Source: an optimization exercise on an open RTL-to-GDS flow (aim: small area, a short achievable clock period and few clock cycles). Production flows keep margins and buffers that such runs may drop.
Where RTL was checked, it was by simulation tests only, not by an equivalence proof against the original.
Some runs may be left out. An edit can pass the tests and still lose a function that they never use.
The RTL of runs 2 to 6 and 8 was laid out without a check of its function.

Fig. 1: run 1, the clock tree on the layout
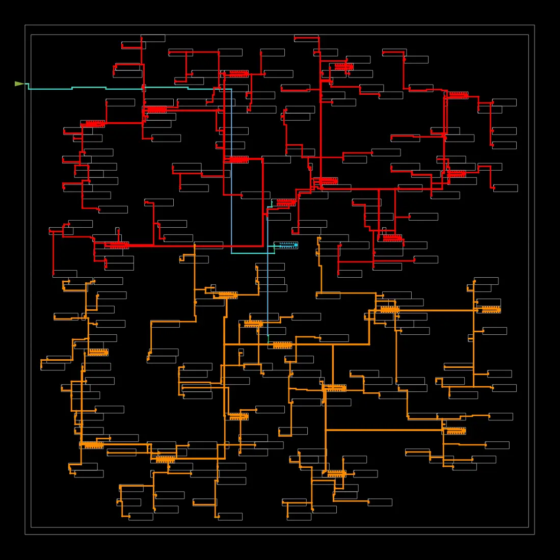
Fig. 2: run 1, signal wires on met2
Cells faint in the background.
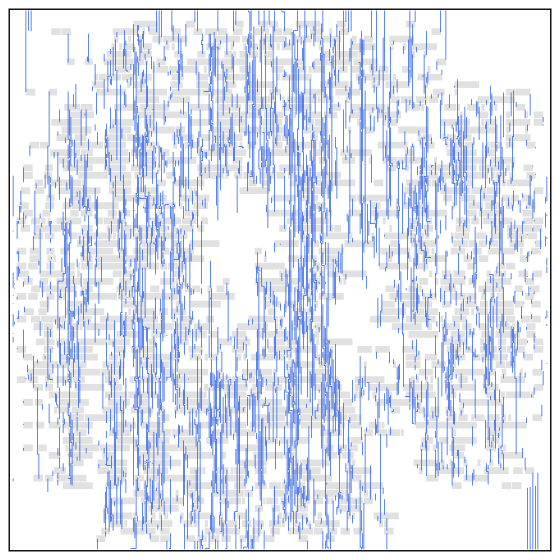
Fig. 3: run 1, the metal 3 layer
Bar = 50 um.
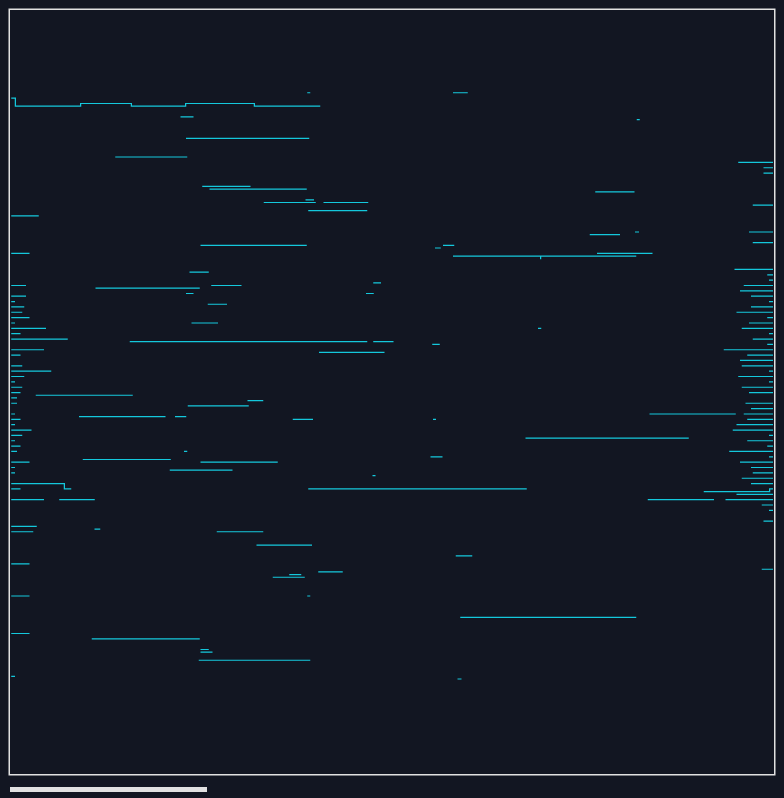
===== design/flow/design.v =====
`timescale 10ns/1ns
module muldiv (result, valid, clock, reset, start, opera1, opera2, muordi);
output [63:0] result;
output valid;
input [31:0] opera1;
input [63:0] opera2;
input  start, reset, muordi, clock;
reg  valid, OPE, w4;
reg [63:0] result, result_copy;
reg [31:0] opera1_copy, opera1_copydiv;
reg [5:0] i;
reg [1:0] cust;
wire w2, w3;
wire [31:0] opera1_not, opera1_copy_not;
wire [63:0] opera2_not, result_not;
wire [31:0] w1, w9, w10, w13, D, A, sum;
wire [63:0] B, w11, w12;
parameter Q0 = 2'b00,    
          Q2 = 2'b01,    
          Q3 = 2'b10,    
          Q4 = 2'b11;    
assign A = 32'h00000000;
assign B = 64'h0000000000000000;
assign w2 = opera1[31];
assign w3 = opera2[63];
assign opera1_not = w2 ? ~opera1 : opera1;
assign opera1_copy_not = w2 ? opera1 : ~opera1;
assign opera2_not = w3 ? ~opera2 : opera2;
assign result_not = ~result_copy;
Add_rca M1 ( w10, , opera1_not, A, w2);           
Add_rca M6 ( w13, , opera1_copy_not, A, ~w2);     
Add_rca64 M2 ( w11, , opera2_not, B, w3);         
Add_rca64 M4 ( w12, , result_not, B, 1'b1);       
assign D = result_copy[63:32];
Add_rca M3 ( w1, , opera1_copy, D, 1'b0);         
Add_rca M5 ( w9, , opera1_copydiv, D, 1'b0);      
assign sum = OPE ? w9 : w1;
always @(posedge clock or posedge reset)
begin
    if (reset) begin
        cust <= Q0;
        valid <= 1'b0;
        result <= 64'h0000000000000000;
    end else if (start) begin
        valid <= 1'b0;
        i <= 6'd0;
        w4 <= w2 ^ w3;
        opera1_copy <= w10;
        opera1_copydiv <= w13;
        if (muordi == 1'b0) begin
            OPE <= 1'b0;
            result_copy <= {32'h00000000, w11[31:0]};
            cust <= Q2;
        end else begin
            OPE <= 1'b1;
            result_copy <= w11;
            cust <= Q3;
        end
    end else begin
        case (cust)
        Q2: begin  
            if (result_copy[0])
                result_copy <= {1'b0, w1, result_copy[31:1]};
            else
                result_copy <= {1'b0, result_copy[63:1]};
            i <= i + 6'd1;
            if (i == 6'd31)
                cust <= Q4;
        end
        Q3: begin  
            OPE <= ~sum[31];
            if (i == 6'd32) begin
                result_copy <= {sum, result_copy[30:0], ~sum[31]};
                cust <= Q4;
            end else begin
                result_copy <= {sum[30:0], result_copy[31:0], ~sum[31]};
            end
            i <= i + 6'd1;
        end
        Q4: begin  
            result <= w4 ? w12 : result_copy;
            valid <= 1'b1;
            cust <= Q0;
        end
        default: ;
        endcase
    end
end
endmodule
`timescale 10ns/1ns
module Add_rca64 (sum, c_out, a, b, c_in);
output [63:0] sum;
output c_out;
  input [63:0] a, b;
input c_in;
wire c_in32, c_out;
wire [63:0] sum;
  Add_rca M1 (sum[31:0], c_in32, a[31:0], b[31:0], c_in);
  Add_rca M2 (sum[63:32], c_out, a[63:32], b[63:32], c_in32);
endmodule
`timescale 10ns/1ns
module Add_rca (sum, c_out, a, b, c_in);
output [31:0] sum;
output c_out;
  input [31:0] a, b;
input c_in;
wire c_in4, c_in8, c_in12, c_in16, c_in20, c_in24, c_in28, c_out;
wire [31:0] sum;
  Add_rca_4 M1 (sum[3:0], c_in4, a[3:0], b[3:0], c_in);
  Add_rca_4 M2 (sum[7:4], c_in8, a[7:4], b[7:4], c_in4);
  Add_rca_4 M3 (sum[11:8], c_in12, a[11:8], b[11:8], c_in8);
  Add_rca_4 M4 (sum[15:12], c_in16, a[15:12], b[15:12], c_in12);
  Add_rca_4 M5 (sum[19:16], c_in20, a[19:16], b[19:16], c_in16);
  Add_rca_4 M6 (sum[23:20], c_in24, a[23:20], b[23:20], c_in20);
  Add_rca_4 M7 (sum[27:24], c_in28, a[27:24], b[27:24], c_in24);
  Add_rca_4 M8 (sum[31:28], c_out, a[31:28], b[31:28], c_in28);
endmodule
`timescale 10ns/1ns
module Add_rca_4 (sum, c_out, a, b, c_in);
  output [3: 0] sum;
output c_out;
  input [3: 0] a, b;
input c_in;
wire [3: 0] sum;
wire c_in2, c_in3, c_in4;
Add_full M1 (sum[0], c_in2, a[0], b[0], c_in);
Add_full M2 (sum[1], c_in3, a[1], b[1], c_in2);
Add_full M3 (sum[2], c_in4, a[2], b[2], c_in3);
Add_full M4 (sum[3], c_out, a[3], b[3], c_in4);
endmodule
`timescale 10ns/1ns
module Add_full (sum, c_out, a, b, c_in);
output sum, c_out;
input a, b, c_in;
wire w1, w2, w3;
Add_half M1 (w1, w2, a, b);
Add_half M2 (sum, w3, w1, c_in);
or M3 (c_out, w2, w3);
endmodule
`timescale 10ns/1ns
module Add_half (sum, c_out, a, b);
output sum, c_out;
input a, b;
xor M1 (sum, a, b);
and M2 (c_out, a, b);
endmodule

===== design/flow/run.sh =====
#!/bin/bash
# synth_recipe.tcl (not shown) runs the flow's synth.tcl, then flattens the netlist and writes it again
# the make line also repeats each setting of config.mk as NAME=value (left out here)
make -C /OpenROAD-flow-scripts/flow DESIGN_CONFIG=/design/flow/config.mk WORK_HOME=/design/flow/orfs CLKGATE_MAP_FILE= SYNTH_SCRIPT=/design/flow/synth_recipe.tcl finish

===== design/flow/config.mk =====
export PLATFORM = sky130hd
export DESIGN_NAME = muldiv
export DESIGN_NICKNAME = muldiv
export VERILOG_FILES = /design/flow/design.v
export SDC_FILE = /design/flow/constraint.sdc
export NUM_CORES = 4
export LEC_CHECK = 0
export CAP_MARGIN = 20
export CORE_MARGIN = 2
export CORE_UTILIZATION = 40
export SLEW_MARGIN = 20

===== design/flow/constraint.sdc =====
create_clock -name core_clock -period 14.0 [get_ports {clock}]
set_input_delay 2.8000 -clock core_clock [delete_from_list [all_inputs] [get_ports {clock}]]
set_output_delay 2.8000 -clock core_clock [all_outputs]
set_load 0.01 [all_outputs]

==> summary.md, run 1 <==
| Metric | Value |
|---|---|
| Critical path capture point type | `flip-flop` |
| Final setup vio count | `0` |
| Initial antenna violation count | `0` |
| Worst Max-Slew Pin Slew | `about 1.1 ns` |
| WP buf/inv | `2` |
| Leading cell type in the layout, fill and taps excluded | `clkdlybuf4s50_1` |
| Yosys cell types | `42` |
| Die height | `194 um` |
| Final Instance Area | `17700 sq um` |
| Largest net degree at the start of global routing | `113` |
| Biggest area consumer among synthesized cells | `edfxtp_1` |
| Vias in the first global route | `9995` |
| CP Capture Point | `result_copy[63]$_DFFE_PP_` |
| Synth top area share | `0.280` |
| Critical Path Source Type | `input port` |
| Sequential area share after synthesis | `0.396` |
| Initial core utilization | `0.406` |
| First-pass GRT wire length | `approximately 54000 um` |
| Most frequent cells in the layout | `161 x clkdlybuf4s50_1, 135 x edfxtp_1, 133 x ha_1, 125 x mux2i_1, 124 x nand2_1` |
| Final hold viol count | `0` |
| Post-Syn Area | `~14000 sq um` |
| Reg2reg path depth | `37` |
| Worst-case clock skew | `0.00713 ns` |
| Ports | `165` |
| Worst hold path type | `reg2reg` |
| Most common cell on crit path | `ha_2` |
| Fill cells | `3245` |
| Total number of vias | `9355` |
| Share of cells above drive strength 1 | `0.153` |
| Max-cap violations | `0` |
| Top cells by area, synth | `edfxtp_1 28%, ha_1 17%, dfrtp_1 12%, mux2i_1 8.7%, fa_1 8.3%` |
| Rel. slew slack | `0.289` |
| Die ar. | `37700 sq um` |
| Max incr delay on CP | `roughly 0.45 ns` |
| Area delta synth->final | `22.3%` |
| Placed insts | `1798` |
| Final Max Slew Viols | `0` |
| Yosys reg bits | `~200` |
| TritonCTS buffer count | `24` |
| Worst reg2reg path startpoint | `result_copy[32]$_DFFE_PP_` |
| Worst path slowest cell | `clkdlybuf4s50_1` |
| Req. time, crit path | `14.24 ns` |
| Setup CP Type | `in2reg` |
| Drt wl/cell | `18.0 um` |
| Arr. time, crit path | `between 10 and 15 ns` |
| Ys Warns | `1` |
| Die Wd | `194 um` |
| GR Util All Layers | `0.178` |
| Cells after Synth | `1217` |
| Worst setup path startpoint | `opera2[0]` |
| DRC | `0` |
| Clk slew on worst S/H paths | `~0.060 ns` |
| CTS tree | `built` |
| DRT iter0 DRCs | `around 530` |
| # nets final | `roughly 1700` |
| Final cycle utilization of the critical path | `0.978` |
| Post-place instance area | `about 17000 sq um` |
| Largest fanout on the critical path | `1` |
| DRT Pass-1 Iters | `5` |
| Detail Placement HPWL | `about 24000 um` |
| # rows | `approximately 70` |
| Post-Route WL | `33100 um` |
| Reg-to-Reg End | `result_copy[63]$_DFFE_PP_` |
| Core box area | `between 30000 and 40000 sq um` |
| Worst-Skew Late Latency | `roughly 0.52 ns` |
| Hold Buf Count CTS | `0` |
| # port buffers | `between 150 and 200` |
| CTS max path bufs | `3` |
| Synth Net Count | `between 1500 and 2000` |
| CP top delay family | `adder cells` |
| Routed Antenna Nets | `0` |
| Placer Congestion | `0.794` |
| Reg area | `5730 sq um` |
| Reg2Reg Setup Slack | `roughly 0.43 ns` |
| Min cycle time layout | `13.69 ns` |
| Grt total ovfl | `0` |
| Levels on crit path | `67` |
| Multi-input combinational cell area | `roughly 8400 sq um` |
| Clock root cell | `clkbuf_16` |
| Vias per cell | `5.08` |
| N_diodes | `0` |
| Non-Filler Instances | `1842` |
| Avg Inst Size Synth | `11.9 sq um` |
| Status | `finished clean` |
| FMAX | `73.1 MHz` |
Testbench counts for the RTL of run 1, summed over its fixed seeds: cycles 82,817.
## Picture notes: Fig. 1
H-tree Lvls: 1
total clock sinks: 202

## Picture notes: Fig. 2
The longest straight run is 76.3 um. The wires run mostly vertical. The layer carries 15600 um of wire.

## Picture notes: Fig. 3
The layer carries 1340 um of wire. The wires run mostly horizontal. 129 nets have wire on it. The layer holds 4.1% of the routed length. The longest straight run is 60.0 um.

## run 1: worst min path at each step
stage,startpoint,endpoint,slack [ns],cells past startpoint
6_report,result[8]$_DFFE_PP0P_,result[8]$_DFFE_PP0P_,0.48,2
5_1_grt,result[20]$_DFFE_PP0P_,result[20]$_DFFE_PP0P_,0.50,2
4_1_cts,result[11]$_DFFE_PP0P_,result[11]$_DFFE_PP0P_,0.48,2
3_5_place_dp,result[11]$_DFFE_PP0P_,result[11]$_DFFE_PP0P_,0.47,2
3_3_place_gp,result[13]$_DFFE_PP0P_,result[13]$_DFFE_PP0P_,0.46,2
2_1_floorplan,result[0]$_DFFE_PP0P_,result[0]$_DFFE_PP0P_,0.52,2
## run 1: cell usage after synthesis (all sizes together)
| cell | n |
|---|---|
| nor3 | 1 |
| mux2 | 1 |
| or3 | 1 |
| a22o | 1 |
| nor2 | 21 |
| a21oi | 8 |
| a21o | 22 |
| o21bai | 1 |
| a31o | 1 |
| nand3 | 3 |
| buf | 33 |
| a21boi | 1 |
| o22ai | 1 |
| inv | 109 |
| xnor2 | 8 |
| a221o | 7 |
| and2 | 1 |
| o211ai | 1 |
| edfxtp | 135 |
| nand2 | 126 |
| a211oi | 2 |
| o221ai | 1 |
| a221oi | 1 |
| a32oi | 1 |
| nor2b | 2 |
| fa | 60 |
| ha | 193 |
| mux4 | 28 |
| dfrtp | 67 |
| and4bb | 1 |
| o21ai | 122 |
| clkbuf | 33 |
| clkinv | 1 |
| o31ai | 1 |
| xor2 | 95 |
| nand4bb | 1 |
| mux2i | 125 |
| nand3b | 1 |
## run 1: sequential cells by signal, indices dropped and copies added, names as in the netlist
register / flops
w4: 1
OPE: 1
valid: 1
opera1_copy: 32
result_copy: 64
i: 6
result: 64
cust: 2
opera1_copydiv: 31
## run 1: layer usage
layer | up-vias | routed length [um] | GRT usage
met5 | - | 0 | 0
met4 | 0 | 523 | 0.0351
met3 | 38 | 1340 | 0.0231
met2 | 201 | 15600 | 0.295
met1 | 4558 | 15600 | 0.252
li1 | 4558 | - | -
## run 1: metrics by stage
stage,setup TNS [ns],setup slack [ns],utilization,hold WS [ns]
after floorplan,0,0.00903,-,0.516
after global placement,-3.85,-0.756,0.470,0.460
after detailed placement,-4.41,-0.817,0.470,0.470
after CTS,0,0.00155,0.494,0.484
after global routing,-0.0295,-0.0295,0.497,0.497
final,0,0.314,0.497,0.476
## run 1: repair_timing
item,in CTS,in global routing
gates resized for setup,33,22
endpoints found under the setup margin,6,6
setup buffers,0,0
pin swaps,0,14
## run 1: kinds of logic after synthesis
| family | synth area share |
|---|---|
| buffers and inverters | 0.0485 |
| muxes | 0.131 |
| adders and majority gates | 0.250 |
| xor gates and xnor gates | 0.0624 |
| DFF | 0.396 |
| AOI/OAI and AO/OA | 0.0679 |
| and+or+nand+nor | 0.0436 |
## run 1: area by class of cell
type | instances | area share
clock buffer | 34 | 0.0379
clock inverter | 10 | 0.00552
inverter | 110 | 0.0234
multi-input combinational | 839 | 0.475
sequential | 202 | 0.324
tap | 461 | 0.0326
timing repair buffer | 186 | 0.102
## run 1: tightest hold or removal path, cell delays in order, from the launching register on
cell	delay, ns
dfrtp_1	0.34
nand2_1	0.04
o21ai_0	0.06
Fig. 4: run 1, selected gate families
Bar = 50 um.
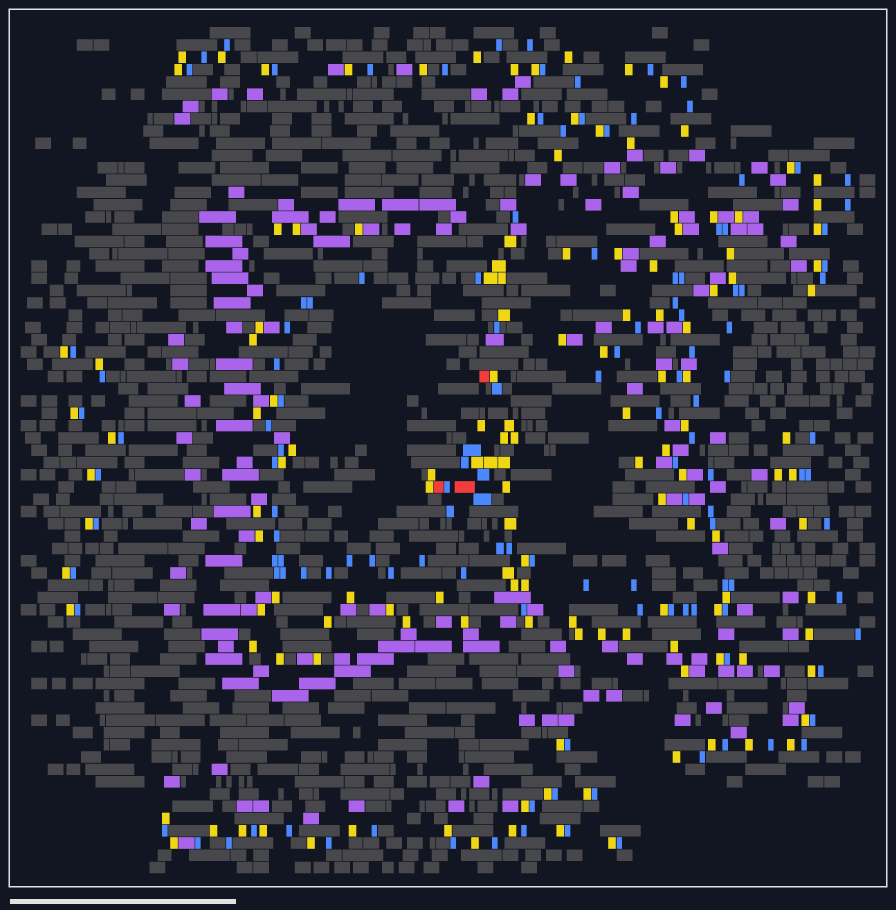

## Run 2: what changed since run 1
==> design/flow/design.v (replaced) <==
module muldiv (result, valid, clock, reset, start, opera1, opera2, muordi);
output [63:0] result;
output valid;
input [31:0] opera1;
input [63:0] opera2;
input  start, reset, muordi, clock;
reg        valid;
reg        busy;       
reg        dv;         
reg        pre;        
reg        post;       
reg        cdv;        
reg        prev;       
reg [3:0]  cnt;
reg [64:0] P;          
reg [32:0] M;          
assign result = P[63:0];
wire dolast = dv ? (cnt == 4'd15) : (cnt == 4'd7);
wire b1_one = P[0] ^ prev;
wire b1_two = (P[1] & ~P[0] & ~prev) | (~P[1] & P[0] & prev);
wire b1_neg = P[1];
wire b2_one = P[2] ^ P[1];
wire b2_two = (P[3] & ~P[2] & ~P[1]) | (~P[3] & P[2] & P[1]);
wire b2_neg = P[3];
wire [34:0] Mx  = {{2{M[32]}}, M};
wire [34:0] M2x = {M[32], M, 1'b0};
reg  negcyc;           
wire        s1_one = dv ? ~negcyc : b1_one;
wire        s1_two = dv ? 1'b0    : b1_two;
wire        s1_neg = dv ? 1'b0    : b1_neg;
wire        s2_one = dv ? ~negcyc : b2_one;
wire        s2_two = dv ? 1'b0    : b2_two;
wire        s2_neg = dv ? 1'b0    : b2_neg;
wire [34:0] B1 = (({35{s1_one}} & Mx) | ({35{s1_two}} & M2x)) ^ {35{s1_neg}};
wire [34:0] B2 = (({35{s2_one}} & Mx) | ({35{s2_two}} & M2x)) ^ {35{s2_neg}};
wire [34:0] A1 = negcyc ? {3'b000, ~P[31:0]} :
                 dv     ? {2'b00, P[63:31]} :
                          {{2{P[64]}}, P[64:32]};
wire        c1 = negcyc ? 1'b1 : dv ? cdv : s1_neg;
wire [34:0] S1 = A1 + B1 + {34'd0, c1};
wire        q1 = ~S1[34];
wire [31:0] r1 = q1 ? S1[31:0] : P[62:31];
wire [34:0] A2 = negcyc ? {3'b000, ~P[63:32]} :
                 dv     ? {2'b00, r1, P[30]} :
                          {{2{S1[34]}}, S1[34:2]};
wire        c2 = negcyc ? S1[32] : dv ? cdv : s2_neg;
wire [34:0] S2 = A2 + B2 + {34'd0, c2};
wire        q2 = ~S2[34];
wire [31:0] r2 = (q2 | dolast) ? S2[31:0] : {r1[30:0], P[30]};
always @(posedge clock or posedge reset)
begin
    if (reset) begin
        valid <= 1'b0;
        busy <= 1'b0;
        negcyc <= 1'b0;
    end else if (start) begin
        valid <= 1'b0;
        busy <= 1'b1;
        negcyc <= muordi & opera2[63];
    end else if (busy) begin
        if (negcyc) begin
            negcyc <= 1'b0;
            if (~pre) begin
                busy <= 1'b0;
                valid <= 1'b1;
            end
        end else if (dolast) begin
            if (dv & post)
                negcyc <= 1'b1;
            else begin
                busy <= 1'b0;
                valid <= 1'b1;
            end
        end
    end
end
always @(posedge clock)
begin
    if (start) begin
        dv <= muordi;
        cnt <= 4'd0;
        prev <= 1'b0;
        post <= muordi & (opera1[31] ^ opera2[63]);
        pre <= muordi & opera2[63];
        cdv <= ~opera1[31];
        if (muordi) begin
            M <= {1'b1, opera1[31] ? opera1 : ~opera1};
            P <= {1'b0, opera2};
        end else begin
            M <= {opera2[63], opera2[31:0]};
            P <= {33'd0, opera1};
        end
    end else if (busy) begin
        if (negcyc) begin
            P <= {1'b0, S2[31:0], S1[31:0]};
            pre <= 1'b0;
        end else begin
            cnt <= cnt + 4'd1;
            if (dv)
                P <= {1'b0, r2, P[29:0], q1, q2};
            else begin
                P <= {S2[34:2], S2[1:0], S1[1:0], P[31:4]};
                prev <= P[3];
            end
        end
    end
end
endmodule
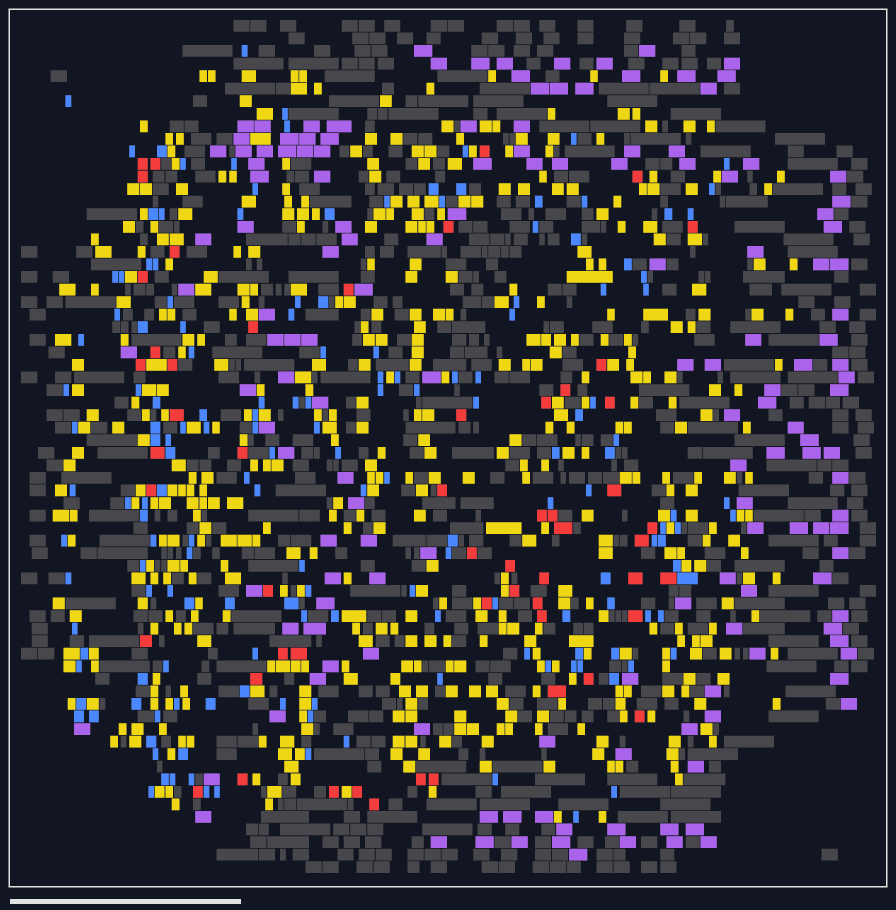
Fig. 5. Selected gate families (run 2).
Bar = 50 um.
Key: blue = NAND gates [cells 165, most used nand2_1]; purple = multiplexers [cells 152, most used mux2i_1, where spread over the die]; red = AND and OR gates [cells 55, most used and3_1]; yellow = inverting AOI/OAI gates [cells 479, most used a21oi_1, where spread over the die]

==> run 2 against run 1 <==
  * Still clean on timing, DRC and antenna
  * Synthesized cell count grew 35%
  * Global-route usage grew 10 points
  * Critical path depth shrank 39
  * Non-clock buffer count shrank 3
  * Setup slack gained 4.0 ns
  * Utilization shrank 4.6 points
  * First-iteration DRC count grew to 3.1 times the previous value
  * Cell count grew 15%
==> summary.md, run 2 <==
| Metric | Value |
|---|---|
| CTS tree | `built` |
| Final setup vio count | `0` |
| Synth cell count leaders | `153 x a21oi_1, 121 x nand2_1, 107 x mux2i_1` |
| Count leader, synth | `a21oi_1` |
| Detail Placement HPWL | `38800 um` |
| Multi-input combinational cell area | `9500 sq um` |
| CTS max path bufs | `2` |
| Post-Syn Area | `13800 sq um` |
| Initial antenna violation count | `0` |
| Gr busiest metal | `met1` |
| Setup CP Type | `reg2reg` |
| Worst-Skew Late Latency | `0.39 ns` |
| Top cells by area, synth | `edfxtp_1 22%, mux2i_1 7.8%, ha_1 6.1%, xor2_1 5.7%, a21oi_1 5.5%` |
| CP Capture Point | `P[62]$_DFFE_PN_` |
| # port buffers | `about 160` |
| Routing usage on met2 | `0.413` |
| Mux share of post-synthesis cell area | `0.115` |
| DRT iter0 DRCs | `1637` |
| Worst Max-Slew Pin Slew | `1.09 ns` |
| Post-synth EDFFs | `slightly above 100` |
| Worst-case clock skew | `0.0196 ns` |
| Fill cells | `3371` |
| Total number of vias | `13200` |
| Arr. time, crit path | `9.83 ns` |
| Max reg flops | `65` |
| Core box area | `34300 sq um` |
| Vias in the first global route | `12200` |
| FFs w/ async S/R, synth | `0.0273` |
| Largest net degree at the start of global routing | `83` |
| Final cycle utilization of the critical path | `0.694` |
| Worst setup path startpoint | `dv$_DFFE_PP_` |
| Worst path slowest cell | `buf_4` |
| Most common cell on crit path | `buf_4` |
| Leading cell type in the layout, fill and taps excluded | `clkdlybuf4s50_1` |
| Min cycle time layout | `approximately 10 ns` |
| N_diodes | `0` |
| Critical Path Source Type | `flip-flop` |
| Final WS setup | `4.29 ns` |
| Ys Warns | `1` |
| DRT Pass-1 Iters | `7` |
| Clock root cell | `clkbuf_16` |
| TritonCTS buffer count | `9` |
| Largest fanout on the critical path | `79` |
| Worst reg2reg path startpoint | `dv$_DFFE_PP_` |
| XOR/XNOR share of the synthesized area | `0.0971` |
| Met1 Track Usage GR | `0.421` |
| Rel. slew slack | `0.270` |
| First-pass GRT wire length | `roughly 76000 um` |
| Reg2reg path depth | `28` |
| Final Max Slew Viols | `0` |
| Simple-Gate Fraction of Synth Area | `0.140` |
| Die height | `190 um` |
| Req. time, crit path | `14.12 ns` |
| Status | `finished clean` |
| Synth Net Count | `1810` |
| Yosys cell types | `slightly below 90` |
| Reg-to-Reg End | `P[62]$_DFFE_PN_` |
| Drt wl/cell | `24.3 um` |
| Worst hold path type | `reg2reg` |
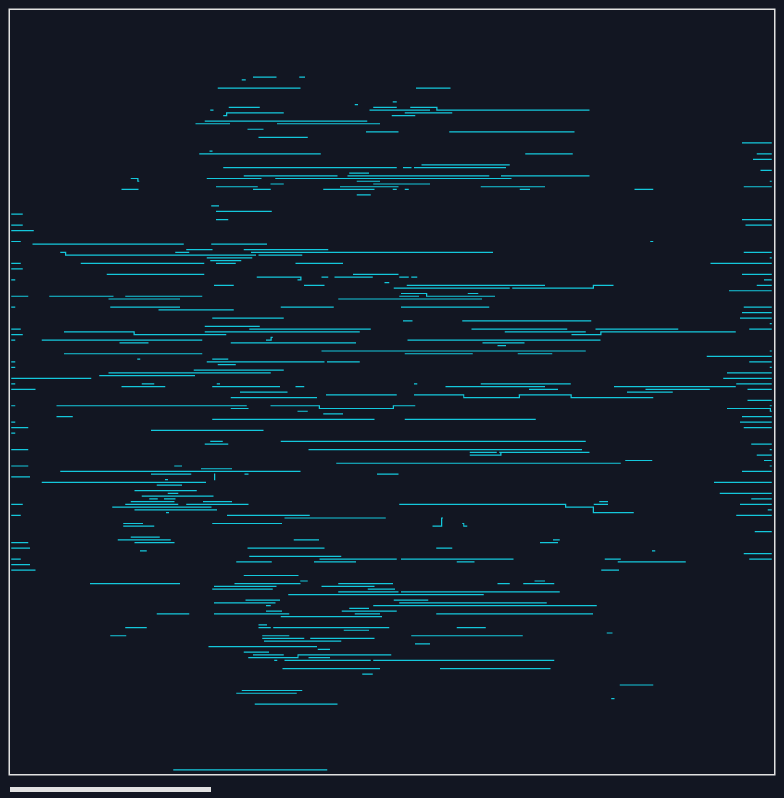
Fig. 6. The metal 3 layer (run 2).
Bar = 50 um.
The layer carries 4550 um of wire. The wires run mostly horizontal. The layer holds 8.9% of the routed length. The longest straight run is 75.4 um.

==> run 2: final cells by class <==
class	count	area share
well taps	455	0.0368
repair buffers	183	0.115
multi-input cells	1318	0.614
clock inverters	2	0.000647
clock buffers	14	0.0164
flip-flops and latches	110	0.210
inverters	32	0.00776
==> run 2: worst reg2reg max path: cells and delay by family, from the launching register on <==
family / cells / cell delay, ns
adders and majority gates: 3 / 1.47
and+or+nand+nor: 2 / 0.28
xor gates and xnor gates: 1 / 0.16
buffers and inverters: 5 / 2.61
DFF: 1 / 0.33
AOI/OAI and AO/OA: 17 / 4.60
==> run 2: cell families after synthesis <==
logic type | count (synthesis)
AOI/OAI and AO/OA | 546
xor gates and xnor gates | 153
adders and majority gates | 71
buffers and inverters | 211
DFF | 110
muxes | 152
and+or+nand+nor | 396
==> run 2: through the flow <==
| step | hold WS [ns] | cells | utilization |
|---|---|---|---|
| 2_1_floorplan | 0.475 | 1639 | - |
| 3_3_place_gp | 0.492 | 2098 | 0.444 |
| 3_5_place_dp | 0.502 | 2098 | 0.444 |
| 4_1_cts | 0.520 | 2114 | 0.451 |
| 5_1_grt | 0.541 | 2114 | 0.451 |
| 6_report | 0.521 | 2114 | 0.451 |
==> run 2: worst min path at each step <==
stage                                 start           endpoint  slack, ns  cells past startpoint
after CTS                 valid$_DFFE_PP0P_  valid$_DFFE_PP0P_       0.52                      1
after floorplan           prev$_SDFFE_PP0P_  prev$_SDFFE_PP0P_       0.48                      2
after detailed placement  valid$_DFFE_PP0P_  valid$_DFFE_PP0P_       0.50                      1
final                     valid$_DFFE_PP0P_  valid$_DFFE_PP0P_       0.52                      1
after global placement    valid$_DFFE_PP0P_  valid$_DFFE_PP0P_       0.49                      1
after global routing      valid$_DFFE_PP0P_  valid$_DFFE_PP0P_       0.54                      1
==> run 2: per-layer routing <==
| metal | share of wire | vias up |
|---|---|---|
| met3 | 0.089 | 51 |
| met5 | 0 | - |
| met4 | 0.021 | 0 |
| li1 | - | 6141 |
| met2 | 0.42 | 620 |
| met1 | 0.47 | 6391 |
Fig. 7: run 2, signal wires on met2
Cells faint in the background.
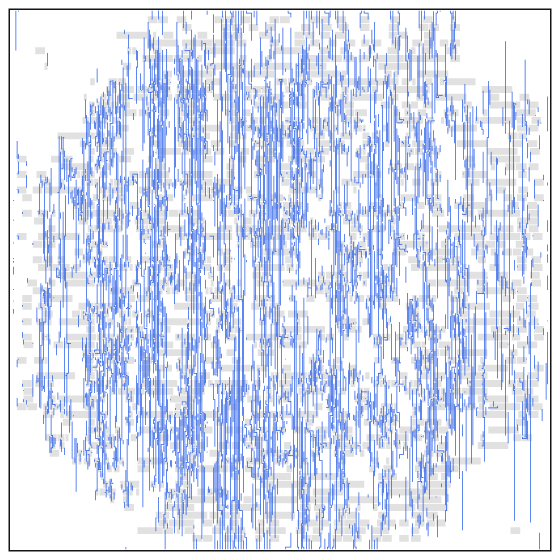

## Run 3: what changed since run 2
--- a/design/flow/config.mk
+++ b/design/flow/config.mk
@@ -5,7 +5,8 @@
 export SDC_FILE = /design/flow/constraint.sdc
 export NUM_CORES = 4
 export LEC_CHECK = 0
+export ABC_CLOCK_PERIOD_IN_PS = 3000
 export CAP_MARGIN = 20
 export CORE_MARGIN = 2
-export CORE_UTILIZATION = 40
+export CORE_UTILIZATION = 60
 export SLEW_MARGIN = 20
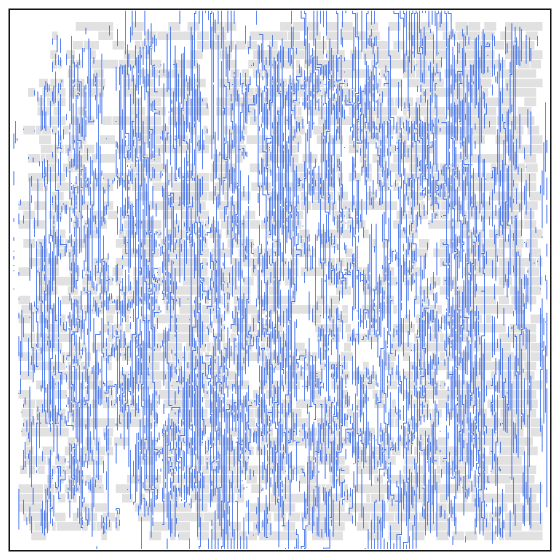
Fig. 8. Signal wires on met2 (run 3).
Cells faint in the background.
The longest straight run is 67.5 um. The wires run mostly vertical. The layer holds 43% of the routed length. 1568 nets have wire on it. The layer carries 20.7 mm of wire.

==> run 3 against run 2 <==
  * Count of clock-buffer cells in the layout shrank 5
  * Die area shrank 33%
  * First-iteration DRC count grew 37%
  * Utilization grew 22 points
  * Final area shrank 1.2%
  * Register-to-register slack gained 0.19 ns
  * Clock skew is essentially flat
  * Global-route usage grew 11 points
==> summary.md, run 3 <==
| Metric | Value |
|---|---|
| Status | `finished clean` |
| Largest net degree at the start of global routing | `around 140` |
| # rows | `55` |
| Share of cells above drive strength 1 | `0.0701` |
| Reg2reg path depth | `23` |
| Critical Path Source Type | `flip-flop` |
| Initial antenna violation count | `0` |
| Synth Net Count | `1810` |
| GR Util All Layers | `0.388` |
| Setup Buffers After CTS | `0` |
| H-tree Lvls | `3` |
| Top reg by flops | `P` |
| Hold_ws | `just over 0.5 ns` |
| Critical path capture point type | `flip-flop` |
| Synth top area share | `0.222` |
| Detail Placement HPWL | `36500 um` |
| Rel. slew slack | `0.261` |
| Synth cell count leaders | `153 x a21oi_1, 121 x nand2_1, 107 x mux2i_1` |
| Post-route setup TNS | `0 ns` |
| Min cycle time layout | `9.52 ns` |
| Ys Warns | `1` |
| Ports | `165` |
| Drt wl/cell | `25.0 um` |
| N_diodes | `0` |
| Sequential area share after synthesis | `0.235` |
| Count leader, synth | `a21oi_1` |
| Clock root cell | `clkbuf_16` |
| Final cycle utilization of the critical path | `0.680` |
| Biggest regs | `P: 65 flops, M: 33 flops, cnt: 4 flops` |
| # port buffers | `approximately 160` |
| Max reg flops | `65` |
| Vias per cell | `approximately 7.0` |
| Final hold viol count | `0` |
| DRT iter0 DRCs | `2249` |
| CTS tree | `built` |
| Total clock sinks | `110` |
| Worst Max-Slew Pin Slew | `1.11 ns` |
| Die Wd | `156 um` |
| Post-Route WL | `slightly below 50000 um` |
| Setup CP Type | `reg2reg` |
| Post-synth EDFFs | `102` |
| Arr. time, crit path | `9.63 ns` |
| Req. time, crit path | `14.11 ns` |
| Post-layout util | `0.675` |
| # resized after CTS | `0` |
| Area delta synth->final | `10.8%` |
| Top cells by area, synth | `edfxtp_1 22%, mux2i_1 7.8%, ha_1 6.1%, xor2_1 5.7%, a21oi_1 5.5%` |
| Post-Syn Area | `13800 sq um` |
| Die ar. | `about 24000 sq um` |
| TritonCTS buffer count | `9` |
| Die height | `about 160 um` |
| Initial core utilization | `0.610` |
| Worst hold path type | `reg2reg` |
| Most frequent cells in the layout | `161 x clkdlybuf4s50_1, 151 x a21oi_1, 119 x nand2_1, 107 x mux2i_1, 102 x edfxtp_1` |
| Final setup vio count | `0` |
| Clk slew on worst S/H paths | `0.09 ns` |
| Hold Buf Count CTS | `0` |
| Largest fanout on the critical path | `87` |
| Yosys cell types | `just under 90` |
| DRT Pass-1 Iters | `9` |
| Total number of vias | `about 14000` |
| Max-cap violations | `0` |
| Grt total ovfl | `0` |
| Worst-case clock skew | `0.0193 ns` |
| Worst Hold Depth | `1` |
| FFs w/ async S/R, synth | `0.0273` |
| CTS max path bufs | `2` |
| Yosys reg bits | `110` |
| Biggest area consumer among synthesized cells | `edfxtp_1` |
| Leading cell type in the layout, fill and taps excluded | `clkdlybuf4s50_1` |
| Core box area | `approximately 23000 sq um` |
| Placer Congestion | `about 1` |
| Worst-Skew Late Latency | `0.38 ns` |
| DRC | `0` |
| First-pass GRT wire length | `72600 um` |
| Final Max Slew Viols | `0` |
| FMAX | `approximately 110 MHz` |
| # nets final | `1821` |
| Avg Inst Size Synth | `between 8 and 9 sq um` |
| Routed Antenna Nets | `0` |
| Cells after Synth | `1639` |
| Ys flop type | `edfxtp_1` |
| RSZ-0062 raised after global routing | `no` |
| Vias in the first global route | `12300` |
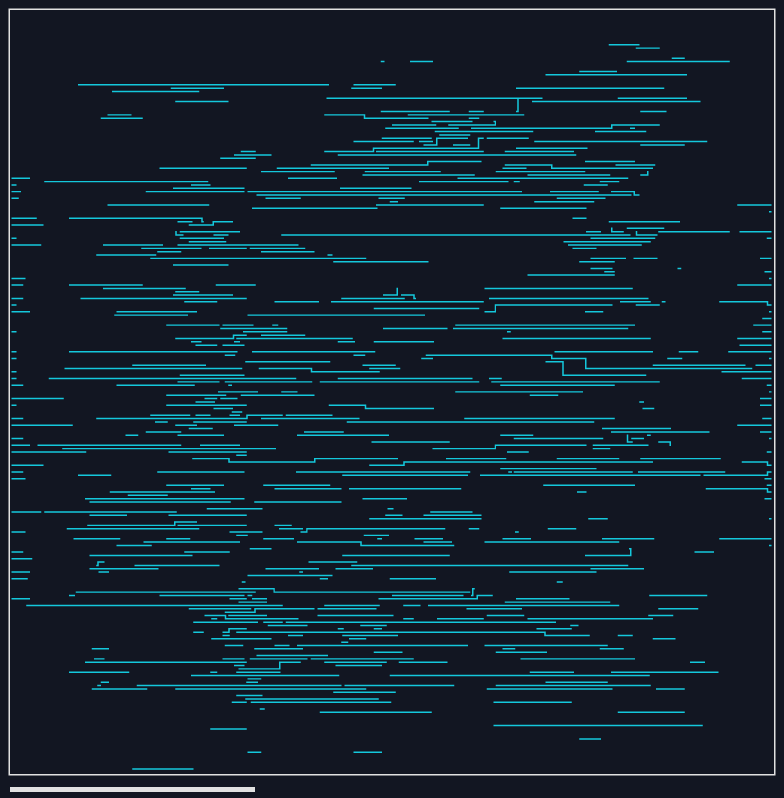
Fig. 9. The metal 3 layer (run 3).
Bar = 50 um.
The longest straight run is 76.1 um. The wires run mostly horizontal.

==> run 3: final timing paths <==
path	end	from	slack, ns
worst min-delay path	valid$_DFFE_PP0P_	valid$_DFFE_PP0P_	0.52
max in group asynchronous	negcyc$_DFFE_PP0N_	reset	11.25
worst max-delay path	P[62]$_DFFE_PN_	negcyc$_DFFE_PP0N_	4.48
worst max register to register	P[62]$_DFFE_PN_	negcyc$_DFFE_PP0N_	4.48
min in group asynchronous	valid$_DFFE_PP0P_	reset	2.60
worst min register to register	valid$_DFFE_PP0P_	valid$_DFFE_PP0P_	0.52
==> run 3: kinds of logic after synthesis <==
logic type,after synthesis,share of synthesized area
muxes,152,0.115
buffers and inverters,211,0.0785
adders and majority gates,71,0.0665
and+or+nand+nor,396,0.140
xor gates and xnor gates,153,0.0971
DFF,110,0.235
AOI/OAI and AO/OA,546,0.268
==> run 3: area by class of cell <==
| cell class | instances | area [sq um] |
|---|---|---|
| clock buffer | 9 | 225 |
| clock inverter | 7 | 85.1 |
| fill | 1880 | 7350 |
| inverter | 32 | 120 |
| multi-input combinational | 1318 | 9500 |
| sequential | 110 | 3240 |
| tap | 285 | 357 |
| timing repair buffer | 179 | 1760 |
==> run 3: critical path: stages (launching register included) <==
cell and delay (ns):
dfrtp_4 0.85, buf_4 0.82, o21ai_0 0.26, fa_1 0.48, fa_1 0.51, nor2b_4 0.14, o2111ai_1 0.21, a31oi_1 0.42
a311oi_1 0.22, a31oi_4 0.20, buf_4 0.55, nor2_1 0.08, a21oi_1 0.32, mux2i_1 0.14, mux2i_1 0.26, ha_1 0.36
a211oi_1 0.40, o41ai_1 0.16, o311ai_1 0.50, o211ai_1 0.29, a21oi_2 0.83, o22ai_2 0.57, a222oi_1 0.43, o211ai_1 0.13
==> run 3: per-layer routing <==
layer	routed length (um)	GRT usage	vias to the layer above
li1	-	-	6131
met1	20400	0.586	6423
met2	20700	0.583	984
met3	6390	0.0661	75
met4	869	0.0786	0
met5	0	0	-
==> run 3: metrics by stage <==
step	area (sq um)	cells	setup slack, ns
after CTS	15300	1940	4.66
after global placement	15000	1924	4.91
final	15300	1940	4.48
after detailed placement	15000	1924	4.70
after global routing	15300	1940	3.93
after floorplan	13800	1639	6.93
Fig. 10: run 3, the clock tree on the layout
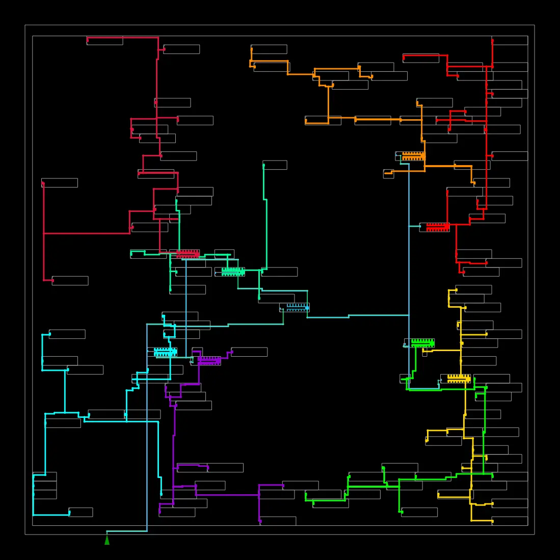

## Run 4: what changed since run 3
--- a/design/flow/config.mk
+++ b/design/flow/config.mk
@@ -5,8 +5,8 @@
 export SDC_FILE = /design/flow/constraint.sdc
 export NUM_CORES = 4
 export LEC_CHECK = 0
-export ABC_CLOCK_PERIOD_IN_PS = 3000
 export CAP_MARGIN = 20
 export CORE_MARGIN = 2
 export CORE_UTILIZATION = 60
+export SETUP_SLACK_MARGIN = 5
 export SLEW_MARGIN = 20
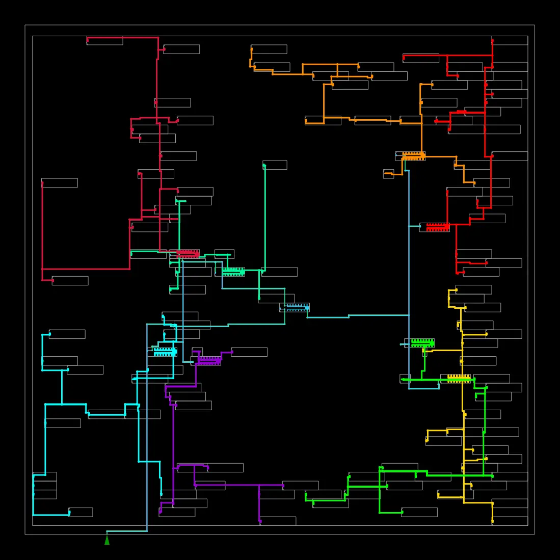
Fig. 11. The clock tree on the layout (run 4).
H-tree Lvls: 3
total clock sinks: 110
seq_cells: 110
clock root cell: clkbuf_16
TritonCTS buffer count: 9

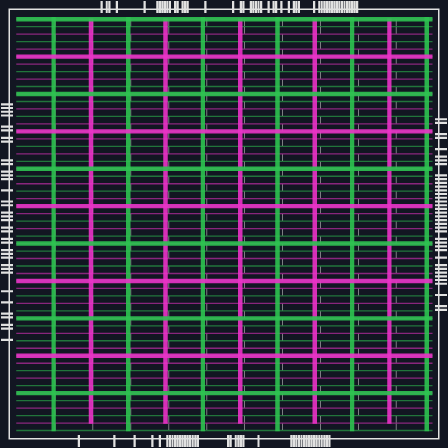
Fig. 12. PDN straps and rails (run 4).
Pins as bars on the die edge. Tap cells in gray.
Key: magenta = VDD; green = VSS
11 straps on met4. The core has 55 rows.

==> run 4 against run 3 <==
  * Count of clock-buffer cells in the layout stayed put
  * Largest cell class unchanged
  * Non-clock buffer count is 4 higher
  * Die area stayed put
  * Final area is 0.43% higher
  * Sequential share of layout area is 0.090 points lower
==> summary.md, run 4 <==
| Metric | Value |
|---|---|
| Worst-Skew Late Latency | `0.38 ns` |
| Most frequent cells in the layout | `161 x clkdlybuf4s50_1, 151 x a21oi_1, 119 x nand2_1, 107 x mux2i_1, 102 x edfxtp_1` |
| Die Wd | `156 um` |
| Sequential area share after synthesis | `0.235` |
| Yosys cell types | `88` |
| Post-synth EDFFs | `102` |
| Biggest regs | `P: 65 flops, M: 33 flops, cnt: 4 flops` |
| Avg Inst Size Synth | `roughly 8.4 sq um` |
| Synth cell count leaders | `153 x a21oi_1, 121 x nand2_1, 107 x mux2i_1` |
| Setup CP Type | `reg2reg` |
| # nets final | `about 1800` |
| Drt wl/cell | `around 25 um` |
| First-pass GRT wire length | `between 70000 and 80000 um` |
| Grt total ovfl | `0` |
| Top cells by area, synth | `edfxtp_1 22%, mux2i_1 7.8%, ha_1 6.1%, xor2_1 5.7%, a21oi_1 5.5%` |
| Hold_ws | `0.518 ns` |
| Leading cell type in the layout, fill and taps excluded | `clkdlybuf4s50_1` |
| CP top delay family | `compound AO/OA/AOI/OAI gates` |
| Worst reg2reg path startpoint | `dv$_DFFE_PP_` |
| Final setup vio count | `0` |
| Top reg by flops | `P` |
| Pre-CTS setup slack | `4.70 ns` |
| Final cycle utilization of the critical path | `0.612` |
| Max incr delay on CP | `0.54 ns` |
| Worst setup path startpoint | `dv$_DFFE_PP_` |
| Post-Route WL | `48800 um` |
| Ports | `165` |
| Max reg flops | `65` |
| Status | `finished clean` |
| XOR/XNOR share of the synthesized area | `0.0971` |
| Post-route setup TNS | `0 ns` |
| Max-cap violations | `0` |
| Die ar. | `approximately 24000 sq um` |
| # rows | `55` |
| Placer Congestion | `around 1` |
| Synth Area in Compound Gates | `0.268` |
| Share of cells above drive strength 1 | `0.0729` |
| Rel. slew slack | `0.254` |
| Critical path capture point type | `flip-flop` |
| Ys Warns | `1` |
| Ys flop type | `edfxtp_1` |
| Die height | `approximately 160 um` |
| GR Util All Layers | `0.388` |
| Largest net degree at the start of global routing | `138` |
| Critical Path Source Type | `flip-flop` |
| Detail Placement HPWL | `36500 um` |
| Cells after Synth | `about 1600` |
| Synth top area share | `0.222` |
| Vias in the first global route | `12300` |
| Worst path slowest cell | `buf_4` |
| Arr. time, crit path | `between 8 and 9 ns` |
| Synth Net Count | `1810` |
| Mux share of post-synthesis cell area | `0.115` |
| CTS tree | `built` |
| DRT Pass-1 Iters | `10` |
| Hold Buf Count CTS | `0` |
| HP Start | `valid$_DFFE_PP0P_` |
| Largest family of logic cells by synthesized area | `compound AO/OA/AOI/OAI gates` |
| Worst hold path type | `reg2reg` |
| Final hold viol count | `0` |
| CTS max path bufs | `2` |
| Core box area | `22600 sq um` |
| N_diodes | `0` |
| DRT iter0 DRCs | `roughly 2200` |
==> run 4: cell counts after synthesis <==
Identical to the previous run, type by type.
==> run 4: repair_timing <==
action,CTS,global route
hold endpoints to repair,0,0
setup buffers,0,3
endpoints found under the setup margin,20,27
gates resized for setup,1,5
cloned,0,1
pin swaps,0,1
==> run 4: final timing paths <==
| check | end | slack, ns | cells after the start |
|---|---|---|---|
| setup / recovery | P[62]$_DFFE_PN_ | 5.43 | 26 |
| hold / removal | valid$_DFFE_PP0P_ | 0.52 | 1 |
| setup reg to reg | P[62]$_DFFE_PN_ | 5.43 | 26 |
| hold reg to reg | valid$_DFFE_PP0P_ | 0.52 | 1 |
| max in group asynchronous | negcyc$_DFFE_PP0N_ | 11.25 | 2 |
| min in group asynchronous | valid$_DFFE_PP0P_ | 2.60 | 2 |
==> run 4: cell type report <==
cell class / count / area (sq um)
multi-input combinational: 1318 / 9530
timing repair buffer: 183 / 1800
sequential: 110 / 3240
fill: 1873 / 7290
tap: 285 / 357
clock inverter: 7 / 85.1
inverter: 32 / 120
clock buffer: 9 / 225
==> run 4: worst register-to-register path: cells and delay by family, from the launching register on <==
kind                       cells  cell delay, ns
AOI/OAI and AO/OA             13            4.01
buffers and inverters          4            1.50
adders and majority gates      3            1.34
DFF                            1            0.51
muxes                          2            0.40
and+or+nand+nor                3            0.31
xor gates and xnor gates       1            0.23
==> run 4: cell families (layout without fill, tap and decap cells) <==
logic type,after synthesis,in the layout
AO/OA/AOI/OAI,546,546
XOR/XNOR,153,153
adder cells (fa/ha/maj),71,71
buffers and inverters,211,231
flip-flops,110,110
multiplexers,152,152
AND/OR/NAND/NOR,396,396
==> run 4: layer usage <==
metal | global-route usage | up-vias | part of all wire
li1 | - | 6146 | -
met1 | 0.586 | 6491 | 0.42
met2 | 0.583 | 981 | 0.43
met3 | 0.0661 | 72 | 0.13
met4 | 0.0786 | 0 | 0.018
met5 | 0 | - | 0
==> run 4: through the flow <==
| step | std cells | utilization |
|---|---|---|
| floorplan | 1639 | - |
| global placement | 1924 | 0.662 |
| detailed placement | 1924 | 0.662 |
| CTS | 1940 | 0.676 |
| global route | 1944 | 0.678 |
| finish | 1944 | 0.678 |
Fig. 13: run 4, signal wires on met2
Cells faint in the background.
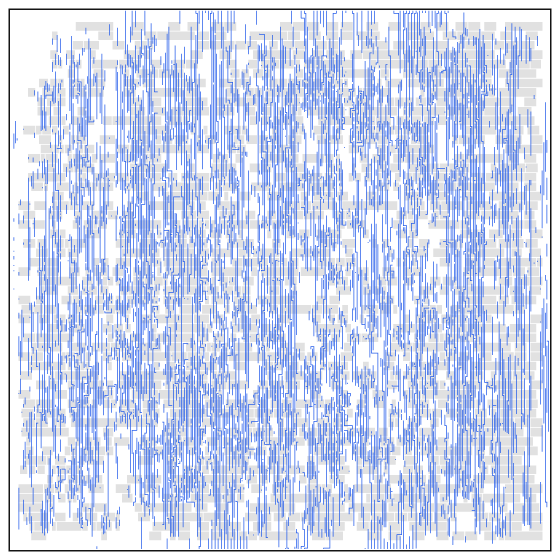

--- run 5 (changed files replaced; the others as in run 4) ---
==> design/flow/design.v <==
module muldiv (result, valid, clock, reset, start, opera1, opera2, muordi);
output [63:0] result;
output valid;
input [31:0] opera1;
input [63:0] opera2;
input  start, reset, muordi, clock;
reg        valid;
reg        busy;       
reg        negcyc;     
reg        dv;         
reg        pre;        
reg        post;       
reg        sa;         
reg        prev;       
reg [3:0]  cnt;
reg [64:0] P;          
reg [32:0] M;          
assign result = P[63:0];
wire dolast = dv ? (cnt == 4'd15) : (cnt == 4'd7);
wire [31:0] Dm = M[31:0] ^ {32{sa}};
wire [31:0] Dabove;    
genvar gi;
generate for (gi = 0; gi < 32; gi = gi + 1) begin : g_dab
    if (gi == 31) assign Dabove[gi] = 1'b0;
    else          assign Dabove[gi] = |Dm[31:gi+1];
end endgenerate
wire        skip = dv & ~P[63] & ~|P[62:56] & ~|(P[55:24] & ~Dabove) & (cnt <= 4'd11);
wire [34:0] Mx  = {{2{M[32]}}, M};
wire [34:0] M2x = {M[32], M, 1'b0};
wire        d1_neg = ~(P[63] ^ sa);
wire        s1_one = dv ? ~negcyc : P[0] ^ prev;
wire        s1_two = ~dv & ((P[1] & ~P[0] & ~prev) | (~P[1] & P[0] & prev));
wire        s1_neg = negcyc ? 1'b0 : dv ? d1_neg : P[1];
wire [34:0] B1 = (({35{s1_one}} & Mx) | ({35{s1_two}} & M2x)) ^ {35{s1_neg}};
wire [34:0] A1 = negcyc ? {3'b000, ~P[31:0]} :
                 dv     ? {{2{P[64]}}, P[64:63], P[62:31]} :
                          {{2{P[64]}}, P[64:32]};
wire        c1 = negcyc | s1_neg;
wire [34:0] S1;
pfx_add #(35) u_add1 (.a(A1), .b(B1), .cin(c1), .s(S1));
wire        q1 = ~S1[31];
wire        d2_neg = ~(S1[31] ^ sa);
wire        s2_one = dv ? ~negcyc : P[2] ^ P[1];
wire        s2_two = ~dv & ((P[3] & ~P[2] & ~P[1]) | (~P[3] & P[2] & P[1]));
wire        s2_neg = negcyc ? 1'b0 : dv ? d2_neg : P[3];
wire [34:0] B2 = (({35{s2_one}} & Mx) | ({35{s2_two}} & M2x)) ^ {35{s2_neg}};
wire [34:0] A2 = negcyc ? {3'b000, ~P[63:32]} :
                 dv     ? {S1[34:32], S1[30:0], P[30]} :
                          {{2{S1[34]}}, S1[34:2]};
wire        c2 = negcyc ? S1[32] : s2_neg;
wire [34:0] S2;
pfx_add #(35) u_add2 (.a(A2), .b(B2), .cin(c2), .s(S2));
wire        q2 = ~S2[31];
always @(posedge clock or posedge reset)
begin
    if (reset) begin
        valid <= 1'b0;
        busy <= 1'b0;
        negcyc <= 1'b0;
    end else if (start) begin
        valid <= 1'b0;
        busy <= 1'b1;
        negcyc <= muordi & opera2[63];
    end else if (busy) begin
        if (negcyc) begin
            negcyc <= 1'b0;
            if (~pre) begin
                busy <= 1'b0;
                valid <= 1'b1;
            end
        end else if (dolast) begin
            if (dv & post)
                negcyc <= 1'b1;
            else begin
                busy <= 1'b0;
                valid <= 1'b1;
            end
        end
    end
end
always @(posedge clock)
begin
    if (start) begin
        dv <= muordi;
        cnt <= 4'd0;
        prev <= 1'b0;
        pre <= opera2[63];
        post <= opera1[31] ^ opera2[63];
        sa <= opera1[31];
        if (muordi) begin
            M <= {opera1[31], opera1};
            P <= {1'b0, opera2};
        end else begin
            M <= {opera2[63], opera2[31:0]};
            P <= {33'd0, opera1};
        end
    end else if (busy) begin
        if (negcyc) begin
            P <= {1'b0, S2[31:0], S1[31:0]};
            pre <= 1'b0;
        end else if (skip) begin
            cnt <= cnt + 4'd4;
            P <= {1'b0, P[55:0], 8'd0};
        end else begin
            cnt <= cnt + 4'd1;
            if (dv)
                P <= {S2[31], S2[31:0], P[29:0], q1, q2};
            else begin
                P <= {S2[34:2], S2[1:0], S1[1:0], P[31:4]};
                prev <= P[3];
            end
        end
    end
end
endmodule
module pfx_add #(parameter W = 35) (a, b, cin, s);
input  [W-1:0] a, b;
input          cin;
output [W-1:0] s;
localparam L = $clog2(W);
wire [W-1:0] pp = a ^ b;
wire [W-1:0] g [0:L];
wire [W-1:0] p [0:L];
assign g[0] = (a & b) | {{(W-1){1'b0}}, pp[0] & cin};
assign p[0] = pp;
genvar k, i;
generate for (k = 0; k < L; k = k + 1) begin : g_lvl
    for (i = 0; i < W; i = i + 1) begin : g_bit
        if ((i >> k) & 1) begin : g_op
            assign g[k+1][i] = g[k][i] | (p[k][i] & g[k][((i >> k) << k) - 1]);
            assign p[k+1][i] = p[k][i] & p[k][((i >> k) << k) - 1];
        end else begin : g_pass
            assign g[k+1][i] = g[k][i];
            assign p[k+1][i] = p[k][i];
        end
    end
end endgenerate
assign s = pp ^ {g[L][W-2:0], cin};
endmodule
==> design/flow/config.mk <==
export PLATFORM = sky130hd
export DESIGN_NAME = muldiv
export DESIGN_NICKNAME = muldiv
export VERILOG_FILES = /design/flow/design.v
export SDC_FILE = /design/flow/constraint.sdc
export NUM_CORES = 4
export LEC_CHECK = 0
export CAP_MARGIN = 20
export CORE_MARGIN = 2
export CORE_UTILIZATION = 45
export SETUP_SLACK_MARGIN = 5
export SLEW_MARGIN = 20
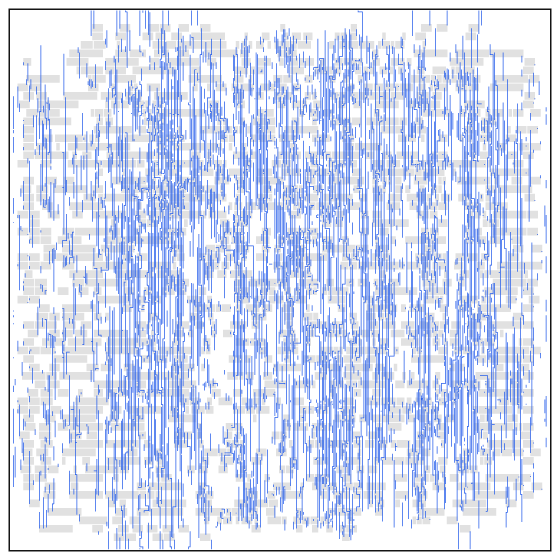
Fig. 14. Signal wires on met2 (run 5).
Cells faint in the background.
The layer carries 20.1 mm of wire. The longest straight run is 74.8 um.

==> run 5 against run 4 <==
  * Utilization is 15 points lower
  * Critical path depth increased by 4
  * Final area fell by 4.6%
  * Still clean on timing, DRC and antenna
  * Fmax increased by 0.12%
  * Wire length up 2.4%
==> summary.md, run 5 <==
| Metric | Value |
|---|---|
| Largest fanout on the critical path | `80` |
| Clock root cell | `clkbuf_16` |
| Req. time, crit path | `14.21 ns` |
| Vias per cell | `around 6.5` |
| Placer Congestion | `around 1` |
| Yosys cell types | `between 70 and 80` |
| Worst reg2reg path startpoint | `dv$_DFFE_PP_` |
| Worst-case clock skew | `0.0181 ns` |
| Synth Net Count | `1678` |
| First-pass GRT wire length | `71900 um` |
| Status | `finished clean` |
| DRT iter0 DRCs | `1870` |
| Leading cell type in the layout, fill and taps excluded | `clkdlybuf4s50_1` |
| Initial antenna violation count | `0` |
| Post-Route WL | `50000 um` |
| Arr. time, crit path | `8.76 ns` |
| Core box area | `27900 sq um` |
| # rows | `~60` |
| Share of cells above drive strength 1 | `0.0767` |
| CTS max path bufs | `2` |
| Avg Inst Size Synth | `8.58 sq um` |
| Die height | `173 um` |
| Max reg flops | `65` |
| Reg2reg path depth | `30` |
| Post-Syn Area | `12900 sq um` |
| Setup CP Type | `reg2reg` |
| Reg area | `around 3200 sq um` |
| Reg2Reg Setup Slack | `5.44 ns` |
| FMAX | `between 100 and 150 MHz` |
| # port buffers | `164` |
| RSZ-0062 raised after global routing | `no` |
| Critical path capture point type | `flip-flop` |
| Final setup vio count | `0` |
| Worst path slowest cell | `edfxtp_1` |
| DRT Pass-1 Iters | `9` |
| Critical Path Source Type | `flip-flop` |
| HP Start | `valid$_DFFE_PP0P_` |
| Routed Antenna Nets | `0` |
| Die ar. | `29900 sq um` |
| Post-synth EDFFs | `about 100` |
| Reg-to-Reg End | `P[63]$_DFFE_PP_` |
| Ys flop type | `edfxtp_1` |
| TritonCTS buffer count | `9` |
| Ports | `165` |
| Max-cap violations | `0` |
| Worst-Skew Late Latency | `0.38 ns` |
| Multi-input combinational cell area | `8560 sq um` |
| Die Wd | `approximately 170 um` |
| Ys Warns | `2` |
| Cells after Synth | `1498` |
| CTS tree | `built` |
| GR Util All Layers | `0.316` |
| Drt wl/cell | `26.2 um` |
| Largest net degree at the start of global routing | `160` |
| Final Max Slew Viols | `0` |
| FFs w/ async S/R, synth | `0.0273` |
| WP buf/inv | `4` |
| CP top delay family | `compound AO/OA/AOI/OAI gates` |
| Hold EP | `valid$_DFFE_PP0P_` |
| # nets final | `roughly 1700` |
| Vias in the first global route | `11300` |
| Detail Placement HPWL | `35600 um` |
| Min cycle time layout | `8.56 ns` |
| Worst hold path type | `reg2reg` |
| Most frequent cells in the layout | `162 x clkdlybuf4s50_1, 114 x nand2_1, 113 x a21oi_1, 102 x edfxtp_1, 86 x xnor2_1` |
| Synth top area share | `0.238` |
| Pre-CTS setup slack | `~5.1 ns` |
| Final WS setup | `5.44 ns` |
| Worst Max-Slew Pin Slew | `between 1 and 1.5 ns` |
| Yosys reg bits | `110` |
| DRC | `0` |
| Final hold viol count | `0` |
| Initial core utilization | `0.460` |
| Biggest area consumer among synthesized cells | `edfxtp_1` |
| Final cycle utilization of the critical path | `0.611` |
| Total clock sinks | `110` |
| Area delta synth->final | `13.9%` |
| Biggest regs | `P: 65 flops, M: 33 flops, cnt: 4 flops` |
| Worst Hold Depth | `2` |
| Total number of vias | `12500` |
| Rel. slew slack | `0.252` |
| Top cells by area, synth | `edfxtp_1 24%, ha_1 6.4%, xnor2_1 5.9%, mux2i_1 4.8%, a21oi_1 4.5%` |
| Fill cells | `2676` |
| Post-route setup TNS | `0 ns` |
| Max incr delay on CP | `0.58 ns` |
| Most common cell on crit path | `fa_1` |
| Sequential area share after synthesis | `0.252` |
| Grt total ovfl | `0` |
| Top reg by flops | `P` |
| Clk slew on worst S/H paths | `0.10 ns` |
| Synth cell count leaders | `115 x a21oi_1, 115 x nand2_1, 102 x edfxtp_1` |
| H-tree Lvls | `3` |
| Hold_ws | `roughly 0.52 ns` |
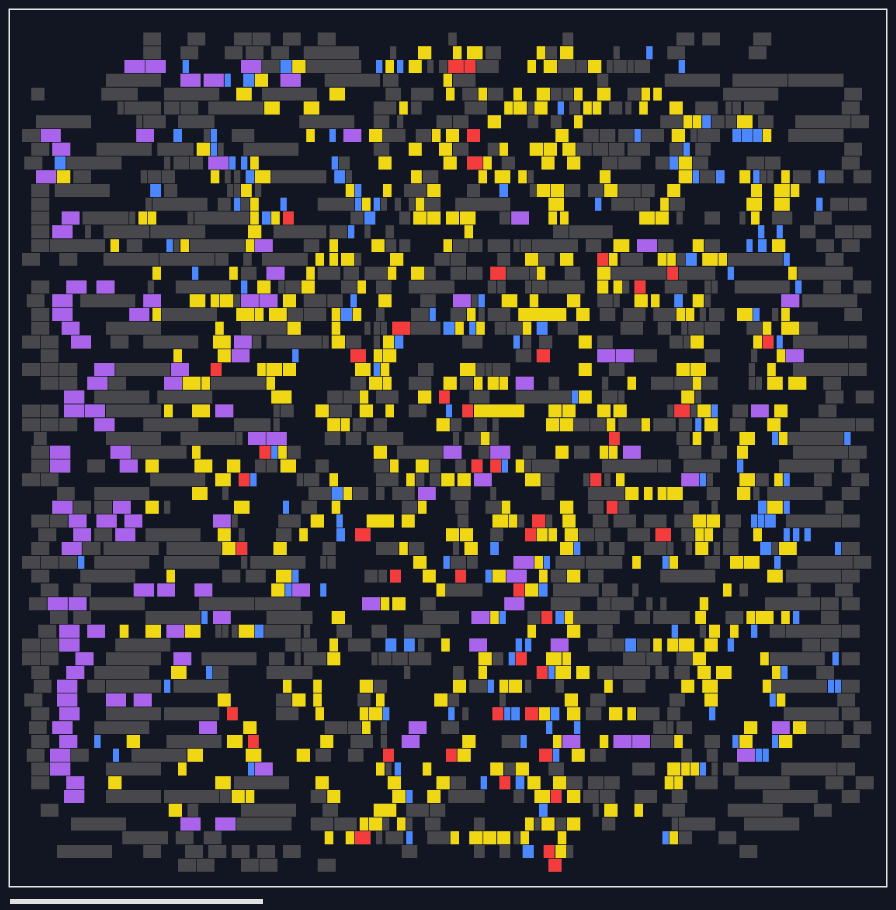
Fig. 15. Selected gate families (run 5).
Bar = 50 um.
Key: purple = multiplexers [cells 110, most used mux2i_1, where spread over the die]; yellow = inverting AOI/OAI gates [cells 435, most used a21oi_1]; blue = NAND gates [cells 154, most used nand2_1, where spread over the die]; red = AND and OR gates [cells 47, most used and2_1]

[run 5: layout make-up]
type,instances,area share
multi-input cells,1166,0.585
flip-flops and latches,110,0.221
diodes,1,0.000171
clock inverters,6,0.00530
inverters,45,0.0115
repair buffers,189,0.128
clock buffers,10,0.0171
well taps,378,0.0323
[run 5: cell families (layout without fill, tap and decap cells)]
kind of cell             after synthesis  after routing  synth area share
adder cells (fa/ha/maj)               80             80            0.0860
other                                  0              1                 0
XOR/XNOR                             125            125            0.0863
AND/OR/NAND/NOR                      350            350             0.130
multiplexers                         110            110            0.0903
flip-flops                           110            110             0.252
AO/OA/AOI/OAI                        501            501             0.269
buffers and inverters                222            250            0.0861
[run 5: layer usage]
layer | track usage | up-vias | share of wire
met5 | 0 | - | 0
met3 | 0.0536 | 103 | 0.11
met1 | 0.481 | 5977 | 0.45
li1 | - | 5592 | -
met4 | 0.0975 | 0 | 0.032
met2 | 0.450 | 792 | 0.40
[run 5: timing repair]
action / 4_1_cts / 5_1_grt
setup buffers: 0 / 1
setup endpoints to repair: 0 / 6
gates resized for setup: 0 / 7
hold buffers: 0 / 0
[run 5: metrics by stage]
stage | cell area, sq um | std cells | utilization
6_report | 14600 | 1905 | 0.524
2_1_floorplan | 12900 | 1498 | -
5_1_grt | 14600 | 1904 | 0.524
3_3_place_gp | 14300 | 1886 | 0.511
3_5_place_dp | 14300 | 1886 | 0.511
4_1_cts | 14600 | 1902 | 0.522
[run 5: how the worst max path moves through the flow]
stage,startpoint,to,slack (ns),depth (start not counted)
floorplan,sa$_DFFE_PP_,P[62]$_DFFE_PP_,6.43,34
global placement,negcyc$_DFFE_PP0P_,P[62]$_DFFE_PP_,5.28,30
detailed placement,negcyc$_DFFE_PP0P_,P[63]$_DFFE_PP_,5.05,30
CTS,negcyc$_DFFE_PP0P_,P[62]$_DFFE_PP_,5.02,30
global route,dv$_DFFE_PP_,P[62]$_DFFE_PP_,5.04,30
finish,dv$_DFFE_PP_,P[63]$_DFFE_PP_,5.44,30
[run 5: worst min-delay path, stage by stage (launching register included)]
cell     delay [ns]
dfrtp_1        0.36
a21oi_1        0.04
nor2_1         0.08
Fig. 16: run 5, the metal 3 layer
Bar = 50 um.
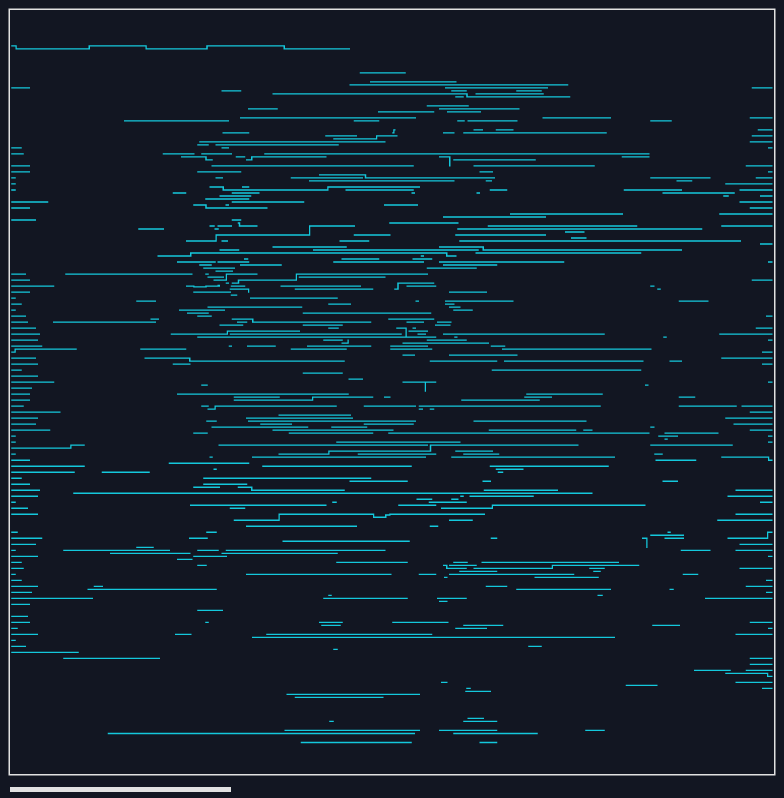

## Run 6: what changed since run 5
--- a/design/flow/design.v
+++ b/design/flow/design.v
@@ -17,39 +17,41 @@
 reg [32:0] M;          
 assign result = P[63:0];
 wire dolast = dv ? (cnt == 4'd15) : (cnt == 4'd7);
+wire dvs = dv & ~negcyc;       
+wire mls = ~dv;                
 wire [31:0] Dm = M[31:0] ^ {32{sa}};
-wire [31:0] Dabove;    
+wire [7:0]  dnz, xnz, dab;
 genvar gi;
-generate for (gi = 0; gi < 32; gi = gi + 1) begin : g_dab
-    if (gi == 31) assign Dabove[gi] = 1'b0;
-    else          assign Dabove[gi] = |Dm[31:gi+1];
+generate for (gi = 0; gi < 8; gi = gi + 1) begin : g_nib
+    assign dnz[gi] = |Dm[4*gi+3:4*gi];
+    assign xnz[gi] = |P[4*gi+27:4*gi+24];
+    if (gi == 7) assign dab[gi] = 1'b0;
+    else         assign dab[gi] = dab[gi+1] | dnz[gi+1];
 end endgenerate
-wire        skip = dv & ~P[63] & ~|P[62:56] & ~|(P[55:24] & ~Dabove) & (cnt <= 4'd11);
-wire [34:0] Mx  = {{2{M[32]}}, M};
-wire [34:0] M2x = {M[32], M, 1'b0};
-wire        d1_neg = ~(P[63] ^ sa);
-wire        s1_one = dv ? ~negcyc : P[0] ^ prev;
-wire        s1_two = ~dv & ((P[1] & ~P[0] & ~prev) | (~P[1] & P[0] & prev));
-wire        s1_neg = negcyc ? 1'b0 : dv ? d1_neg : P[1];
-wire [34:0] B1 = (({35{s1_one}} & Mx) | ({35{s1_two}} & M2x)) ^ {35{s1_neg}};
-wire [34:0] A1 = negcyc ? {3'b000, ~P[31:0]} :
-                 dv     ? {{2{P[64]}}, P[64:63], P[62:31]} :
-                          {{2{P[64]}}, P[64:32]};
-wire        c1 = negcyc | s1_neg;
-wire [34:0] S1;
-pfx_add #(35) u_add1 (.a(A1), .b(B1), .cin(c1), .s(S1));
+wire skip = dvs & ~P[63] & ~|P[62:56] & ~|(xnz & ~dab) & (cnt <= 4'd11);
+wire zlo = ~|P[30:0];
+wire [40:0] Mz = {{6{M[32]}}, M, 2'b00};
+wire        b1_one = mls & (P[0] ^ prev);
+wire        b1_two = mls & ((P[1] & ~P[0] & ~prev) | (~P[1] & P[0] & prev));
+wire        neg1   = negcyc ? zlo : dv ? ~(P[63] ^ sa) : P[1];
+wire [35:0] A1 = {P[64], P[64], P[64:31]};
+wire [35:0] B1 = (({36{dvs}} & Mz[37:2]) | ({36{b1_one}} & Mz[36:1]) |
+                  ({36{b1_two}} & Mz[35:0])) ^ {36{neg1}};
+wire        c1 = neg1 & ~negcyc;
+wire [35:0] S1;
+pfx_add #(36) u_add1 (.a(A1), .b(B1), .cin(c1), .s(S1));
 wire        q1 = ~S1[31];
-wire        d2_neg = ~(S1[31] ^ sa);
-wire        s2_one = dv ? ~negcyc : P[2] ^ P[1];
-wire        s2_two = ~dv & ((P[3] & ~P[2] & ~P[1]) | (~P[3] & P[2] & P[1]));
-wire        s2_neg = negcyc ? 1'b0 : dv ? d2_neg : P[3];
-wire [34:0] B2 = (({35{s2_one}} & Mx) | ({35{s2_two}} & M2x)) ^ {35{s2_neg}};
-wire [34:0] A2 = negcyc ? {3'b000, ~P[63:32]} :
-                 dv     ? {S1[34:32], S1[30:0], P[30]} :
-                          {{2{S1[34]}}, S1[34:2]};
-wire        c2 = negcyc ? S1[32] : s2_neg;
-wire [34:0] S2;
-pfx_add #(35) u_add2 (.a(A2), .b(B2), .cin(c2), .s(S2));
+wire        b2_one = mls & (P[2] ^ P[1]);
+wire        b2_two = mls & ((P[3] & ~P[2] & ~P[1]) | (~P[3] & P[2] & P[1]));
+wire        neg2   = negcyc | (dv ? ~(S1[31] ^ sa) : P[3]);
+wire [38:0] A2x = {S1[35], S1[35], S1[35:3], dv ? S1[2] : neg2, S1[1:0], P[30]};
+wire [38:0] A2 = negcyc ? {8'd0, P[30:0]} : A2x;
+wire [43:0] Mw = {{6{M[32]}}, M, 5'd0};
+wire [38:0] B2 = (({39{dvs}} & Mw[43:5]) | ({39{b2_one}} & Mw[39:1]) |
+                  ({39{b2_two}} & Mw[38:0])) ^ {39{neg2}};
+wire        c2 = neg2 & ~negcyc;
+wire [38:0] S2;
+pfx_add #(39) u_add2 (.a(A2), .b(B2), .cin(c2), .s(S2));
 wire        q2 = ~S2[31];
 always @(posedge clock or posedge reset)
 begin
@@ -96,7 +98,7 @@
         end
     end else if (busy) begin
         if (negcyc) begin
-            P <= {1'b0, S2[31:0], S1[31:0]};
+            P <= {1'b0, ~S1[32:0], ~S2[30:0]};
             pre <= 1'b0;
         end else if (skip) begin
             cnt <= cnt + 4'd4;
@@ -106,7 +108,7 @@
             if (dv)
                 P <= {S2[31], S2[31:0], P[29:0], q1, q2};
             else begin
-                P <= {S2[34:2], S2[1:0], S1[1:0], P[31:4]};
+                P <= {S2[38:6], S2[5:4], S1[2:1], P[31:4]};
                 prev <= P[3];
             end
         end
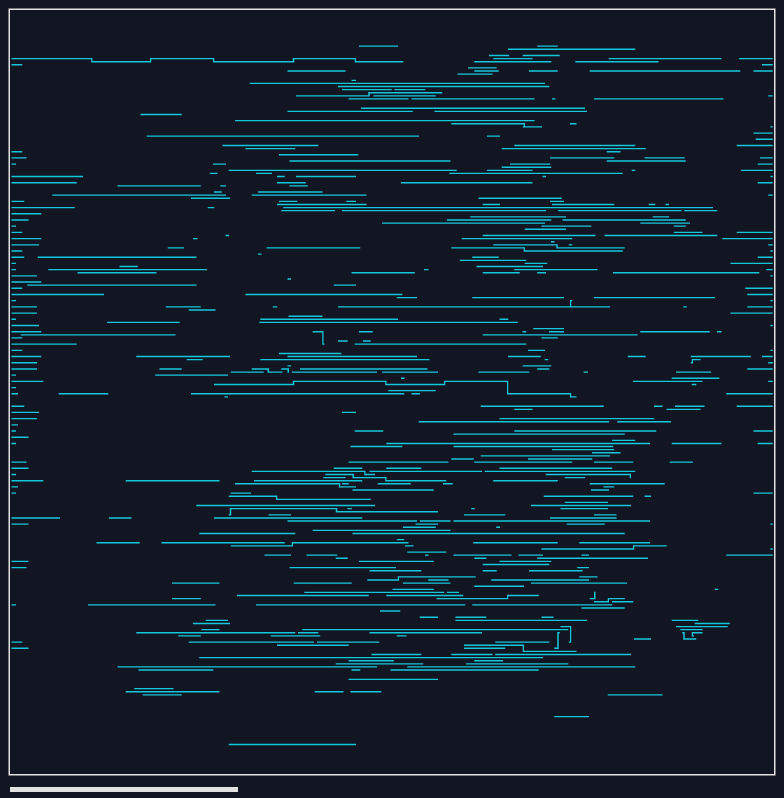
Fig. 17. The metal 3 layer (run 6).
Bar = 50 um.
The wires run mostly horizontal. The layer carries 5980 um of wire. The layer holds 12% of the routed length. The longest straight run is 93.8 um. 310 nets have wire on it.

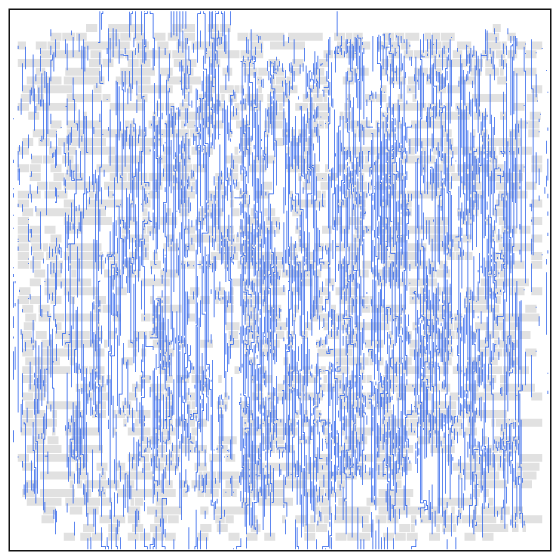
Fig. 18. Signal wires on met2 (run 6).
Cells faint in the background.
The layer holds 43% of the routed length. The layer carries 21.4 mm of wire. 1361 nets have wire on it. The longest straight run is 79.6 um. The wires run mostly vertical.

==> run 6 against run 5 <==
  * Wire length is 0.42% higher
  * Count of clock-buffer cells in the layout down 1
==> summary.md, run 6 <==
| Metric | Value |
|---|---|
| Ports | `165` |
| DRC | `0` |
| Cells after Synth | `1340` |
| Drt wl/cell | `28.4 um` |
| Initial antenna violation count | `3` |
| Most common cell on crit path | `a21o_1` |
| Status | `finished clean` |
| Critical path capture point type | `flip-flop` |
| CTS tree | `built` |
| Detail Placement HPWL | `37000 um` |
| Top reg by flops | `P` |
| Setup CP Type | `reg2reg` |
| RSZ-0062 raised after global routing | `no` |
| Top cells by area, synth | `edfxtp_1 25%, ha_1 7.4%, xor2_1 7.1%, mux2i_1 6.1%, a222oi_1 4.5%` |
| Biggest area consumer among synthesized cells | `edfxtp_1` |
| H-tree Lvls | `3` |
| Largest net degree at the start of global routing | `65` |
| Area delta synth->final | `18.5%` |
| Routed Antenna Nets | `0` |
| Max reg flops | `65` |
| Die ar. | `approximately 28000 sq um` |
| FMAX | `114 MHz` |
| Post-Syn Area | `12000 sq um` |
| Final Instance Area | `14200 sq um` |
| Post-place instance area | `13700 sq um` |
| Met1 Track Usage GR | `0.501` |
| # nets final | `1611` |
| Core box area | `26100 sq um` |
| DRT Pass-1 Iters | `19` |
| Final Max Slew Viols | `0` |
| Clock root cell | `clkbuf_16` |
| Grt total ovfl | `0` |
| Arr. time, crit path | `8.85 ns` |
| Ys Warns | `3` |
| Worst Max-Slew Pin Slew | `0.923 ns` |
| Gr busiest metal | `met2` |
| Post-synth EDFFs | `102` |
| Final setup vio count | `0` |
| Placer Congestion | `1.01` |
| CTS max path bufs | `2` |
| FFs w/ async S/R, synth | `0.0273` |
| Req. time, crit path | `about 14 ns` |
| Synth Net Count | `1525` |
| Synth cell count leaders | `113 x nand2_1, 102 x edfxtp_1, 97 x xor2_1` |
| First-pass GRT wire length | `between 70000 and 80000 um` |
| Yosys reg bits | `110` |
| Vias in the first global route | `11200` |
| Die height | `167 um` |
| DRT iter0 DRCs | `1833` |
| Yosys cell types | `66` |
| Count leader, synth | `nand2_1` |
| Worst-Skew Late Latency | `about 0.38 ns` |
| GR Util All Layers | `0.349` |
| Largest fanout on the critical path | `44` |
| Routing usage on met2 | `0.516` |
| Sequential area share after synthesis | `0.270` |
| Most frequent cells in the layout | `162 x clkdlybuf4s50_1, 113 x nand2_1, 102 x edfxtp_1, 96 x xor2_1` |
| Synth top area share | `0.255` |
| Avg Inst Size Synth | `8.96 sq um` |
| TritonCTS buffer count | `9` |
| Final hold viol count | `0` |
| Min cycle time layout | `approximately 8.7 ns` |
| Final cycle utilization of the critical path | `0.624` |
| Critical Path Source Type | `flip-flop` |
| Die Wd | `167 um` |
| Leading cell type in the layout, fill and taps excluded | `clkdlybuf4s50_1` |
| Max-cap violations | `0` |
| Worst hold path type | `reg2reg` |
| Initial core utilization | `0.460` |
| Total clock sinks | `110` |
| Max incr delay on CP | `roughly 0.57 ns` |
| Worst path slowest cell | `buf_4` |
| Rel. slew slack | `0.383` |
| Biggest regs | `P: 65 flops, M: 33 flops, cnt: 4 flops` |
| Vias per cell | `roughly 6.7` |
| Post-Route WL | `50200 um` |
| Post-route setup TNS | `0 ns` |
| Hold Buf Count CTS | `0` |
| Total number of vias | `11900` |
| Share of cells above drive strength 1 | `0.104` |
| Met3 GRT Util | `0.0865` |
| Worst-case clock skew | `0.0140 ns` |
| Ys flop type | `edfxtp_1` |
| # rows | `59` |
| Clk slew on worst S/H paths | `0.10 ns` |
| # port buffers | `164` |
## run 6: changes by cell type after synthesis, moves of 12 or more
cell      previous run  this run
nor2b_1             36         5
a21oi_1            115        87
clkbuf_1            82        69
a222oi_1            10        54
o21ai_0             40        82
inv_1               44        32
a22oi_1             73        12
xnor2_1             86        42
buf_4               65        33
o21ai_1             29         4
xor2_1              38        97
a211oi_1            53        35
## run 6: what timing repair did
| item | CTS | global route |
|---|---|---|
| gates resized for setup | 12 | 16 |
| gates cloned | 0 | 1 |
| pin swaps | 4 | 7 |
| endpoints found under the hold margin | 0 | 0 |
| buffers inserted | 10 | 7 |
| endpoints found under the setup margin | 43 | 46 |
## run 6: worst paths after layout
kind,start,end,slack [ns],cells after the start
max,dv$_DFFE_PP_,P[17]$_DFFE_PP_,5.26,31
min,valid$_DFFE_PP0P_,valid$_DFFE_PP0P_,0.53,2
max reg2reg,dv$_DFFE_PP_,P[17]$_DFFE_PP_,5.26,31
min reg2reg,valid$_DFFE_PP0P_,valid$_DFFE_PP0P_,0.53,2
max in group asynchronous,reset,negcyc$_DFFE_PP0P_,11.26,2
min in group asynchronous,reset,valid$_DFFE_PP0P_,2.60,2
## run 6: cell type report
type / instances / area (sq um)
clock buffer: 9 / 225
inverter: 34 / 129
multi-input combinational: 1062 / 8130
clock inverter: 7 / 86.3
sequential: 110 / 3240
antenna: 2 / 5.00
tap: 335 / 419
fill: 2437 / 11900
timing repair buffer: 209 / 2010
## run 6: worst max-delay path, delay by kind of cell (launching register included)
family | cells | cell delay (ns)
AO/OA/AOI/OAI | 14 | 3.10
XOR/XNOR | 5 | 1.51
buffers and inverters | 4 | 1.36
flip-flops | 1 | 0.53
adder cells (fa/ha/maj) | 4 | 1.32
AND/OR/NAND/NOR | 4 | 0.59
## run 6: cells by family after synthesis
logic type               Yosys count  share of synthesized area
AO/OA/AOI/OAI                    405                      0.238
AND/OR/NAND/NOR                  311                      0.119
buffers and inverters            169                     0.0660
XOR/XNOR                         141                      0.106
multiplexers                     119                      0.104
flip-flops                       110                      0.270
adder cells (fa/ha/maj)           85                     0.0973
## run 6: per-layer routing
| metal | up-vias | wire [um] |
|---|---|---|
| met3 | 85 | 5980 |
| met5 | - | 14 |
| met2 | 814 | 21400 |
| met4 | 2 | 1390 |
| met1 | 5738 | 21400 |
| li1 | 5239 | - |
## run 6: per-stage QoR
stage / hold WS, ns / utilization / worst slack, ns / cells
2_1_floorplan: 0.487 / - / 6.12 / 1340
3_3_place_gp: 0.489 / 0.522 / 4.50 / 1732
3_5_place_dp: 0.501 / 0.522 / 4.30 / 1732
4_1_cts: 0.539 / 0.540 / 4.90 / 1758
5_1_grt: 0.581 / 0.545 / 4.97 / 1766
6_report: 0.533 / 0.545 / 5.26 / 1768
## Run 7: what changed since run 6
--- a/design/flow/design.v
+++ b/design/flow/design.v
@@ -119,7 +119,7 @@
 input  [W-1:0] a, b;
 input          cin;
 output [W-1:0] s;
-localparam L = $clog2(W);
+localparam L = (W > 32) ? 6 : (W > 16) ? 5 : (W > 8) ? 4 : 3;
 wire [W-1:0] pp = a ^ b;
 wire [W-1:0] g [0:L];
 wire [W-1:0] p [0:L];
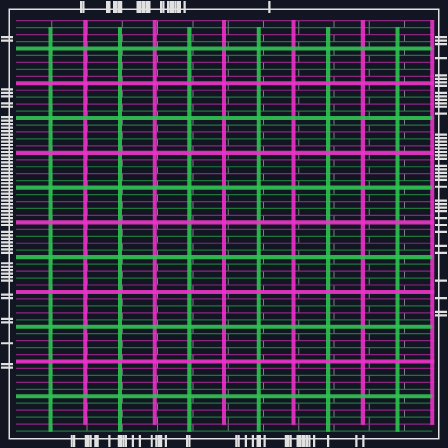
Fig. 19. PDN straps and rails (run 7).
Pins as bars on the die edge. Tap cells in gray.
Key: green = VSS; magenta = VDD
11 straps on met5. 12 straps on met4. 60 met1 rails follow the rows. The core has 59 rows.

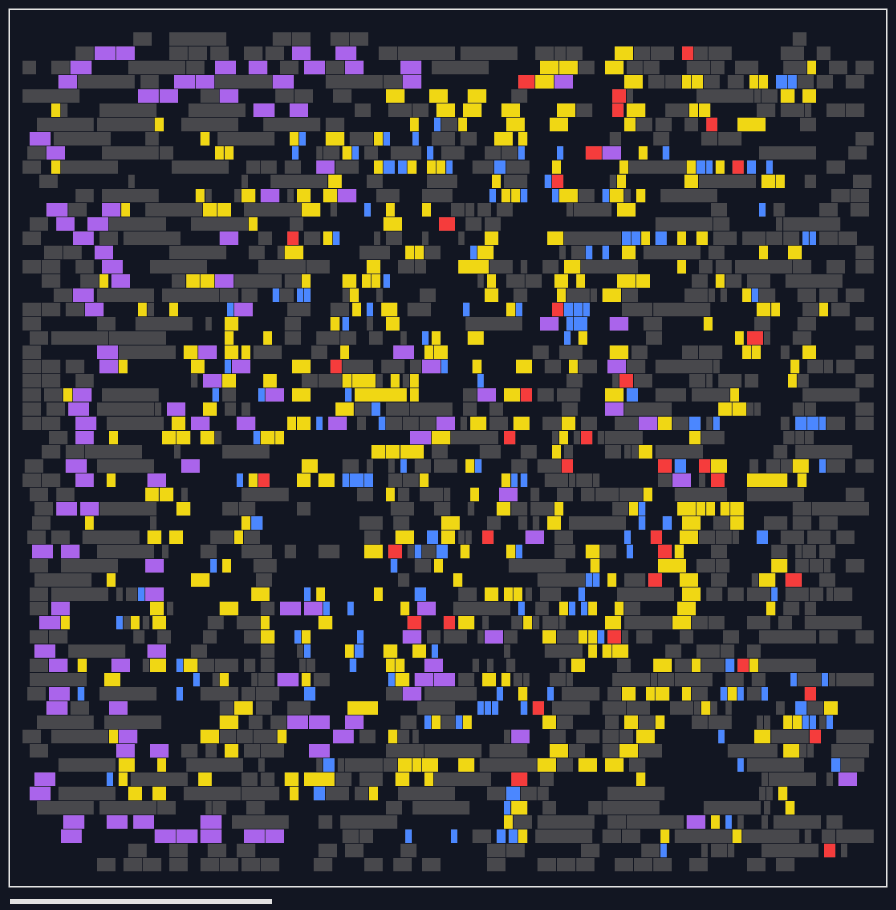
Fig. 20. Selected gate families (run 7).
Bar = 50 um.
Key: red = AND and OR gates [cells 37, most used and3_1]; purple = multiplexers [cells 119, most used mux2i_1]; blue = NAND gates [cells 150, most used nand2_1]; yellow = inverting AOI/OAI gates [cells 343, most used a21oi_1, where spread over the die]

==> run 7 against run 6 <==
  * Wire length unchanged
  * Critical path type unchanged
  * First-iteration DRC count stayed put
  * Global-route usage unchanged
  * Non-clock buffer count is the same
  * Critical path depth unchanged
  * Final area unchanged
==> summary.md, run 7 <==
| Metric | Value |
|---|---|
| DRC | `0` |
| Die ar. | `28000 sq um` |
| Arr. time, crit path | `8.85 ns` |
| Initial core utilization | `0.460` |
| Post-Syn Area | `between 10000 and 15000 sq um` |
| Synth top area share | `0.255` |
| Max-cap violations | `0` |
| Top reg by flops | `P` |
| Vias in the first global route | `11200` |
| CTS max path bufs | `2` |
| Die Wd | `167 um` |
| Final setup vio count | `0` |
| # rows | `59` |
| Clk slew on worst S/H paths | `~0.1 ns` |
| Yosys reg bits | `110` |
| Die height | `167 um` |
| Fill cells | `2437` |
| Drt wl/cell | `~28 um` |
| Hold_ws | `0.533 ns` |
| Ys flop type | `edfxtp_1` |
| # nets final | `1611` |
| RSZ-0062 raised after global routing | `no` |
| Share of cells above drive strength 1 | `0.104` |
| Yosys cell types | `66` |
| Routed Antenna Nets | `0` |
| Vias per cell | `around 6.7` |
| Leading cell type in the layout, fill and taps excluded | `clkdlybuf4s50_1` |
| Placer Congestion | `1.01` |
| WP buf/inv | `4` |
| Initial antenna violation count | `3` |
| Max reg flops | `65` |
| Clock root cell | `clkbuf_16` |
| Post-synth EDFFs | `102` |
| Total number of vias | `approximately 12000` |
| Ys Warns | `3` |
| Placed insts | `about 1700` |
| Status | `finished clean` |
| TritonCTS buffer count | `9` |
| GR Util All Layers | `0.349` |
| Hold Buf Count CTS | `0` |
| CTS tree | `built` |
| Detail Placement HPWL | `between 30000 and 40000 um` |
| Ports | `165` |
| Total clock sinks | `between 100 and 150` |
| Min cycle time layout | `slightly below 9 ns` |
| Biggest area consumer among synthesized cells | `edfxtp_1` |
| Top cells by area, synth | `edfxtp_1 25%, ha_1 7.4%, xor2_1 7.1%, mux2i_1 6.1%, a222oi_1 4.5%` |
| Final cycle utilization of the critical path | `0.624` |
| Post-route setup TNS | `0 ns` |
| Worst hold path type | `reg2reg` |
| Non-Filler Instances | `1768` |
| Count leader, synth | `nand2_1` |
| Worst path slowest cell | `buf_4` |
| Biggest regs | `P: 65 flops, M: 33 flops, cnt: 4 flops` |
| Setup CP Type | `reg2reg` |
| Sequential area share after synthesis | `0.270` |
| Worst Max-Slew Pin Slew | `roughly 0.9 ns` |
| Core box area | `26100 sq um` |
| DRT iter0 DRCs | `around 1800` |
| Critical Path Source Type | `flip-flop` |
| Post-Route WL | `50200 um` |
| DRT Pass-1 Iters | `19` |
| Largest fanout on the critical path | `44` |
| Synth Net Count | `~1500` |
| Area delta synth->final | `18.5%` |
| FFs w/ async S/R, synth | `0.0273` |
| CP top delay family | `compound AO/OA/AOI/OAI gates` |
| Max incr delay on CP | `0.57 ns` |
| Most common cell on crit path | `a21o_1` |
| Avg Inst Size Synth | `8.96 sq um` |
| Worst-Skew Late Latency | `0.38 ns` |
| Final Instance Area | `14200 sq um` |
| Synth cell count leaders | `113 x nand2_1, 102 x edfxtp_1, 97 x xor2_1` |
| Grt total ovfl | `0` |
| FMAX | `roughly 110 MHz` |
| Worst-case clock skew | `roughly 0.014 ns` |
| Req. time, crit path | `between 10 and 15 ns` |
| First-pass GRT wire length | `between 70000 and 80000 um` |
| H-tree Lvls | `3` |
| Largest net degree at the start of global routing | `between 60 and 70` |
| # port buffers | `about 160` |
| Critical path capture point type | `flip-flop` |
| Final hold viol count | `0` |
| Cells after Synth | `1340` |
| Most frequent cells in the layout | `162 x clkdlybuf4s50_1, 113 x nand2_1, 102 x edfxtp_1, 96 x xor2_1` |
| Post-place instance area | `around 14000 sq um` |
| Final Max Slew Viols | `0` |
| Rel. slew slack | `0.383` |
Testbench counts for the RTL of run 7, summed over its fixed seeds: cycles 28,348.
## run 7: cell counts in the layout (fill, tap and decap cells not counted)
No cell type changed its count.
## run 7: logic make-up after synthesis
logic type	synth area share
fa+ha+maj	0.0973
xor+xnor	0.106
buf+inv	0.0660
flops	0.270
compound gates	0.238
mux	0.104
simple gates	0.119
## run 7: what timing repair did
item	in CTS	in global routing
gates cloned	0	1
endpoints found under the hold margin	0	0
endpoints found under the setup margin	43	46
pin swaps	4	7
gates resized for setup	12	16
buffers inserted	10	7
## run 7: per-layer routing
layer  track usage  share of wire
met1         0.501           0.43
met2         0.516           0.43
met3        0.0865           0.12
met5             0        0.00028
met4         0.111          0.028
## run 7: worst min-delay path, stage by stage (launching register included)
cell     delay [ns]
dfrtp_1        0.37
a21oi_1        0.05
nor2_1         0.08
## run 7: final timing paths
path,from,endpoint,slack (ns),cells after the start
min reg2reg,valid$_DFFE_PP0P_,valid$_DFFE_PP0P_,0.53,2
max,dv$_DFFE_PP_,P[17]$_DFFE_PP_,5.26,31
min,valid$_DFFE_PP0P_,valid$_DFFE_PP0P_,0.53,2
max in group asynchronous,reset,negcyc$_DFFE_PP0P_,11.26,2
max reg2reg,dv$_DFFE_PP_,P[17]$_DFFE_PP_,5.26,31
min in group asynchronous,reset,valid$_DFFE_PP0P_,2.60,2
## run 7: stage by stage
step,setup slack [ns],util
after floorplan,6.12,-
final,5.26,0.545
after detailed placement,4.30,0.522
after global placement,4.50,0.522
after CTS,4.90,0.540
after global routing,4.97,0.545
## run 7: final cells by class
cell class,instances,area (sq um),share of cell area
Timing Repair Buffer,209,2010,0.141
Clock buffer,9,225,0.0158
Sequential cell,110,3240,0.228
Tap cell,335,419,0.0294
Multi-Input combinational cell,1062,8130,0.571
Clock inverter,7,86.3,0.00606
Antenna cell,2,5.00,0.000352
Inverter,34,129,0.00905
Fig. 21: run 7, the clock tree on the layout
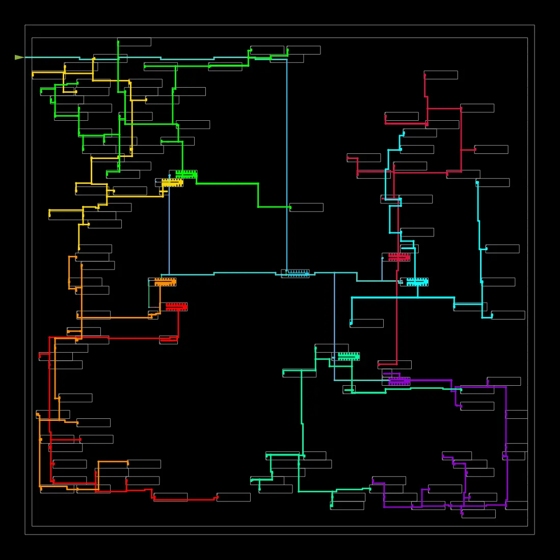

## Run 8: what changed since run 7
--- a/design/flow/design.v
+++ b/design/flow/design.v
@@ -119,7 +119,7 @@
 input  [W-1:0] a, b;
 input          cin;
 output [W-1:0] s;
-localparam L = (W > 32) ? 6 : (W > 16) ? 5 : (W > 8) ? 4 : 3;
+localparam L = $clog2(W);
 wire [W-1:0] pp = a ^ b;
 wire [W-1:0] g [0:L];
 wire [W-1:0] p [0:L];
==> design/flow/flow/run.sh (new file) <==
#!/bin/bash
# Standard layout, with the resizer's setup repair aiming for extra slack.
set -euo pipefail
export SETUP_SLACK_MARGIN=7
bash standard.sh > standard_flow.log 2>&1
==> design/flow/standard.sh (new file) <==
#!/bin/bash
# synth_recipe.tcl (not shown) runs the flow's synth.tcl, then flattens the netlist and writes it again
# the make line also repeats each setting of config.mk as NAME=value (left out here)
make -C /OpenROAD-flow-scripts/flow DESIGN_CONFIG=/design/flow/config.mk WORK_HOME=/design/flow/orfs CLKGATE_MAP_FILE= SYNTH_SCRIPT=/design/flow/synth_recipe.tcl "${@:-finish}"
--- a/design/flow/config.mk
+++ b/design/flow/config.mk
@@ -8,5 +8,4 @@
 export CAP_MARGIN = 20
 export CORE_MARGIN = 2
 export CORE_UTILIZATION = 45
-export SETUP_SLACK_MARGIN = 5
 export SLEW_MARGIN = 20
removed: design/flow/run.sh
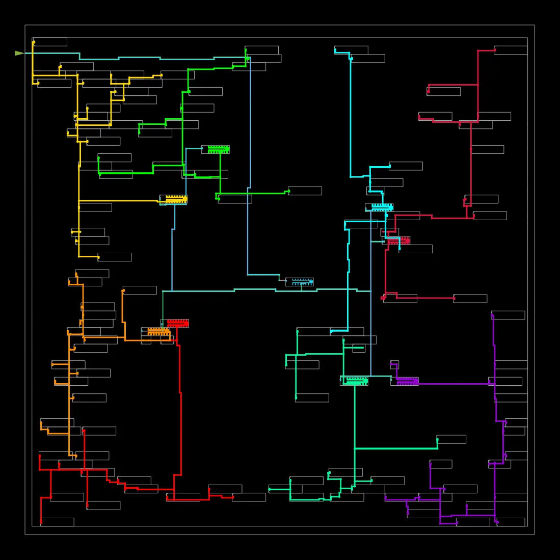
Fig. 22. The clock tree on the layout (run 8).

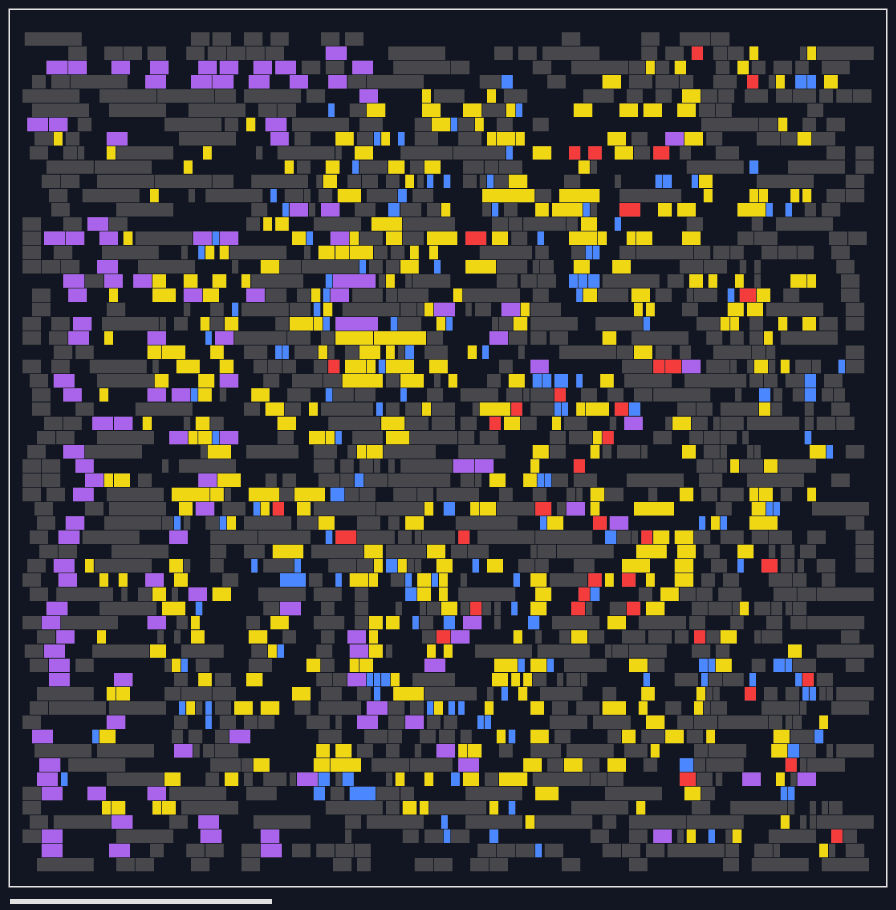
Fig. 23. Selected gate families (run 8).
Bar = 50 um.
Key: yellow = inverting AOI/OAI gates [cells 343, most used a21oi_1, where spread over the die]; blue = NAND gates [cells 150, most used nand2_1, where spread over the die]; purple = multiplexers [cells 119, most used mux2i_1]; red = AND and OR gates [cells 37, most used and3_1]

==> run 8 against run 7 <==
  * Still clean
  * Final area grew 13%
  * Setup slack gained 0.96 ns
  * Register-to-register slack gained 0.96 ns
  * Fmax grew 12%
  * Cell count grew 5.1%
  * Die area is the same
  * Non-clock buffer count grew 93
  * Via count grew 6.1%
  * Wire length grew 8.8%
  * Critical endpoint is now P[57]$_DFFE_PP_
  * Highest routed layer is now met4
==> summary.md, run 8 <==
| Metric | Value |
|---|---|
| Status | `finished clean` |
| Final hold viol count | `0` |
| Ports | `between 150 and 200` |
| Post-route setup TNS | `0 ns` |
| Max-cap violations | `0` |
| Grt total ovfl | `0` |
| H-tree Lvls | `3` |
| Hold Buf Count CTS | `0` |
| Biggest area consumer among synthesized cells | `edfxtp_1` |
| Synth Net Count | `1525` |
| Worst hold path type | `reg2reg` |
| WP buf/inv | `6` |
| Post-Syn Area | `12000 sq um` |
| Die Wd | `167 um` |
| Yosys cell types | `66` |
| Synth cell count leaders | `113 x nand2_1, 102 x edfxtp_1, 97 x xor2_1` |
| Most common cell on crit path | `a21o_1` |
| FMAX | `129 MHz` |
| RSZ-0062 raised after global routing | `yes` |
| HP Start | `valid$_DFFE_PP0P_` |
| Drt wl/cell | `29.4 um` |
| Req. time, crit path | `14.22 ns` |
| Count leader, synth | `nand2_1` |
| Worst-Skew Late Latency | `0.38 ns` |
| # nets final | `1703` |
| Worst Max-Slew Pin Slew | `about 1.1 ns` |
| Critical path capture point type | `flip-flop` |
| Critical Path Source Type | `flip-flop` |
| Routed Antenna Nets | `0` |
| GR Util All Layers | `0.369` |
| Placer Congestion | `0.983` |
| Total number of vias | `12600` |
| Vias per cell | `between 6 and 7` |
| Core box area | `26100 sq um` |
| CP top delay family | `compound AO/OA/AOI/OAI gates` |
| DRC | `0` |
| Fill cells | `2260` |
| Clk slew on worst S/H paths | `0.09 ns` |
| Most frequent cells in the layout | `162 x clkdlybuf4s50_1, 110 x nand2_1, 108 x buf_4, 102 x edfxtp_1, 86 x xor2_1` |
| Initial core utilization | `0.460` |
| N_diodes | `0` |
| Worst path slowest cell | `edfxtp_1` |
| Largest net degree at the start of global routing | `68` |
| Sequential area share after synthesis | `0.270` |
| Leading cell type in the layout, fill and taps excluded | `clkdlybuf4s50_1` |
| Post-Route WL | `54600 um` |
| Cells after Synth | `1340` |
| FFs w/ async S/R, synth | `0.0273` |
| Worst-case clock skew | `0.0113 ns` |
| Post-layout util | `0.617` |
| Setup CP Type | `reg2reg` |
| Max incr delay on CP | `0.57 ns` |
| Die ar. | `28000 sq um` |
| Die height | `167 um` |
| Avg Inst Size Synth | `8.96 sq um` |
| Largest fanout on the critical path | `6` |
| CTS tree | `built` |
| DRT iter0 DRCs | `about 1900` |
| Final Instance Area | `16100 sq um` |
| # port buffers | `164` |
| Min cycle time layout | `around 7.8 ns` |
| First-pass GRT wire length | `~77000 um` |
| Final Max Slew Viols | `0` |
| Detail Placement HPWL | `37000 um` |
| Arr. time, crit path | `8.00 ns` |
| TritonCTS buffer count | `9` |
| Share of cells above drive strength 1 | `0.234` |
| Vias in the first global route | `around 12000` |
| Hold_ws | `0.507 ns` |
| Ys Warns | `3` |
| Rel. slew slack | `0.286` |
| # rows | `between 50 and 60` |
| Synth top area share | `0.255` |
| Final cycle utilization of the critical path | `0.556` |
| Top reg by flops | `P` |
| Clock root cell | `clkbuf_16` |
| Total clock sinks | `110` |
| Worst setup path startpoint | `P[10]$_DFFE_PP_` |
| Area delta synth->final | `34.2%` |
| Post-synth EDFFs | `slightly above 100` |
| CTS max path bufs | `2` |
| Biggest regs | `P: 65 flops, M: 33 flops, cnt: 4 flops` |
| Worst reg2reg path startpoint | `P[10]$_DFFE_PP_` |
| Initial antenna violation count | `0` |
| Ys flop type | `edfxtp_1` |
| Yosys reg bits | `110` |
| Final setup vio count | `0` |
| DRT Pass-1 Iters | `20` |
| Top cells by area, synth | `edfxtp_1 25%, ha_1 7.4%, xor2_1 7.1%, mux2i_1 6.1%, a222oi_1 4.5%` |
| Max reg flops | `between 60 and 70` |
| Post-place instance area | `13700 sq um` |
-- run 8: repair_timing --
action,4_1_cts,5_1_grt
endpoints found under the setup margin,65,61
setup buffers,49,53
pin swaps,61,71
gates cloned,5,5
gates resized for setup,123,77
-- run 8: logic make-up after synthesis --
kind of cell	synth area share
DFF	0.270
AOI/OAI and AO/OA	0.238
xor gates and xnor gates	0.106
buffers and inverters	0.0660
adders and majority gates	0.0973
and+or+nand+nor	0.119
muxes	0.104
-- run 8: layout make-up --
class	count	area (sq um)	area share
well taps	335	419	0.0260
clock buffers	9	225	0.0140
multi-input cells	1061	8980	0.557
inverters	34	135	0.00838
clock inverters	7	82.6	0.00512
repair buffers	302	3040	0.189
flip-flops and latches	110	3240	0.201
-- run 8: per-layer routing --
layer	vias up	routed length, um	track usage	share of wire
met5	-	0	0	0
met4	0	2980	0.157	0.055
met3	191	6680	0.0799	0.12
met2	897	22900	0.554	0.42
met1	6100	22000	0.515	0.40
li1	5419	-	-	-
-- run 8: path summary, 6_finish.rpt --
check,to,slack (ns),cells after the start
max in group asynchronous,negcyc$_DFFE_PP0P_,11.25,2
min reg2reg,valid$_DFFE_PP0P_,0.51,2
max,P[57]$_DFFE_PP_,6.22,33
max reg2reg,P[57]$_DFFE_PP_,6.22,33
min,valid$_DFFE_PP0P_,0.51,2
min in group asynchronous,busy$_DFF_PP0_,2.59,2
-- run 8: worst min-delay path, stage by stage, from the launching register on --
cell,delay [ns]
dfrtp_1,0.36
a21oi_1,0.04
nor2_1,0.07
-- run 8: stage by stage --
step	instances	worst slack [ns]
2_1_floorplan	1340	6.91
3_3_place_gp	1730	4.67
3_5_place_dp	1730	4.47
4_1_cts	1800	6.26
5_1_grt	1858	6.03
6_report	1858	6.22
Fig. 24: run 8, signal wires on met2
Cells faint in the background.
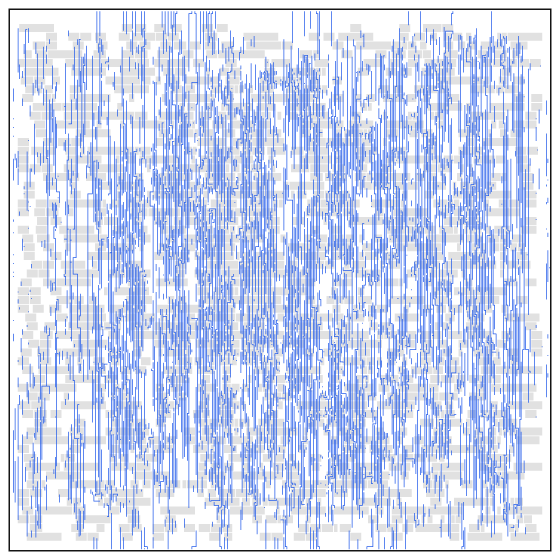

## Run 9: what changed since run 8
==> design/flow/design.v (replaced) <==
module muldiv (result, valid, clock, reset, start, opera1, opera2, muordi);
output [63:0] result;
output valid;
input [31:0] opera1;
input [63:0] opera2;
input  start, reset, muordi, clock;
reg        valid;
reg        busy;       
reg        negcyc;     
reg        dv;         
reg        dvs;        
reg        pre;        
reg        post;       
reg        sa;         
reg        neg1;       
reg        r1one, r1two;          
reg        r2one, r2two, r2neg;   
reg [3:0]  cnt;
reg [64:0] P;          
reg [32:0] M;          
assign result = P[63:0];
wire dolast = dv ? (cnt == 4'd15) : (cnt == 4'd7);
wire [31:0] Dm = M[31:0] ^ {32{sa}};
wire [7:0]  dnz, xnz, dab;
genvar gi;
generate for (gi = 0; gi < 8; gi = gi + 1) begin : g_nib
    assign dnz[gi] = |Dm[4*gi+3:4*gi];
    assign xnz[gi] = |P[4*gi+27:4*gi+24];
    if (gi == 7) assign dab[gi] = 1'b0;
    else         assign dab[gi] = dab[gi+1] | dnz[gi+1];
end endgenerate
wire skip = dvs & ~P[63] & ~|P[62:56] & ~|(xnz & ~dab) & (cnt <= 4'd11);
wire [40:0] Mz = {{6{M[32]}}, M, 2'b00};
wire [43:0] Mw = {{6{M[32]}}, M, 5'd0};
wire [35:0] A1 = {P[64], P[64], P[64:31]};
wire [35:0] B1 = (({36{dvs}} & Mz[37:2]) | ({36{r1one}} & Mz[36:1]) |
                  ({36{r1two}} & Mz[35:0])) ^ {36{neg1}};
wire        c1 = neg1 & ~negcyc;
wire [35:0] S1;
wire [36:0] T1 = {A1, c1} + {B1, c1};
assign S1 = T1[36:1];
wire        q1 = ~S1[31];
wire        neg2 = negcyc | (dvs & (S1[31] ^ ~sa)) | r2neg;
wire [38:0] A2x = {S1[35], S1[35], S1[35:3], dv ? S1[2] : neg2, S1[1:0], P[30]};
wire [38:0] A2 = negcyc ? {8'd0, P[30:0]} : A2x;
wire [38:0] B2 = (({39{dvs}} & Mw[43:5]) | ({39{r2one}} & Mw[39:1]) |
                  ({39{r2two}} & Mw[38:0])) ^ {39{neg2}};
wire        c2 = neg2 & ~negcyc;
wire [38:0] S2;
wire [39:0] T2 = {A2, c2} + {B2, c2};
assign S2 = T2[39:1];
wire        q2 = ~S2[31];
function [2:0] booth;
    input x1, x0, xm;
    booth = {x0 ^ xm, (x1 & ~x0 & ~xm) | (~x1 & x0 & xm), x1};
endfunction
wire [2:0] bl1 = booth(opera1[1], opera1[0], 1'b0);
wire [2:0] bl2 = booth(opera1[3], opera1[2], opera1[1]);
wire [2:0] bs1 = booth(P[5], P[4], P[3]);
wire [2:0] bs2 = booth(P[7], P[6], P[5]);
wire fin_neg  = negcyc & ~pre;              
wire fin_step = ~negcyc & ~skip & dolast;   
wire to_neg   = fin_step & dv & post;       
wire finish   = fin_neg | (fin_step & ~to_neg);
always @(posedge clock or posedge reset)
begin
    if (reset) begin
        valid <= 1'b0;
        busy <= 1'b0;
    end else if (start) begin
        valid <= 1'b0;
        busy <= 1'b1;
    end else if (busy & finish) begin
        valid <= 1'b1;
        busy <= 1'b0;
    end
end
always @(posedge clock)
begin
    if (start) begin
        dv <= muordi;
        negcyc <= muordi & opera2[63];
        dvs <= muordi & ~opera2[63];
        cnt <= 4'd0;
        pre <= opera2[63];
        post <= opera1[31] ^ opera2[63];
        sa <= opera1[31];
        if (muordi) begin
            neg1 <= opera2[63] ? ~|opera2[30:0] : ~opera1[31];
            {r1one, r1two} <= 2'b00;
            {r2one, r2two, r2neg} <= 3'b000;
            M <= {opera1[31], opera1};
            P <= {1'b0, opera2};
        end else begin
            {r1one, r1two, neg1} <= bl1;
            {r2one, r2two, r2neg} <= bl2;
            M <= {opera2[63], opera2[31:0]};
            P <= {33'd0, opera1};
        end
    end else if (busy) begin
        if (negcyc) begin
            P <= {1'b0, ~S1[32:0], ~S2[30:0]};
            pre <= 1'b0;
            negcyc <= 1'b0;
            dvs <= 1'b1;
            neg1 <= ~sa;
        end else if (skip) begin
            cnt <= cnt + 4'd4;
            P <= {1'b0, P[55:0], 8'd0};
            neg1 <= ~sa;
        end else begin
            cnt <= cnt + 4'd1;
            if (dv) begin
                P <= {S2[31], S2[31:0], P[29:0], q1, q2};
                if (to_neg) begin
                    negcyc <= 1'b1;
                    dvs <= 1'b0;
                    neg1 <= ~|P[28:0] & ~q1 & ~q2;
                end else
                    neg1 <= S2[31] ^ ~sa;
            end else begin
                P <= {S2[38:6], S2[5:4], S1[2:1], P[31:4]};
                {r1one, r1two, neg1} <= bs1;
                {r2one, r2two, r2neg} <= bs2;
            end
        end
    end
end
endmodule
==> design/flow/flow/run.sh (replaced) <==
#!/bin/bash
# Standard layout, except that the port buffers are the smallest buffer cell
# and the resizer's setup repair aims for more slack.
set -euo pipefail
export BUFFER_PORTS_ARGS="-buffer_cell sky130_fd_sc_hd__buf_1"
export SETUP_SLACK_MARGIN=7
bash standard.sh > standard_flow.log 2>&1
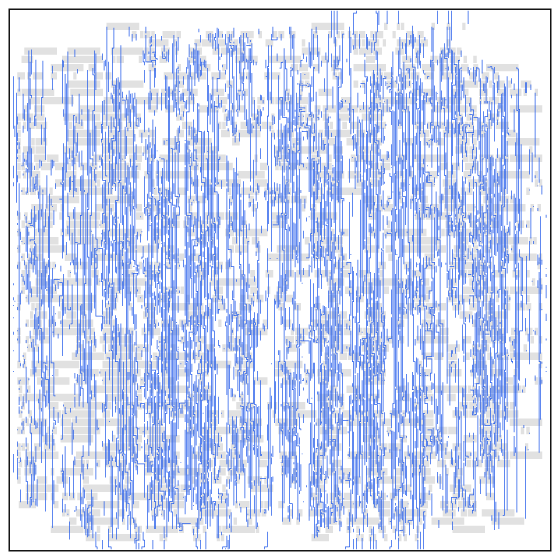
Fig. 25. Signal wires on met2 (run 9).
Cells faint in the background.
1561 nets have wire on it. The layer carries 25.2 mm of wire. The wires run mostly vertical. The layer holds 41% of the routed length.

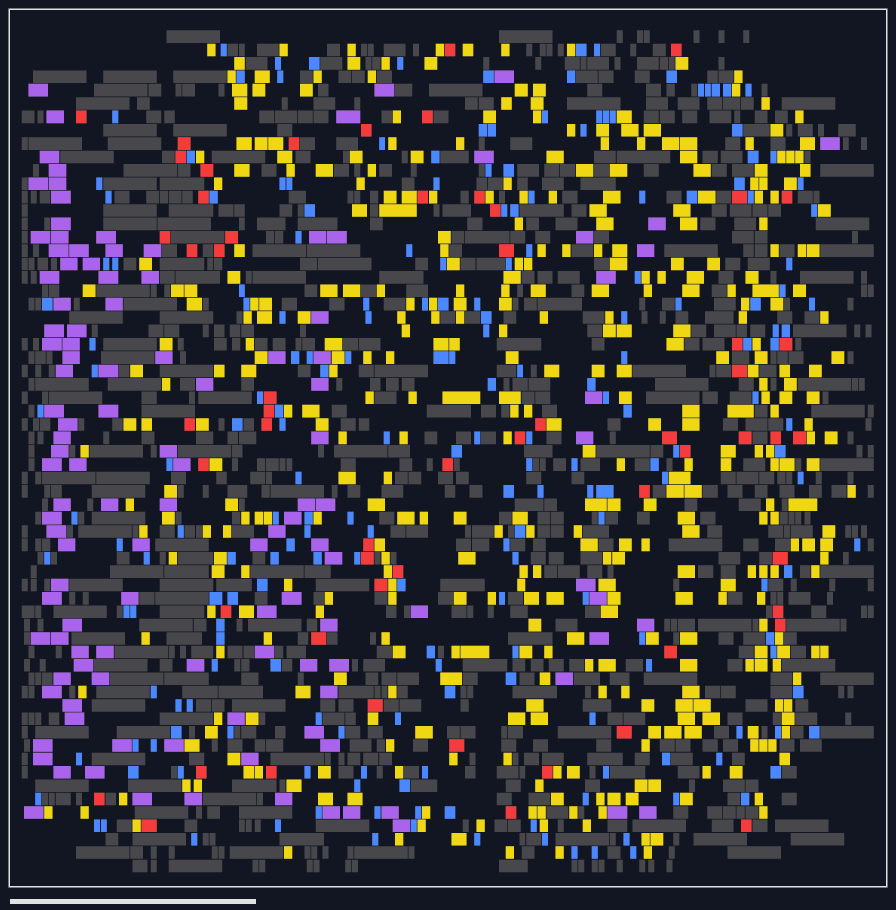
Fig. 26. Selected gate families (run 9).
Bar = 50 um.
Key: red = AND and OR gates [cells 57, most used and3_1, where spread over the die]; blue = NAND gates [cells 206, most used nand2_1, where spread over the die]; purple = multiplexers [cells 120, most used mux2i_1, where spread over the die]; yellow = inverting AOI/OAI gates [cells 409, most used o21ai_0, where spread over the die]

==> run 9 against run 8 <==
  * Largest cell class unchanged
  * Sequential share of layout area rose by 2.6 points
  * Hold slack better by 0.022 ns
  * Area after synthesis rose by 14%
  * Fmax grew 14%
  * Wire length increased by 13%
  * Utilization fell by 11 points
  * Cell count grew 12%
==> summary.md, run 9 <==
| Metric | Value |
|---|---|
| Total clock sinks | `116` |
| Leading cell type in the layout, fill and taps excluded | `buf_1` |
| Final setup vio count | `0` |
| Max reg flops | `65` |
| Most frequent cells in the layout | `162 x buf_1, 139 x nand2_1, 110 x edfxtp_1, 102 x nor2_1, 97 x o21ai_0` |
| Yosys cell types | `86` |
| Arr. time, crit path | `6.97 ns` |
| Post-place instance area | `14300 sq um` |
| Top cells by area, synth | `edfxtp_1 24%, ha_1 6.9%, mux2i_1 5.1%, xor2_1 4.6%, xnor2_1 4.5%` |
| Grt total ovfl | `0` |
| Pre-CTS setup slack | `6.38 ns` |
| Max incr delay on CP | `around 0.44 ns` |
| Die height | `178 um` |
| CP top delay family | `compound AO/OA/AOI/OAI gates` |
| Worst path slowest cell | `xor2_1` |
| XOR/XNOR share of the synthesized area | `0.0922` |
| Largest family of logic cells by synthesized area | `compound AO/OA/AOI/OAI gates` |
| Post-synth EDFFs | `110` |
| TritonCTS buffer count | `17` |
| Synth Area in Compound Gates | `0.268` |
| Synth cell count leaders | `139 x nand2_1, 110 x edfxtp_1, 104 x nor2_1` |
| Reg2Reg Setup Slack | `a little over 7 ns` |
| GR Util All Layers | `0.381` |
| DRT iter0 DRCs | `2216` |
| RSZ-0062 raised after global routing | `yes` |
| Final Max Slew Viols | `0` |
| Worst-Skew Late Latency | `0.45 ns` |
| Drt wl/cell | `a little under 30 um` |
| Simple-Gate Fraction of Synth Area | `0.162` |
| Critical path capture point type | `flip-flop` |
| Worst-case clock skew | `0.0209 ns` |
| Worst Max-Slew Pin Slew | `1.13 ns` |
| Total number of vias | `~14000` |
| H-tree Lvls | `4` |
| Final Instance Area | `15100 sq um` |
| Fill cells | `2917` |
| Share of cells above drive strength 1 | `0.100` |
| Setup CP Type | `reg2reg` |
| Core box area | `29700 sq um` |
| Die Wd | `about 180 um` |
| DRT Pass-1 Iters | `13` |
| Min cycle time layout | `a little under 7 ns` |
| Vias per cell | `6.82` |
| Post-route setup TNS | `0 ns` |
| FMAX | `147 MHz` |
| Final WS setup | `a little over 7 ns` |
| First-pass GRT wire length | `87500 um` |
| Initial core utilization | `0.459` |
| Post-layout util | `0.509` |
| Synth top area share | `0.242` |
| Worst hold path type | `reg2reg` |
| Mux share of post-synthesis cell area | `0.0927` |
| CTS tree | `built` |
| Clk slew on worst S/H paths | `~0.08 ns` |
| # port buffers | `164` |
| Biggest area consumer among synthesized cells | `edfxtp_1` |
| Non-Filler Instances | `2090` |
| Hold_ws | `0.529 ns` |
| Vias in the first global route | `12900` |
| Placer Congestion | `0.997` |
| Initial antenna violation count | `2` |
| Post-Route WL | `61900 um` |
| Clock root cell | `clkbuf_16` |
| Max-cap violations | `0` |
| Top reg by flops | `P` |
| Placed insts | `2042` |
| Req. time, crit path | `14.16 ns` |
| Post-Syn Area | `13600 sq um` |
| Yosys reg bits | `116` |
| Cells after Synth | `1609` |
| WP buf/inv | `2` |
| Ys flop type | `edfxtp_1` |
| Ys Warns | `1` |
| FFs w/ async S/R, synth | `0.0172` |
| Adder-Cell Fraction of Synth Area | `0.0717` |
| Count leader, synth | `nand2_1` |
| CTS max path bufs | `2` |
| Ports | `165` |
| Largest fanout on the critical path | `18` |
| Avg Inst Size Synth | `8.48 sq um` |
| Final cycle utilization of the critical path | `0.487` |
| Hold Buf Count CTS | `0` |
| Final hold viol count | `0` |
| Detail Placement HPWL | `between 40000 and 50000 um` |
| Status | `finished clean` |
| Synth Net Count | `1786` |
| Largest net degree at the start of global routing | `76` |
| Area delta synth->final | `10.9%` |
| Rel. slew slack | `0.241` |
| # rows | `63` |
| DRC | `0` |
| Critical Path Source Type | `flip-flop` |
| Biggest regs | `P: 65 flops, M: 33 flops, cnt: 4 flops` |
| # nets final | `about 1900` |
| Die ar. | `about 32000 sq um` |
| Routed Antenna Nets | `0` |
| Sequential area share after synthesis | `0.252` |
Testbench counts for the RTL of run 9, summed over its fixed seeds: cycles 28,348.
==> run 9: cell types whose count changed in the layout (fill, tap and decap cells not counted), moves of 17 or more <==
cell,change
a21o_1,+31
buf_1,+162
xor2_1,-19
xnor2_1,+42
nand2_1,+29
nor2_1,+21
clkdlybuf4s50_1,-162
nor2b_1,+18
o21ai_0,+37
nand3_1,+17
buf_4,-75
a21oi_1,+25
==> run 9: kinds of logic after synthesis <==
| kind of cell | after synthesis |
|---|---|
| adders and majority gates | 77 |
| and+or+nand+nor | 451 |
| AOI/OAI and AO/OA | 517 |
| buffers and inverters | 186 |
| xor gates and xnor gates | 142 |
| muxes | 120 |
| DFF | 116 |
==> run 9: final timing paths <==
path                                   start                end  cells past startpoint
min in group asynchronous              reset  valid$_DFFE_PP0P_                      2
min reg2reg                valid$_DFFE_PP0P_  valid$_DFFE_PP0P_                      2
max                          r1one$_DFFE_PP_    P[58]$_DFFE_PN_                     26
max in group asynchronous              reset   busy$_DFFE_PP0P_                      2
min                        valid$_DFFE_PP0P_  valid$_DFFE_PP0P_                      2
max reg2reg                  r1one$_DFFE_PP_    P[58]$_DFFE_PN_                     26
==> run 9: cell type report <==
class,instances,area (sq um),share of cell area
multi-input cells,1307,9540,0.630
inverters,40,150,0.00992
clock inverters,15,120,0.00794
repair buffers,203,973,0.0643
well taps,390,488,0.0322
diodes,2,5.00,0.000331
flip-flops and latches,116,3430,0.227
clock buffers,17,425,0.0281
==> run 9: timing repair <==
action,in CTS,in global routing
gates resized for setup,6,28
buffers inserted,7,6
cloned,0,1
endpoints found under the setup margin,56,49
pin swaps,1,6
==> run 9: metal layers <==
layer  GRT usage  routed length (um)
met1       0.560               26400
met5           0                   0
met4       0.120                2090
met3      0.0925                8280
met2       0.544               25200
==> run 9: worst register-to-register path: stages, from the launching register on <==
cell and delay [ns]:
edfxtp_1 0.43, buf_12 0.18, buf_6 0.17, a222oi_1 0.41, xnor2_1 0.14, ha_1 0.36, o21ai_0 0.27, nand2b_1 0.09
a21o_1 0.18, a21oi_1 0.24, a211oi_1 0.15, nor2_1 0.27, o21bai_1 0.10, a21oi_1 0.22, xor2_1 0.44, o21ai_0 0.16
ha_1 0.41, a21oi_1 0.26, o21bai_1 0.10, a21o_1 0.20, a311oi_1 0.27, o21ai_0 0.15, a31o_2 0.29, a211oi_1 0.30
and2_1 0.19, xor2_1 0.31, o221ai_1 0.21
Fig. 27: run 9, the metal 3 layer
Bar = 50 um.
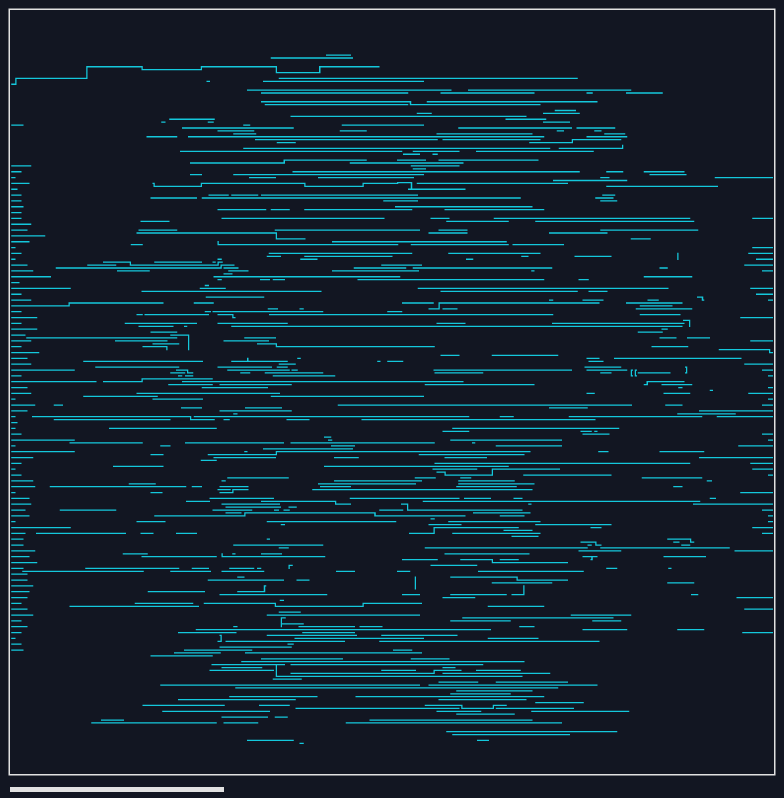

## Run 10: what changed since run 9
==> design/flow/flow/run.sh (replaced) <==
#!/bin/bash
# Standard layout, except that the port buffers are the smallest buffer cell.
set -euo pipefail
export BUFFER_PORTS_ARGS="-buffer_cell sky130_fd_sc_hd__buf_1"
bash standard.sh > standard_flow.log 2>&1
--- a/design/flow/config.mk
+++ b/design/flow/config.mk
@@ -8,4 +8,5 @@
 export CAP_MARGIN = 20
 export CORE_MARGIN = 2
 export CORE_UTILIZATION = 45
+export SETUP_SLACK_MARGIN = 5
 export SLEW_MARGIN = 20
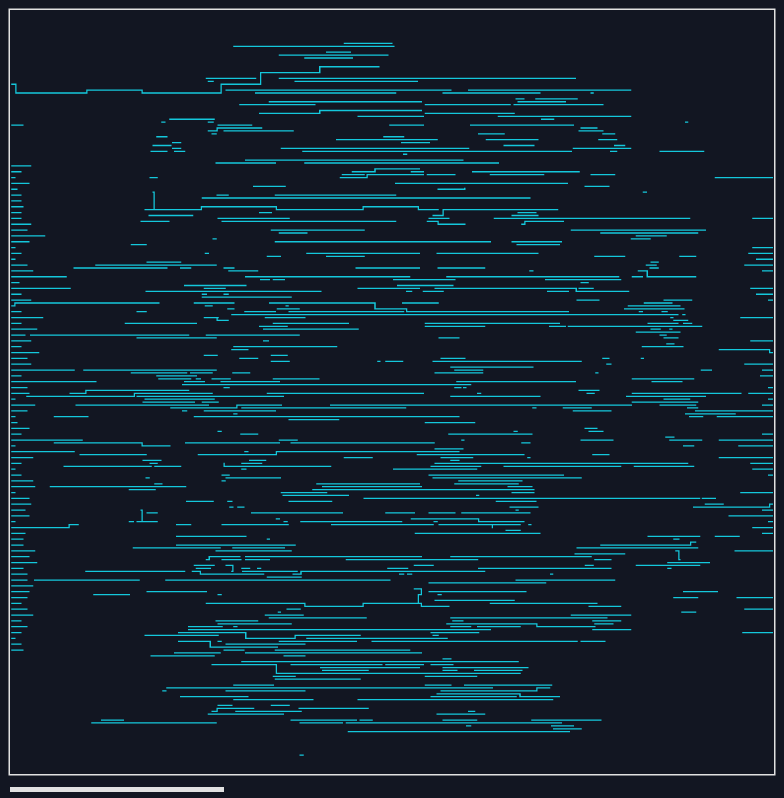
Fig. 28. The metal 3 layer (run 10).
Bar = 50 um.
The longest straight run is 104 um. The layer carries 7680 um of wire. The layer holds 13% of the routed length. 391 nets have wire on it. The wires run mostly horizontal.

==> run 10 against run 9 <==
  * Count of clock-buffer cells in the layout unchanged
  * Setup slack got worse by 1.1 ns
  * Global-route usage shrank 0.22 points
  * Sequential cell count did not move
  * Sequential share of layout area rose by 0.46 points
  * Area after synthesis did not move
  * Critical path type unchanged
  * Fmax is 14% lower
  * Hold slack got worse by 0.00056 ns
  * Critical path depth decreased by 1
==> summary.md, run 10 <==
| Metric | Value |
|---|---|
| Max reg flops | `between 60 and 70` |
| Levels on crit path | `25` |
| Status | `finished clean` |
| Top sig layer | `met4` |
| Most common cell on crit path | `o31a_1` |
| # resized after CTS | `0` |
| Core box area | `29700 sq um` |
| DRT iter0 DRCs | `around 2200` |
| Worst path slowest cell | `edfxtp_1` |
| Pre-CTS setup slack | `6.38 ns` |
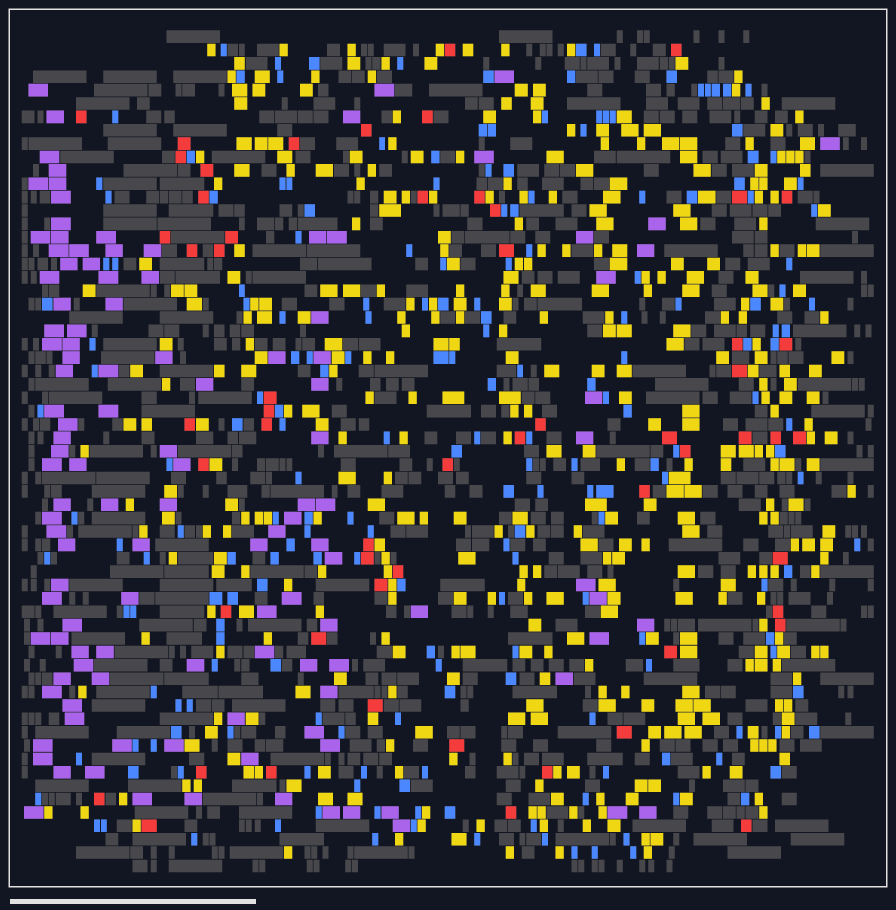
Fig. 29. Selected gate families (run 10).
Bar = 50 um.
Key: purple = multiplexers [cells 120, most used mux2i_1, where spread over the die]; blue = NAND gates [cells 206, most used nand2_1, where spread over the die]; red = AND and OR gates [cells 57, most used and3_1, where spread over the die]; yellow = inverting AOI/OAI gates [cells 409, most used o21ai_0, where spread over the die]

-- run 10: cell counts after synthesis --
No cell type changed its count.
-- run 10: final cells by class --
cell class	count	share of cell area
multi-input combinational	1307	0.633
sequential	116	0.231
timing repair buffer	190	0.0557
tap	390	0.0329
clock buffer	17	0.0287
inverter	40	0.0101
clock inverter	15	0.00810
antenna	2	0.000337
-- run 10: kinds of logic after synthesis --
group	after synthesis
adder cells (fa/ha/maj)	77
buffers and inverters	186
XOR/XNOR	142
multiplexers	120
flip-flops	116
AND/OR/NAND/NOR	451
AO/OA/AOI/OAI	517
-- run 10: worst min-delay path: stages (launching register included) --
cell     delay (ns)
dfrtp_1        0.38
inv_1          0.05
o21ai_0        0.06

-- afterwards: timing with drivers on the ports --
The results above use ideal ports. As a check the final layouts listed here were re-extracted and re-timed, cells and wires unchanged. Step 1 sets driving cells, clkbuf_16 on the clock port and buf_2 on the other inputs (assumed; they add their load-dependent delay and slew). Step 2 times the ports against the registers' clock, not the clock port: input delays grow and output delays shrink by t, the midpoint of the rising clock arrivals with the driver on. Three values: no drivers, after step 1, after step 2; two values: the first two.
run | shift t [ns] | setup WS [ns] | hold slack, ns
run 1 | 0.563 | 0.314 / 0.334 / -0.229 | 0.476 / 0.476 / 0.476
run 2 | 0.431 | 4.287 / 4.287 / 4.287 | 0.521 / 0.521 / 0.521
run 3 | 0.413 | 4.479 / 4.479 / 4.479 | 0.517 / 0.517 / 0.517
run 4 | 0.413 | 5.432 / 5.432 / 5.432 | 0.518 / 0.518 / 0.518
run 5 | 0.424 | 5.443 / 5.443 / 5.443 | 0.523 / 0.523 / 0.523
run 6 | 0.423 | 5.262 / 5.262 / 5.262 | 0.533 / 0.533 / 0.533
run 7 | 0.423 | 5.262 / 5.262 / 5.262 | 0.533 / 0.533 / 0.533
run 8 | 0.424 | 6.221 / 6.221 / 6.221 | 0.507 / 0.507 / 0.507
run 9 | 0.493 | 7.187 / 7.187 / 7.187 | 0.529 / 0.529 / 0.529
run 10 | 0.491 | 6.094 / 6.094 / 6.094 | 0.528 / 0.528 / 0.528
Met with ideal ports but missed after step 2: setup timing in run 1. For run 1, which loses most, drivers alone change the setup slack by +0.020 ns; drivers and shift together by -0.543 ns.
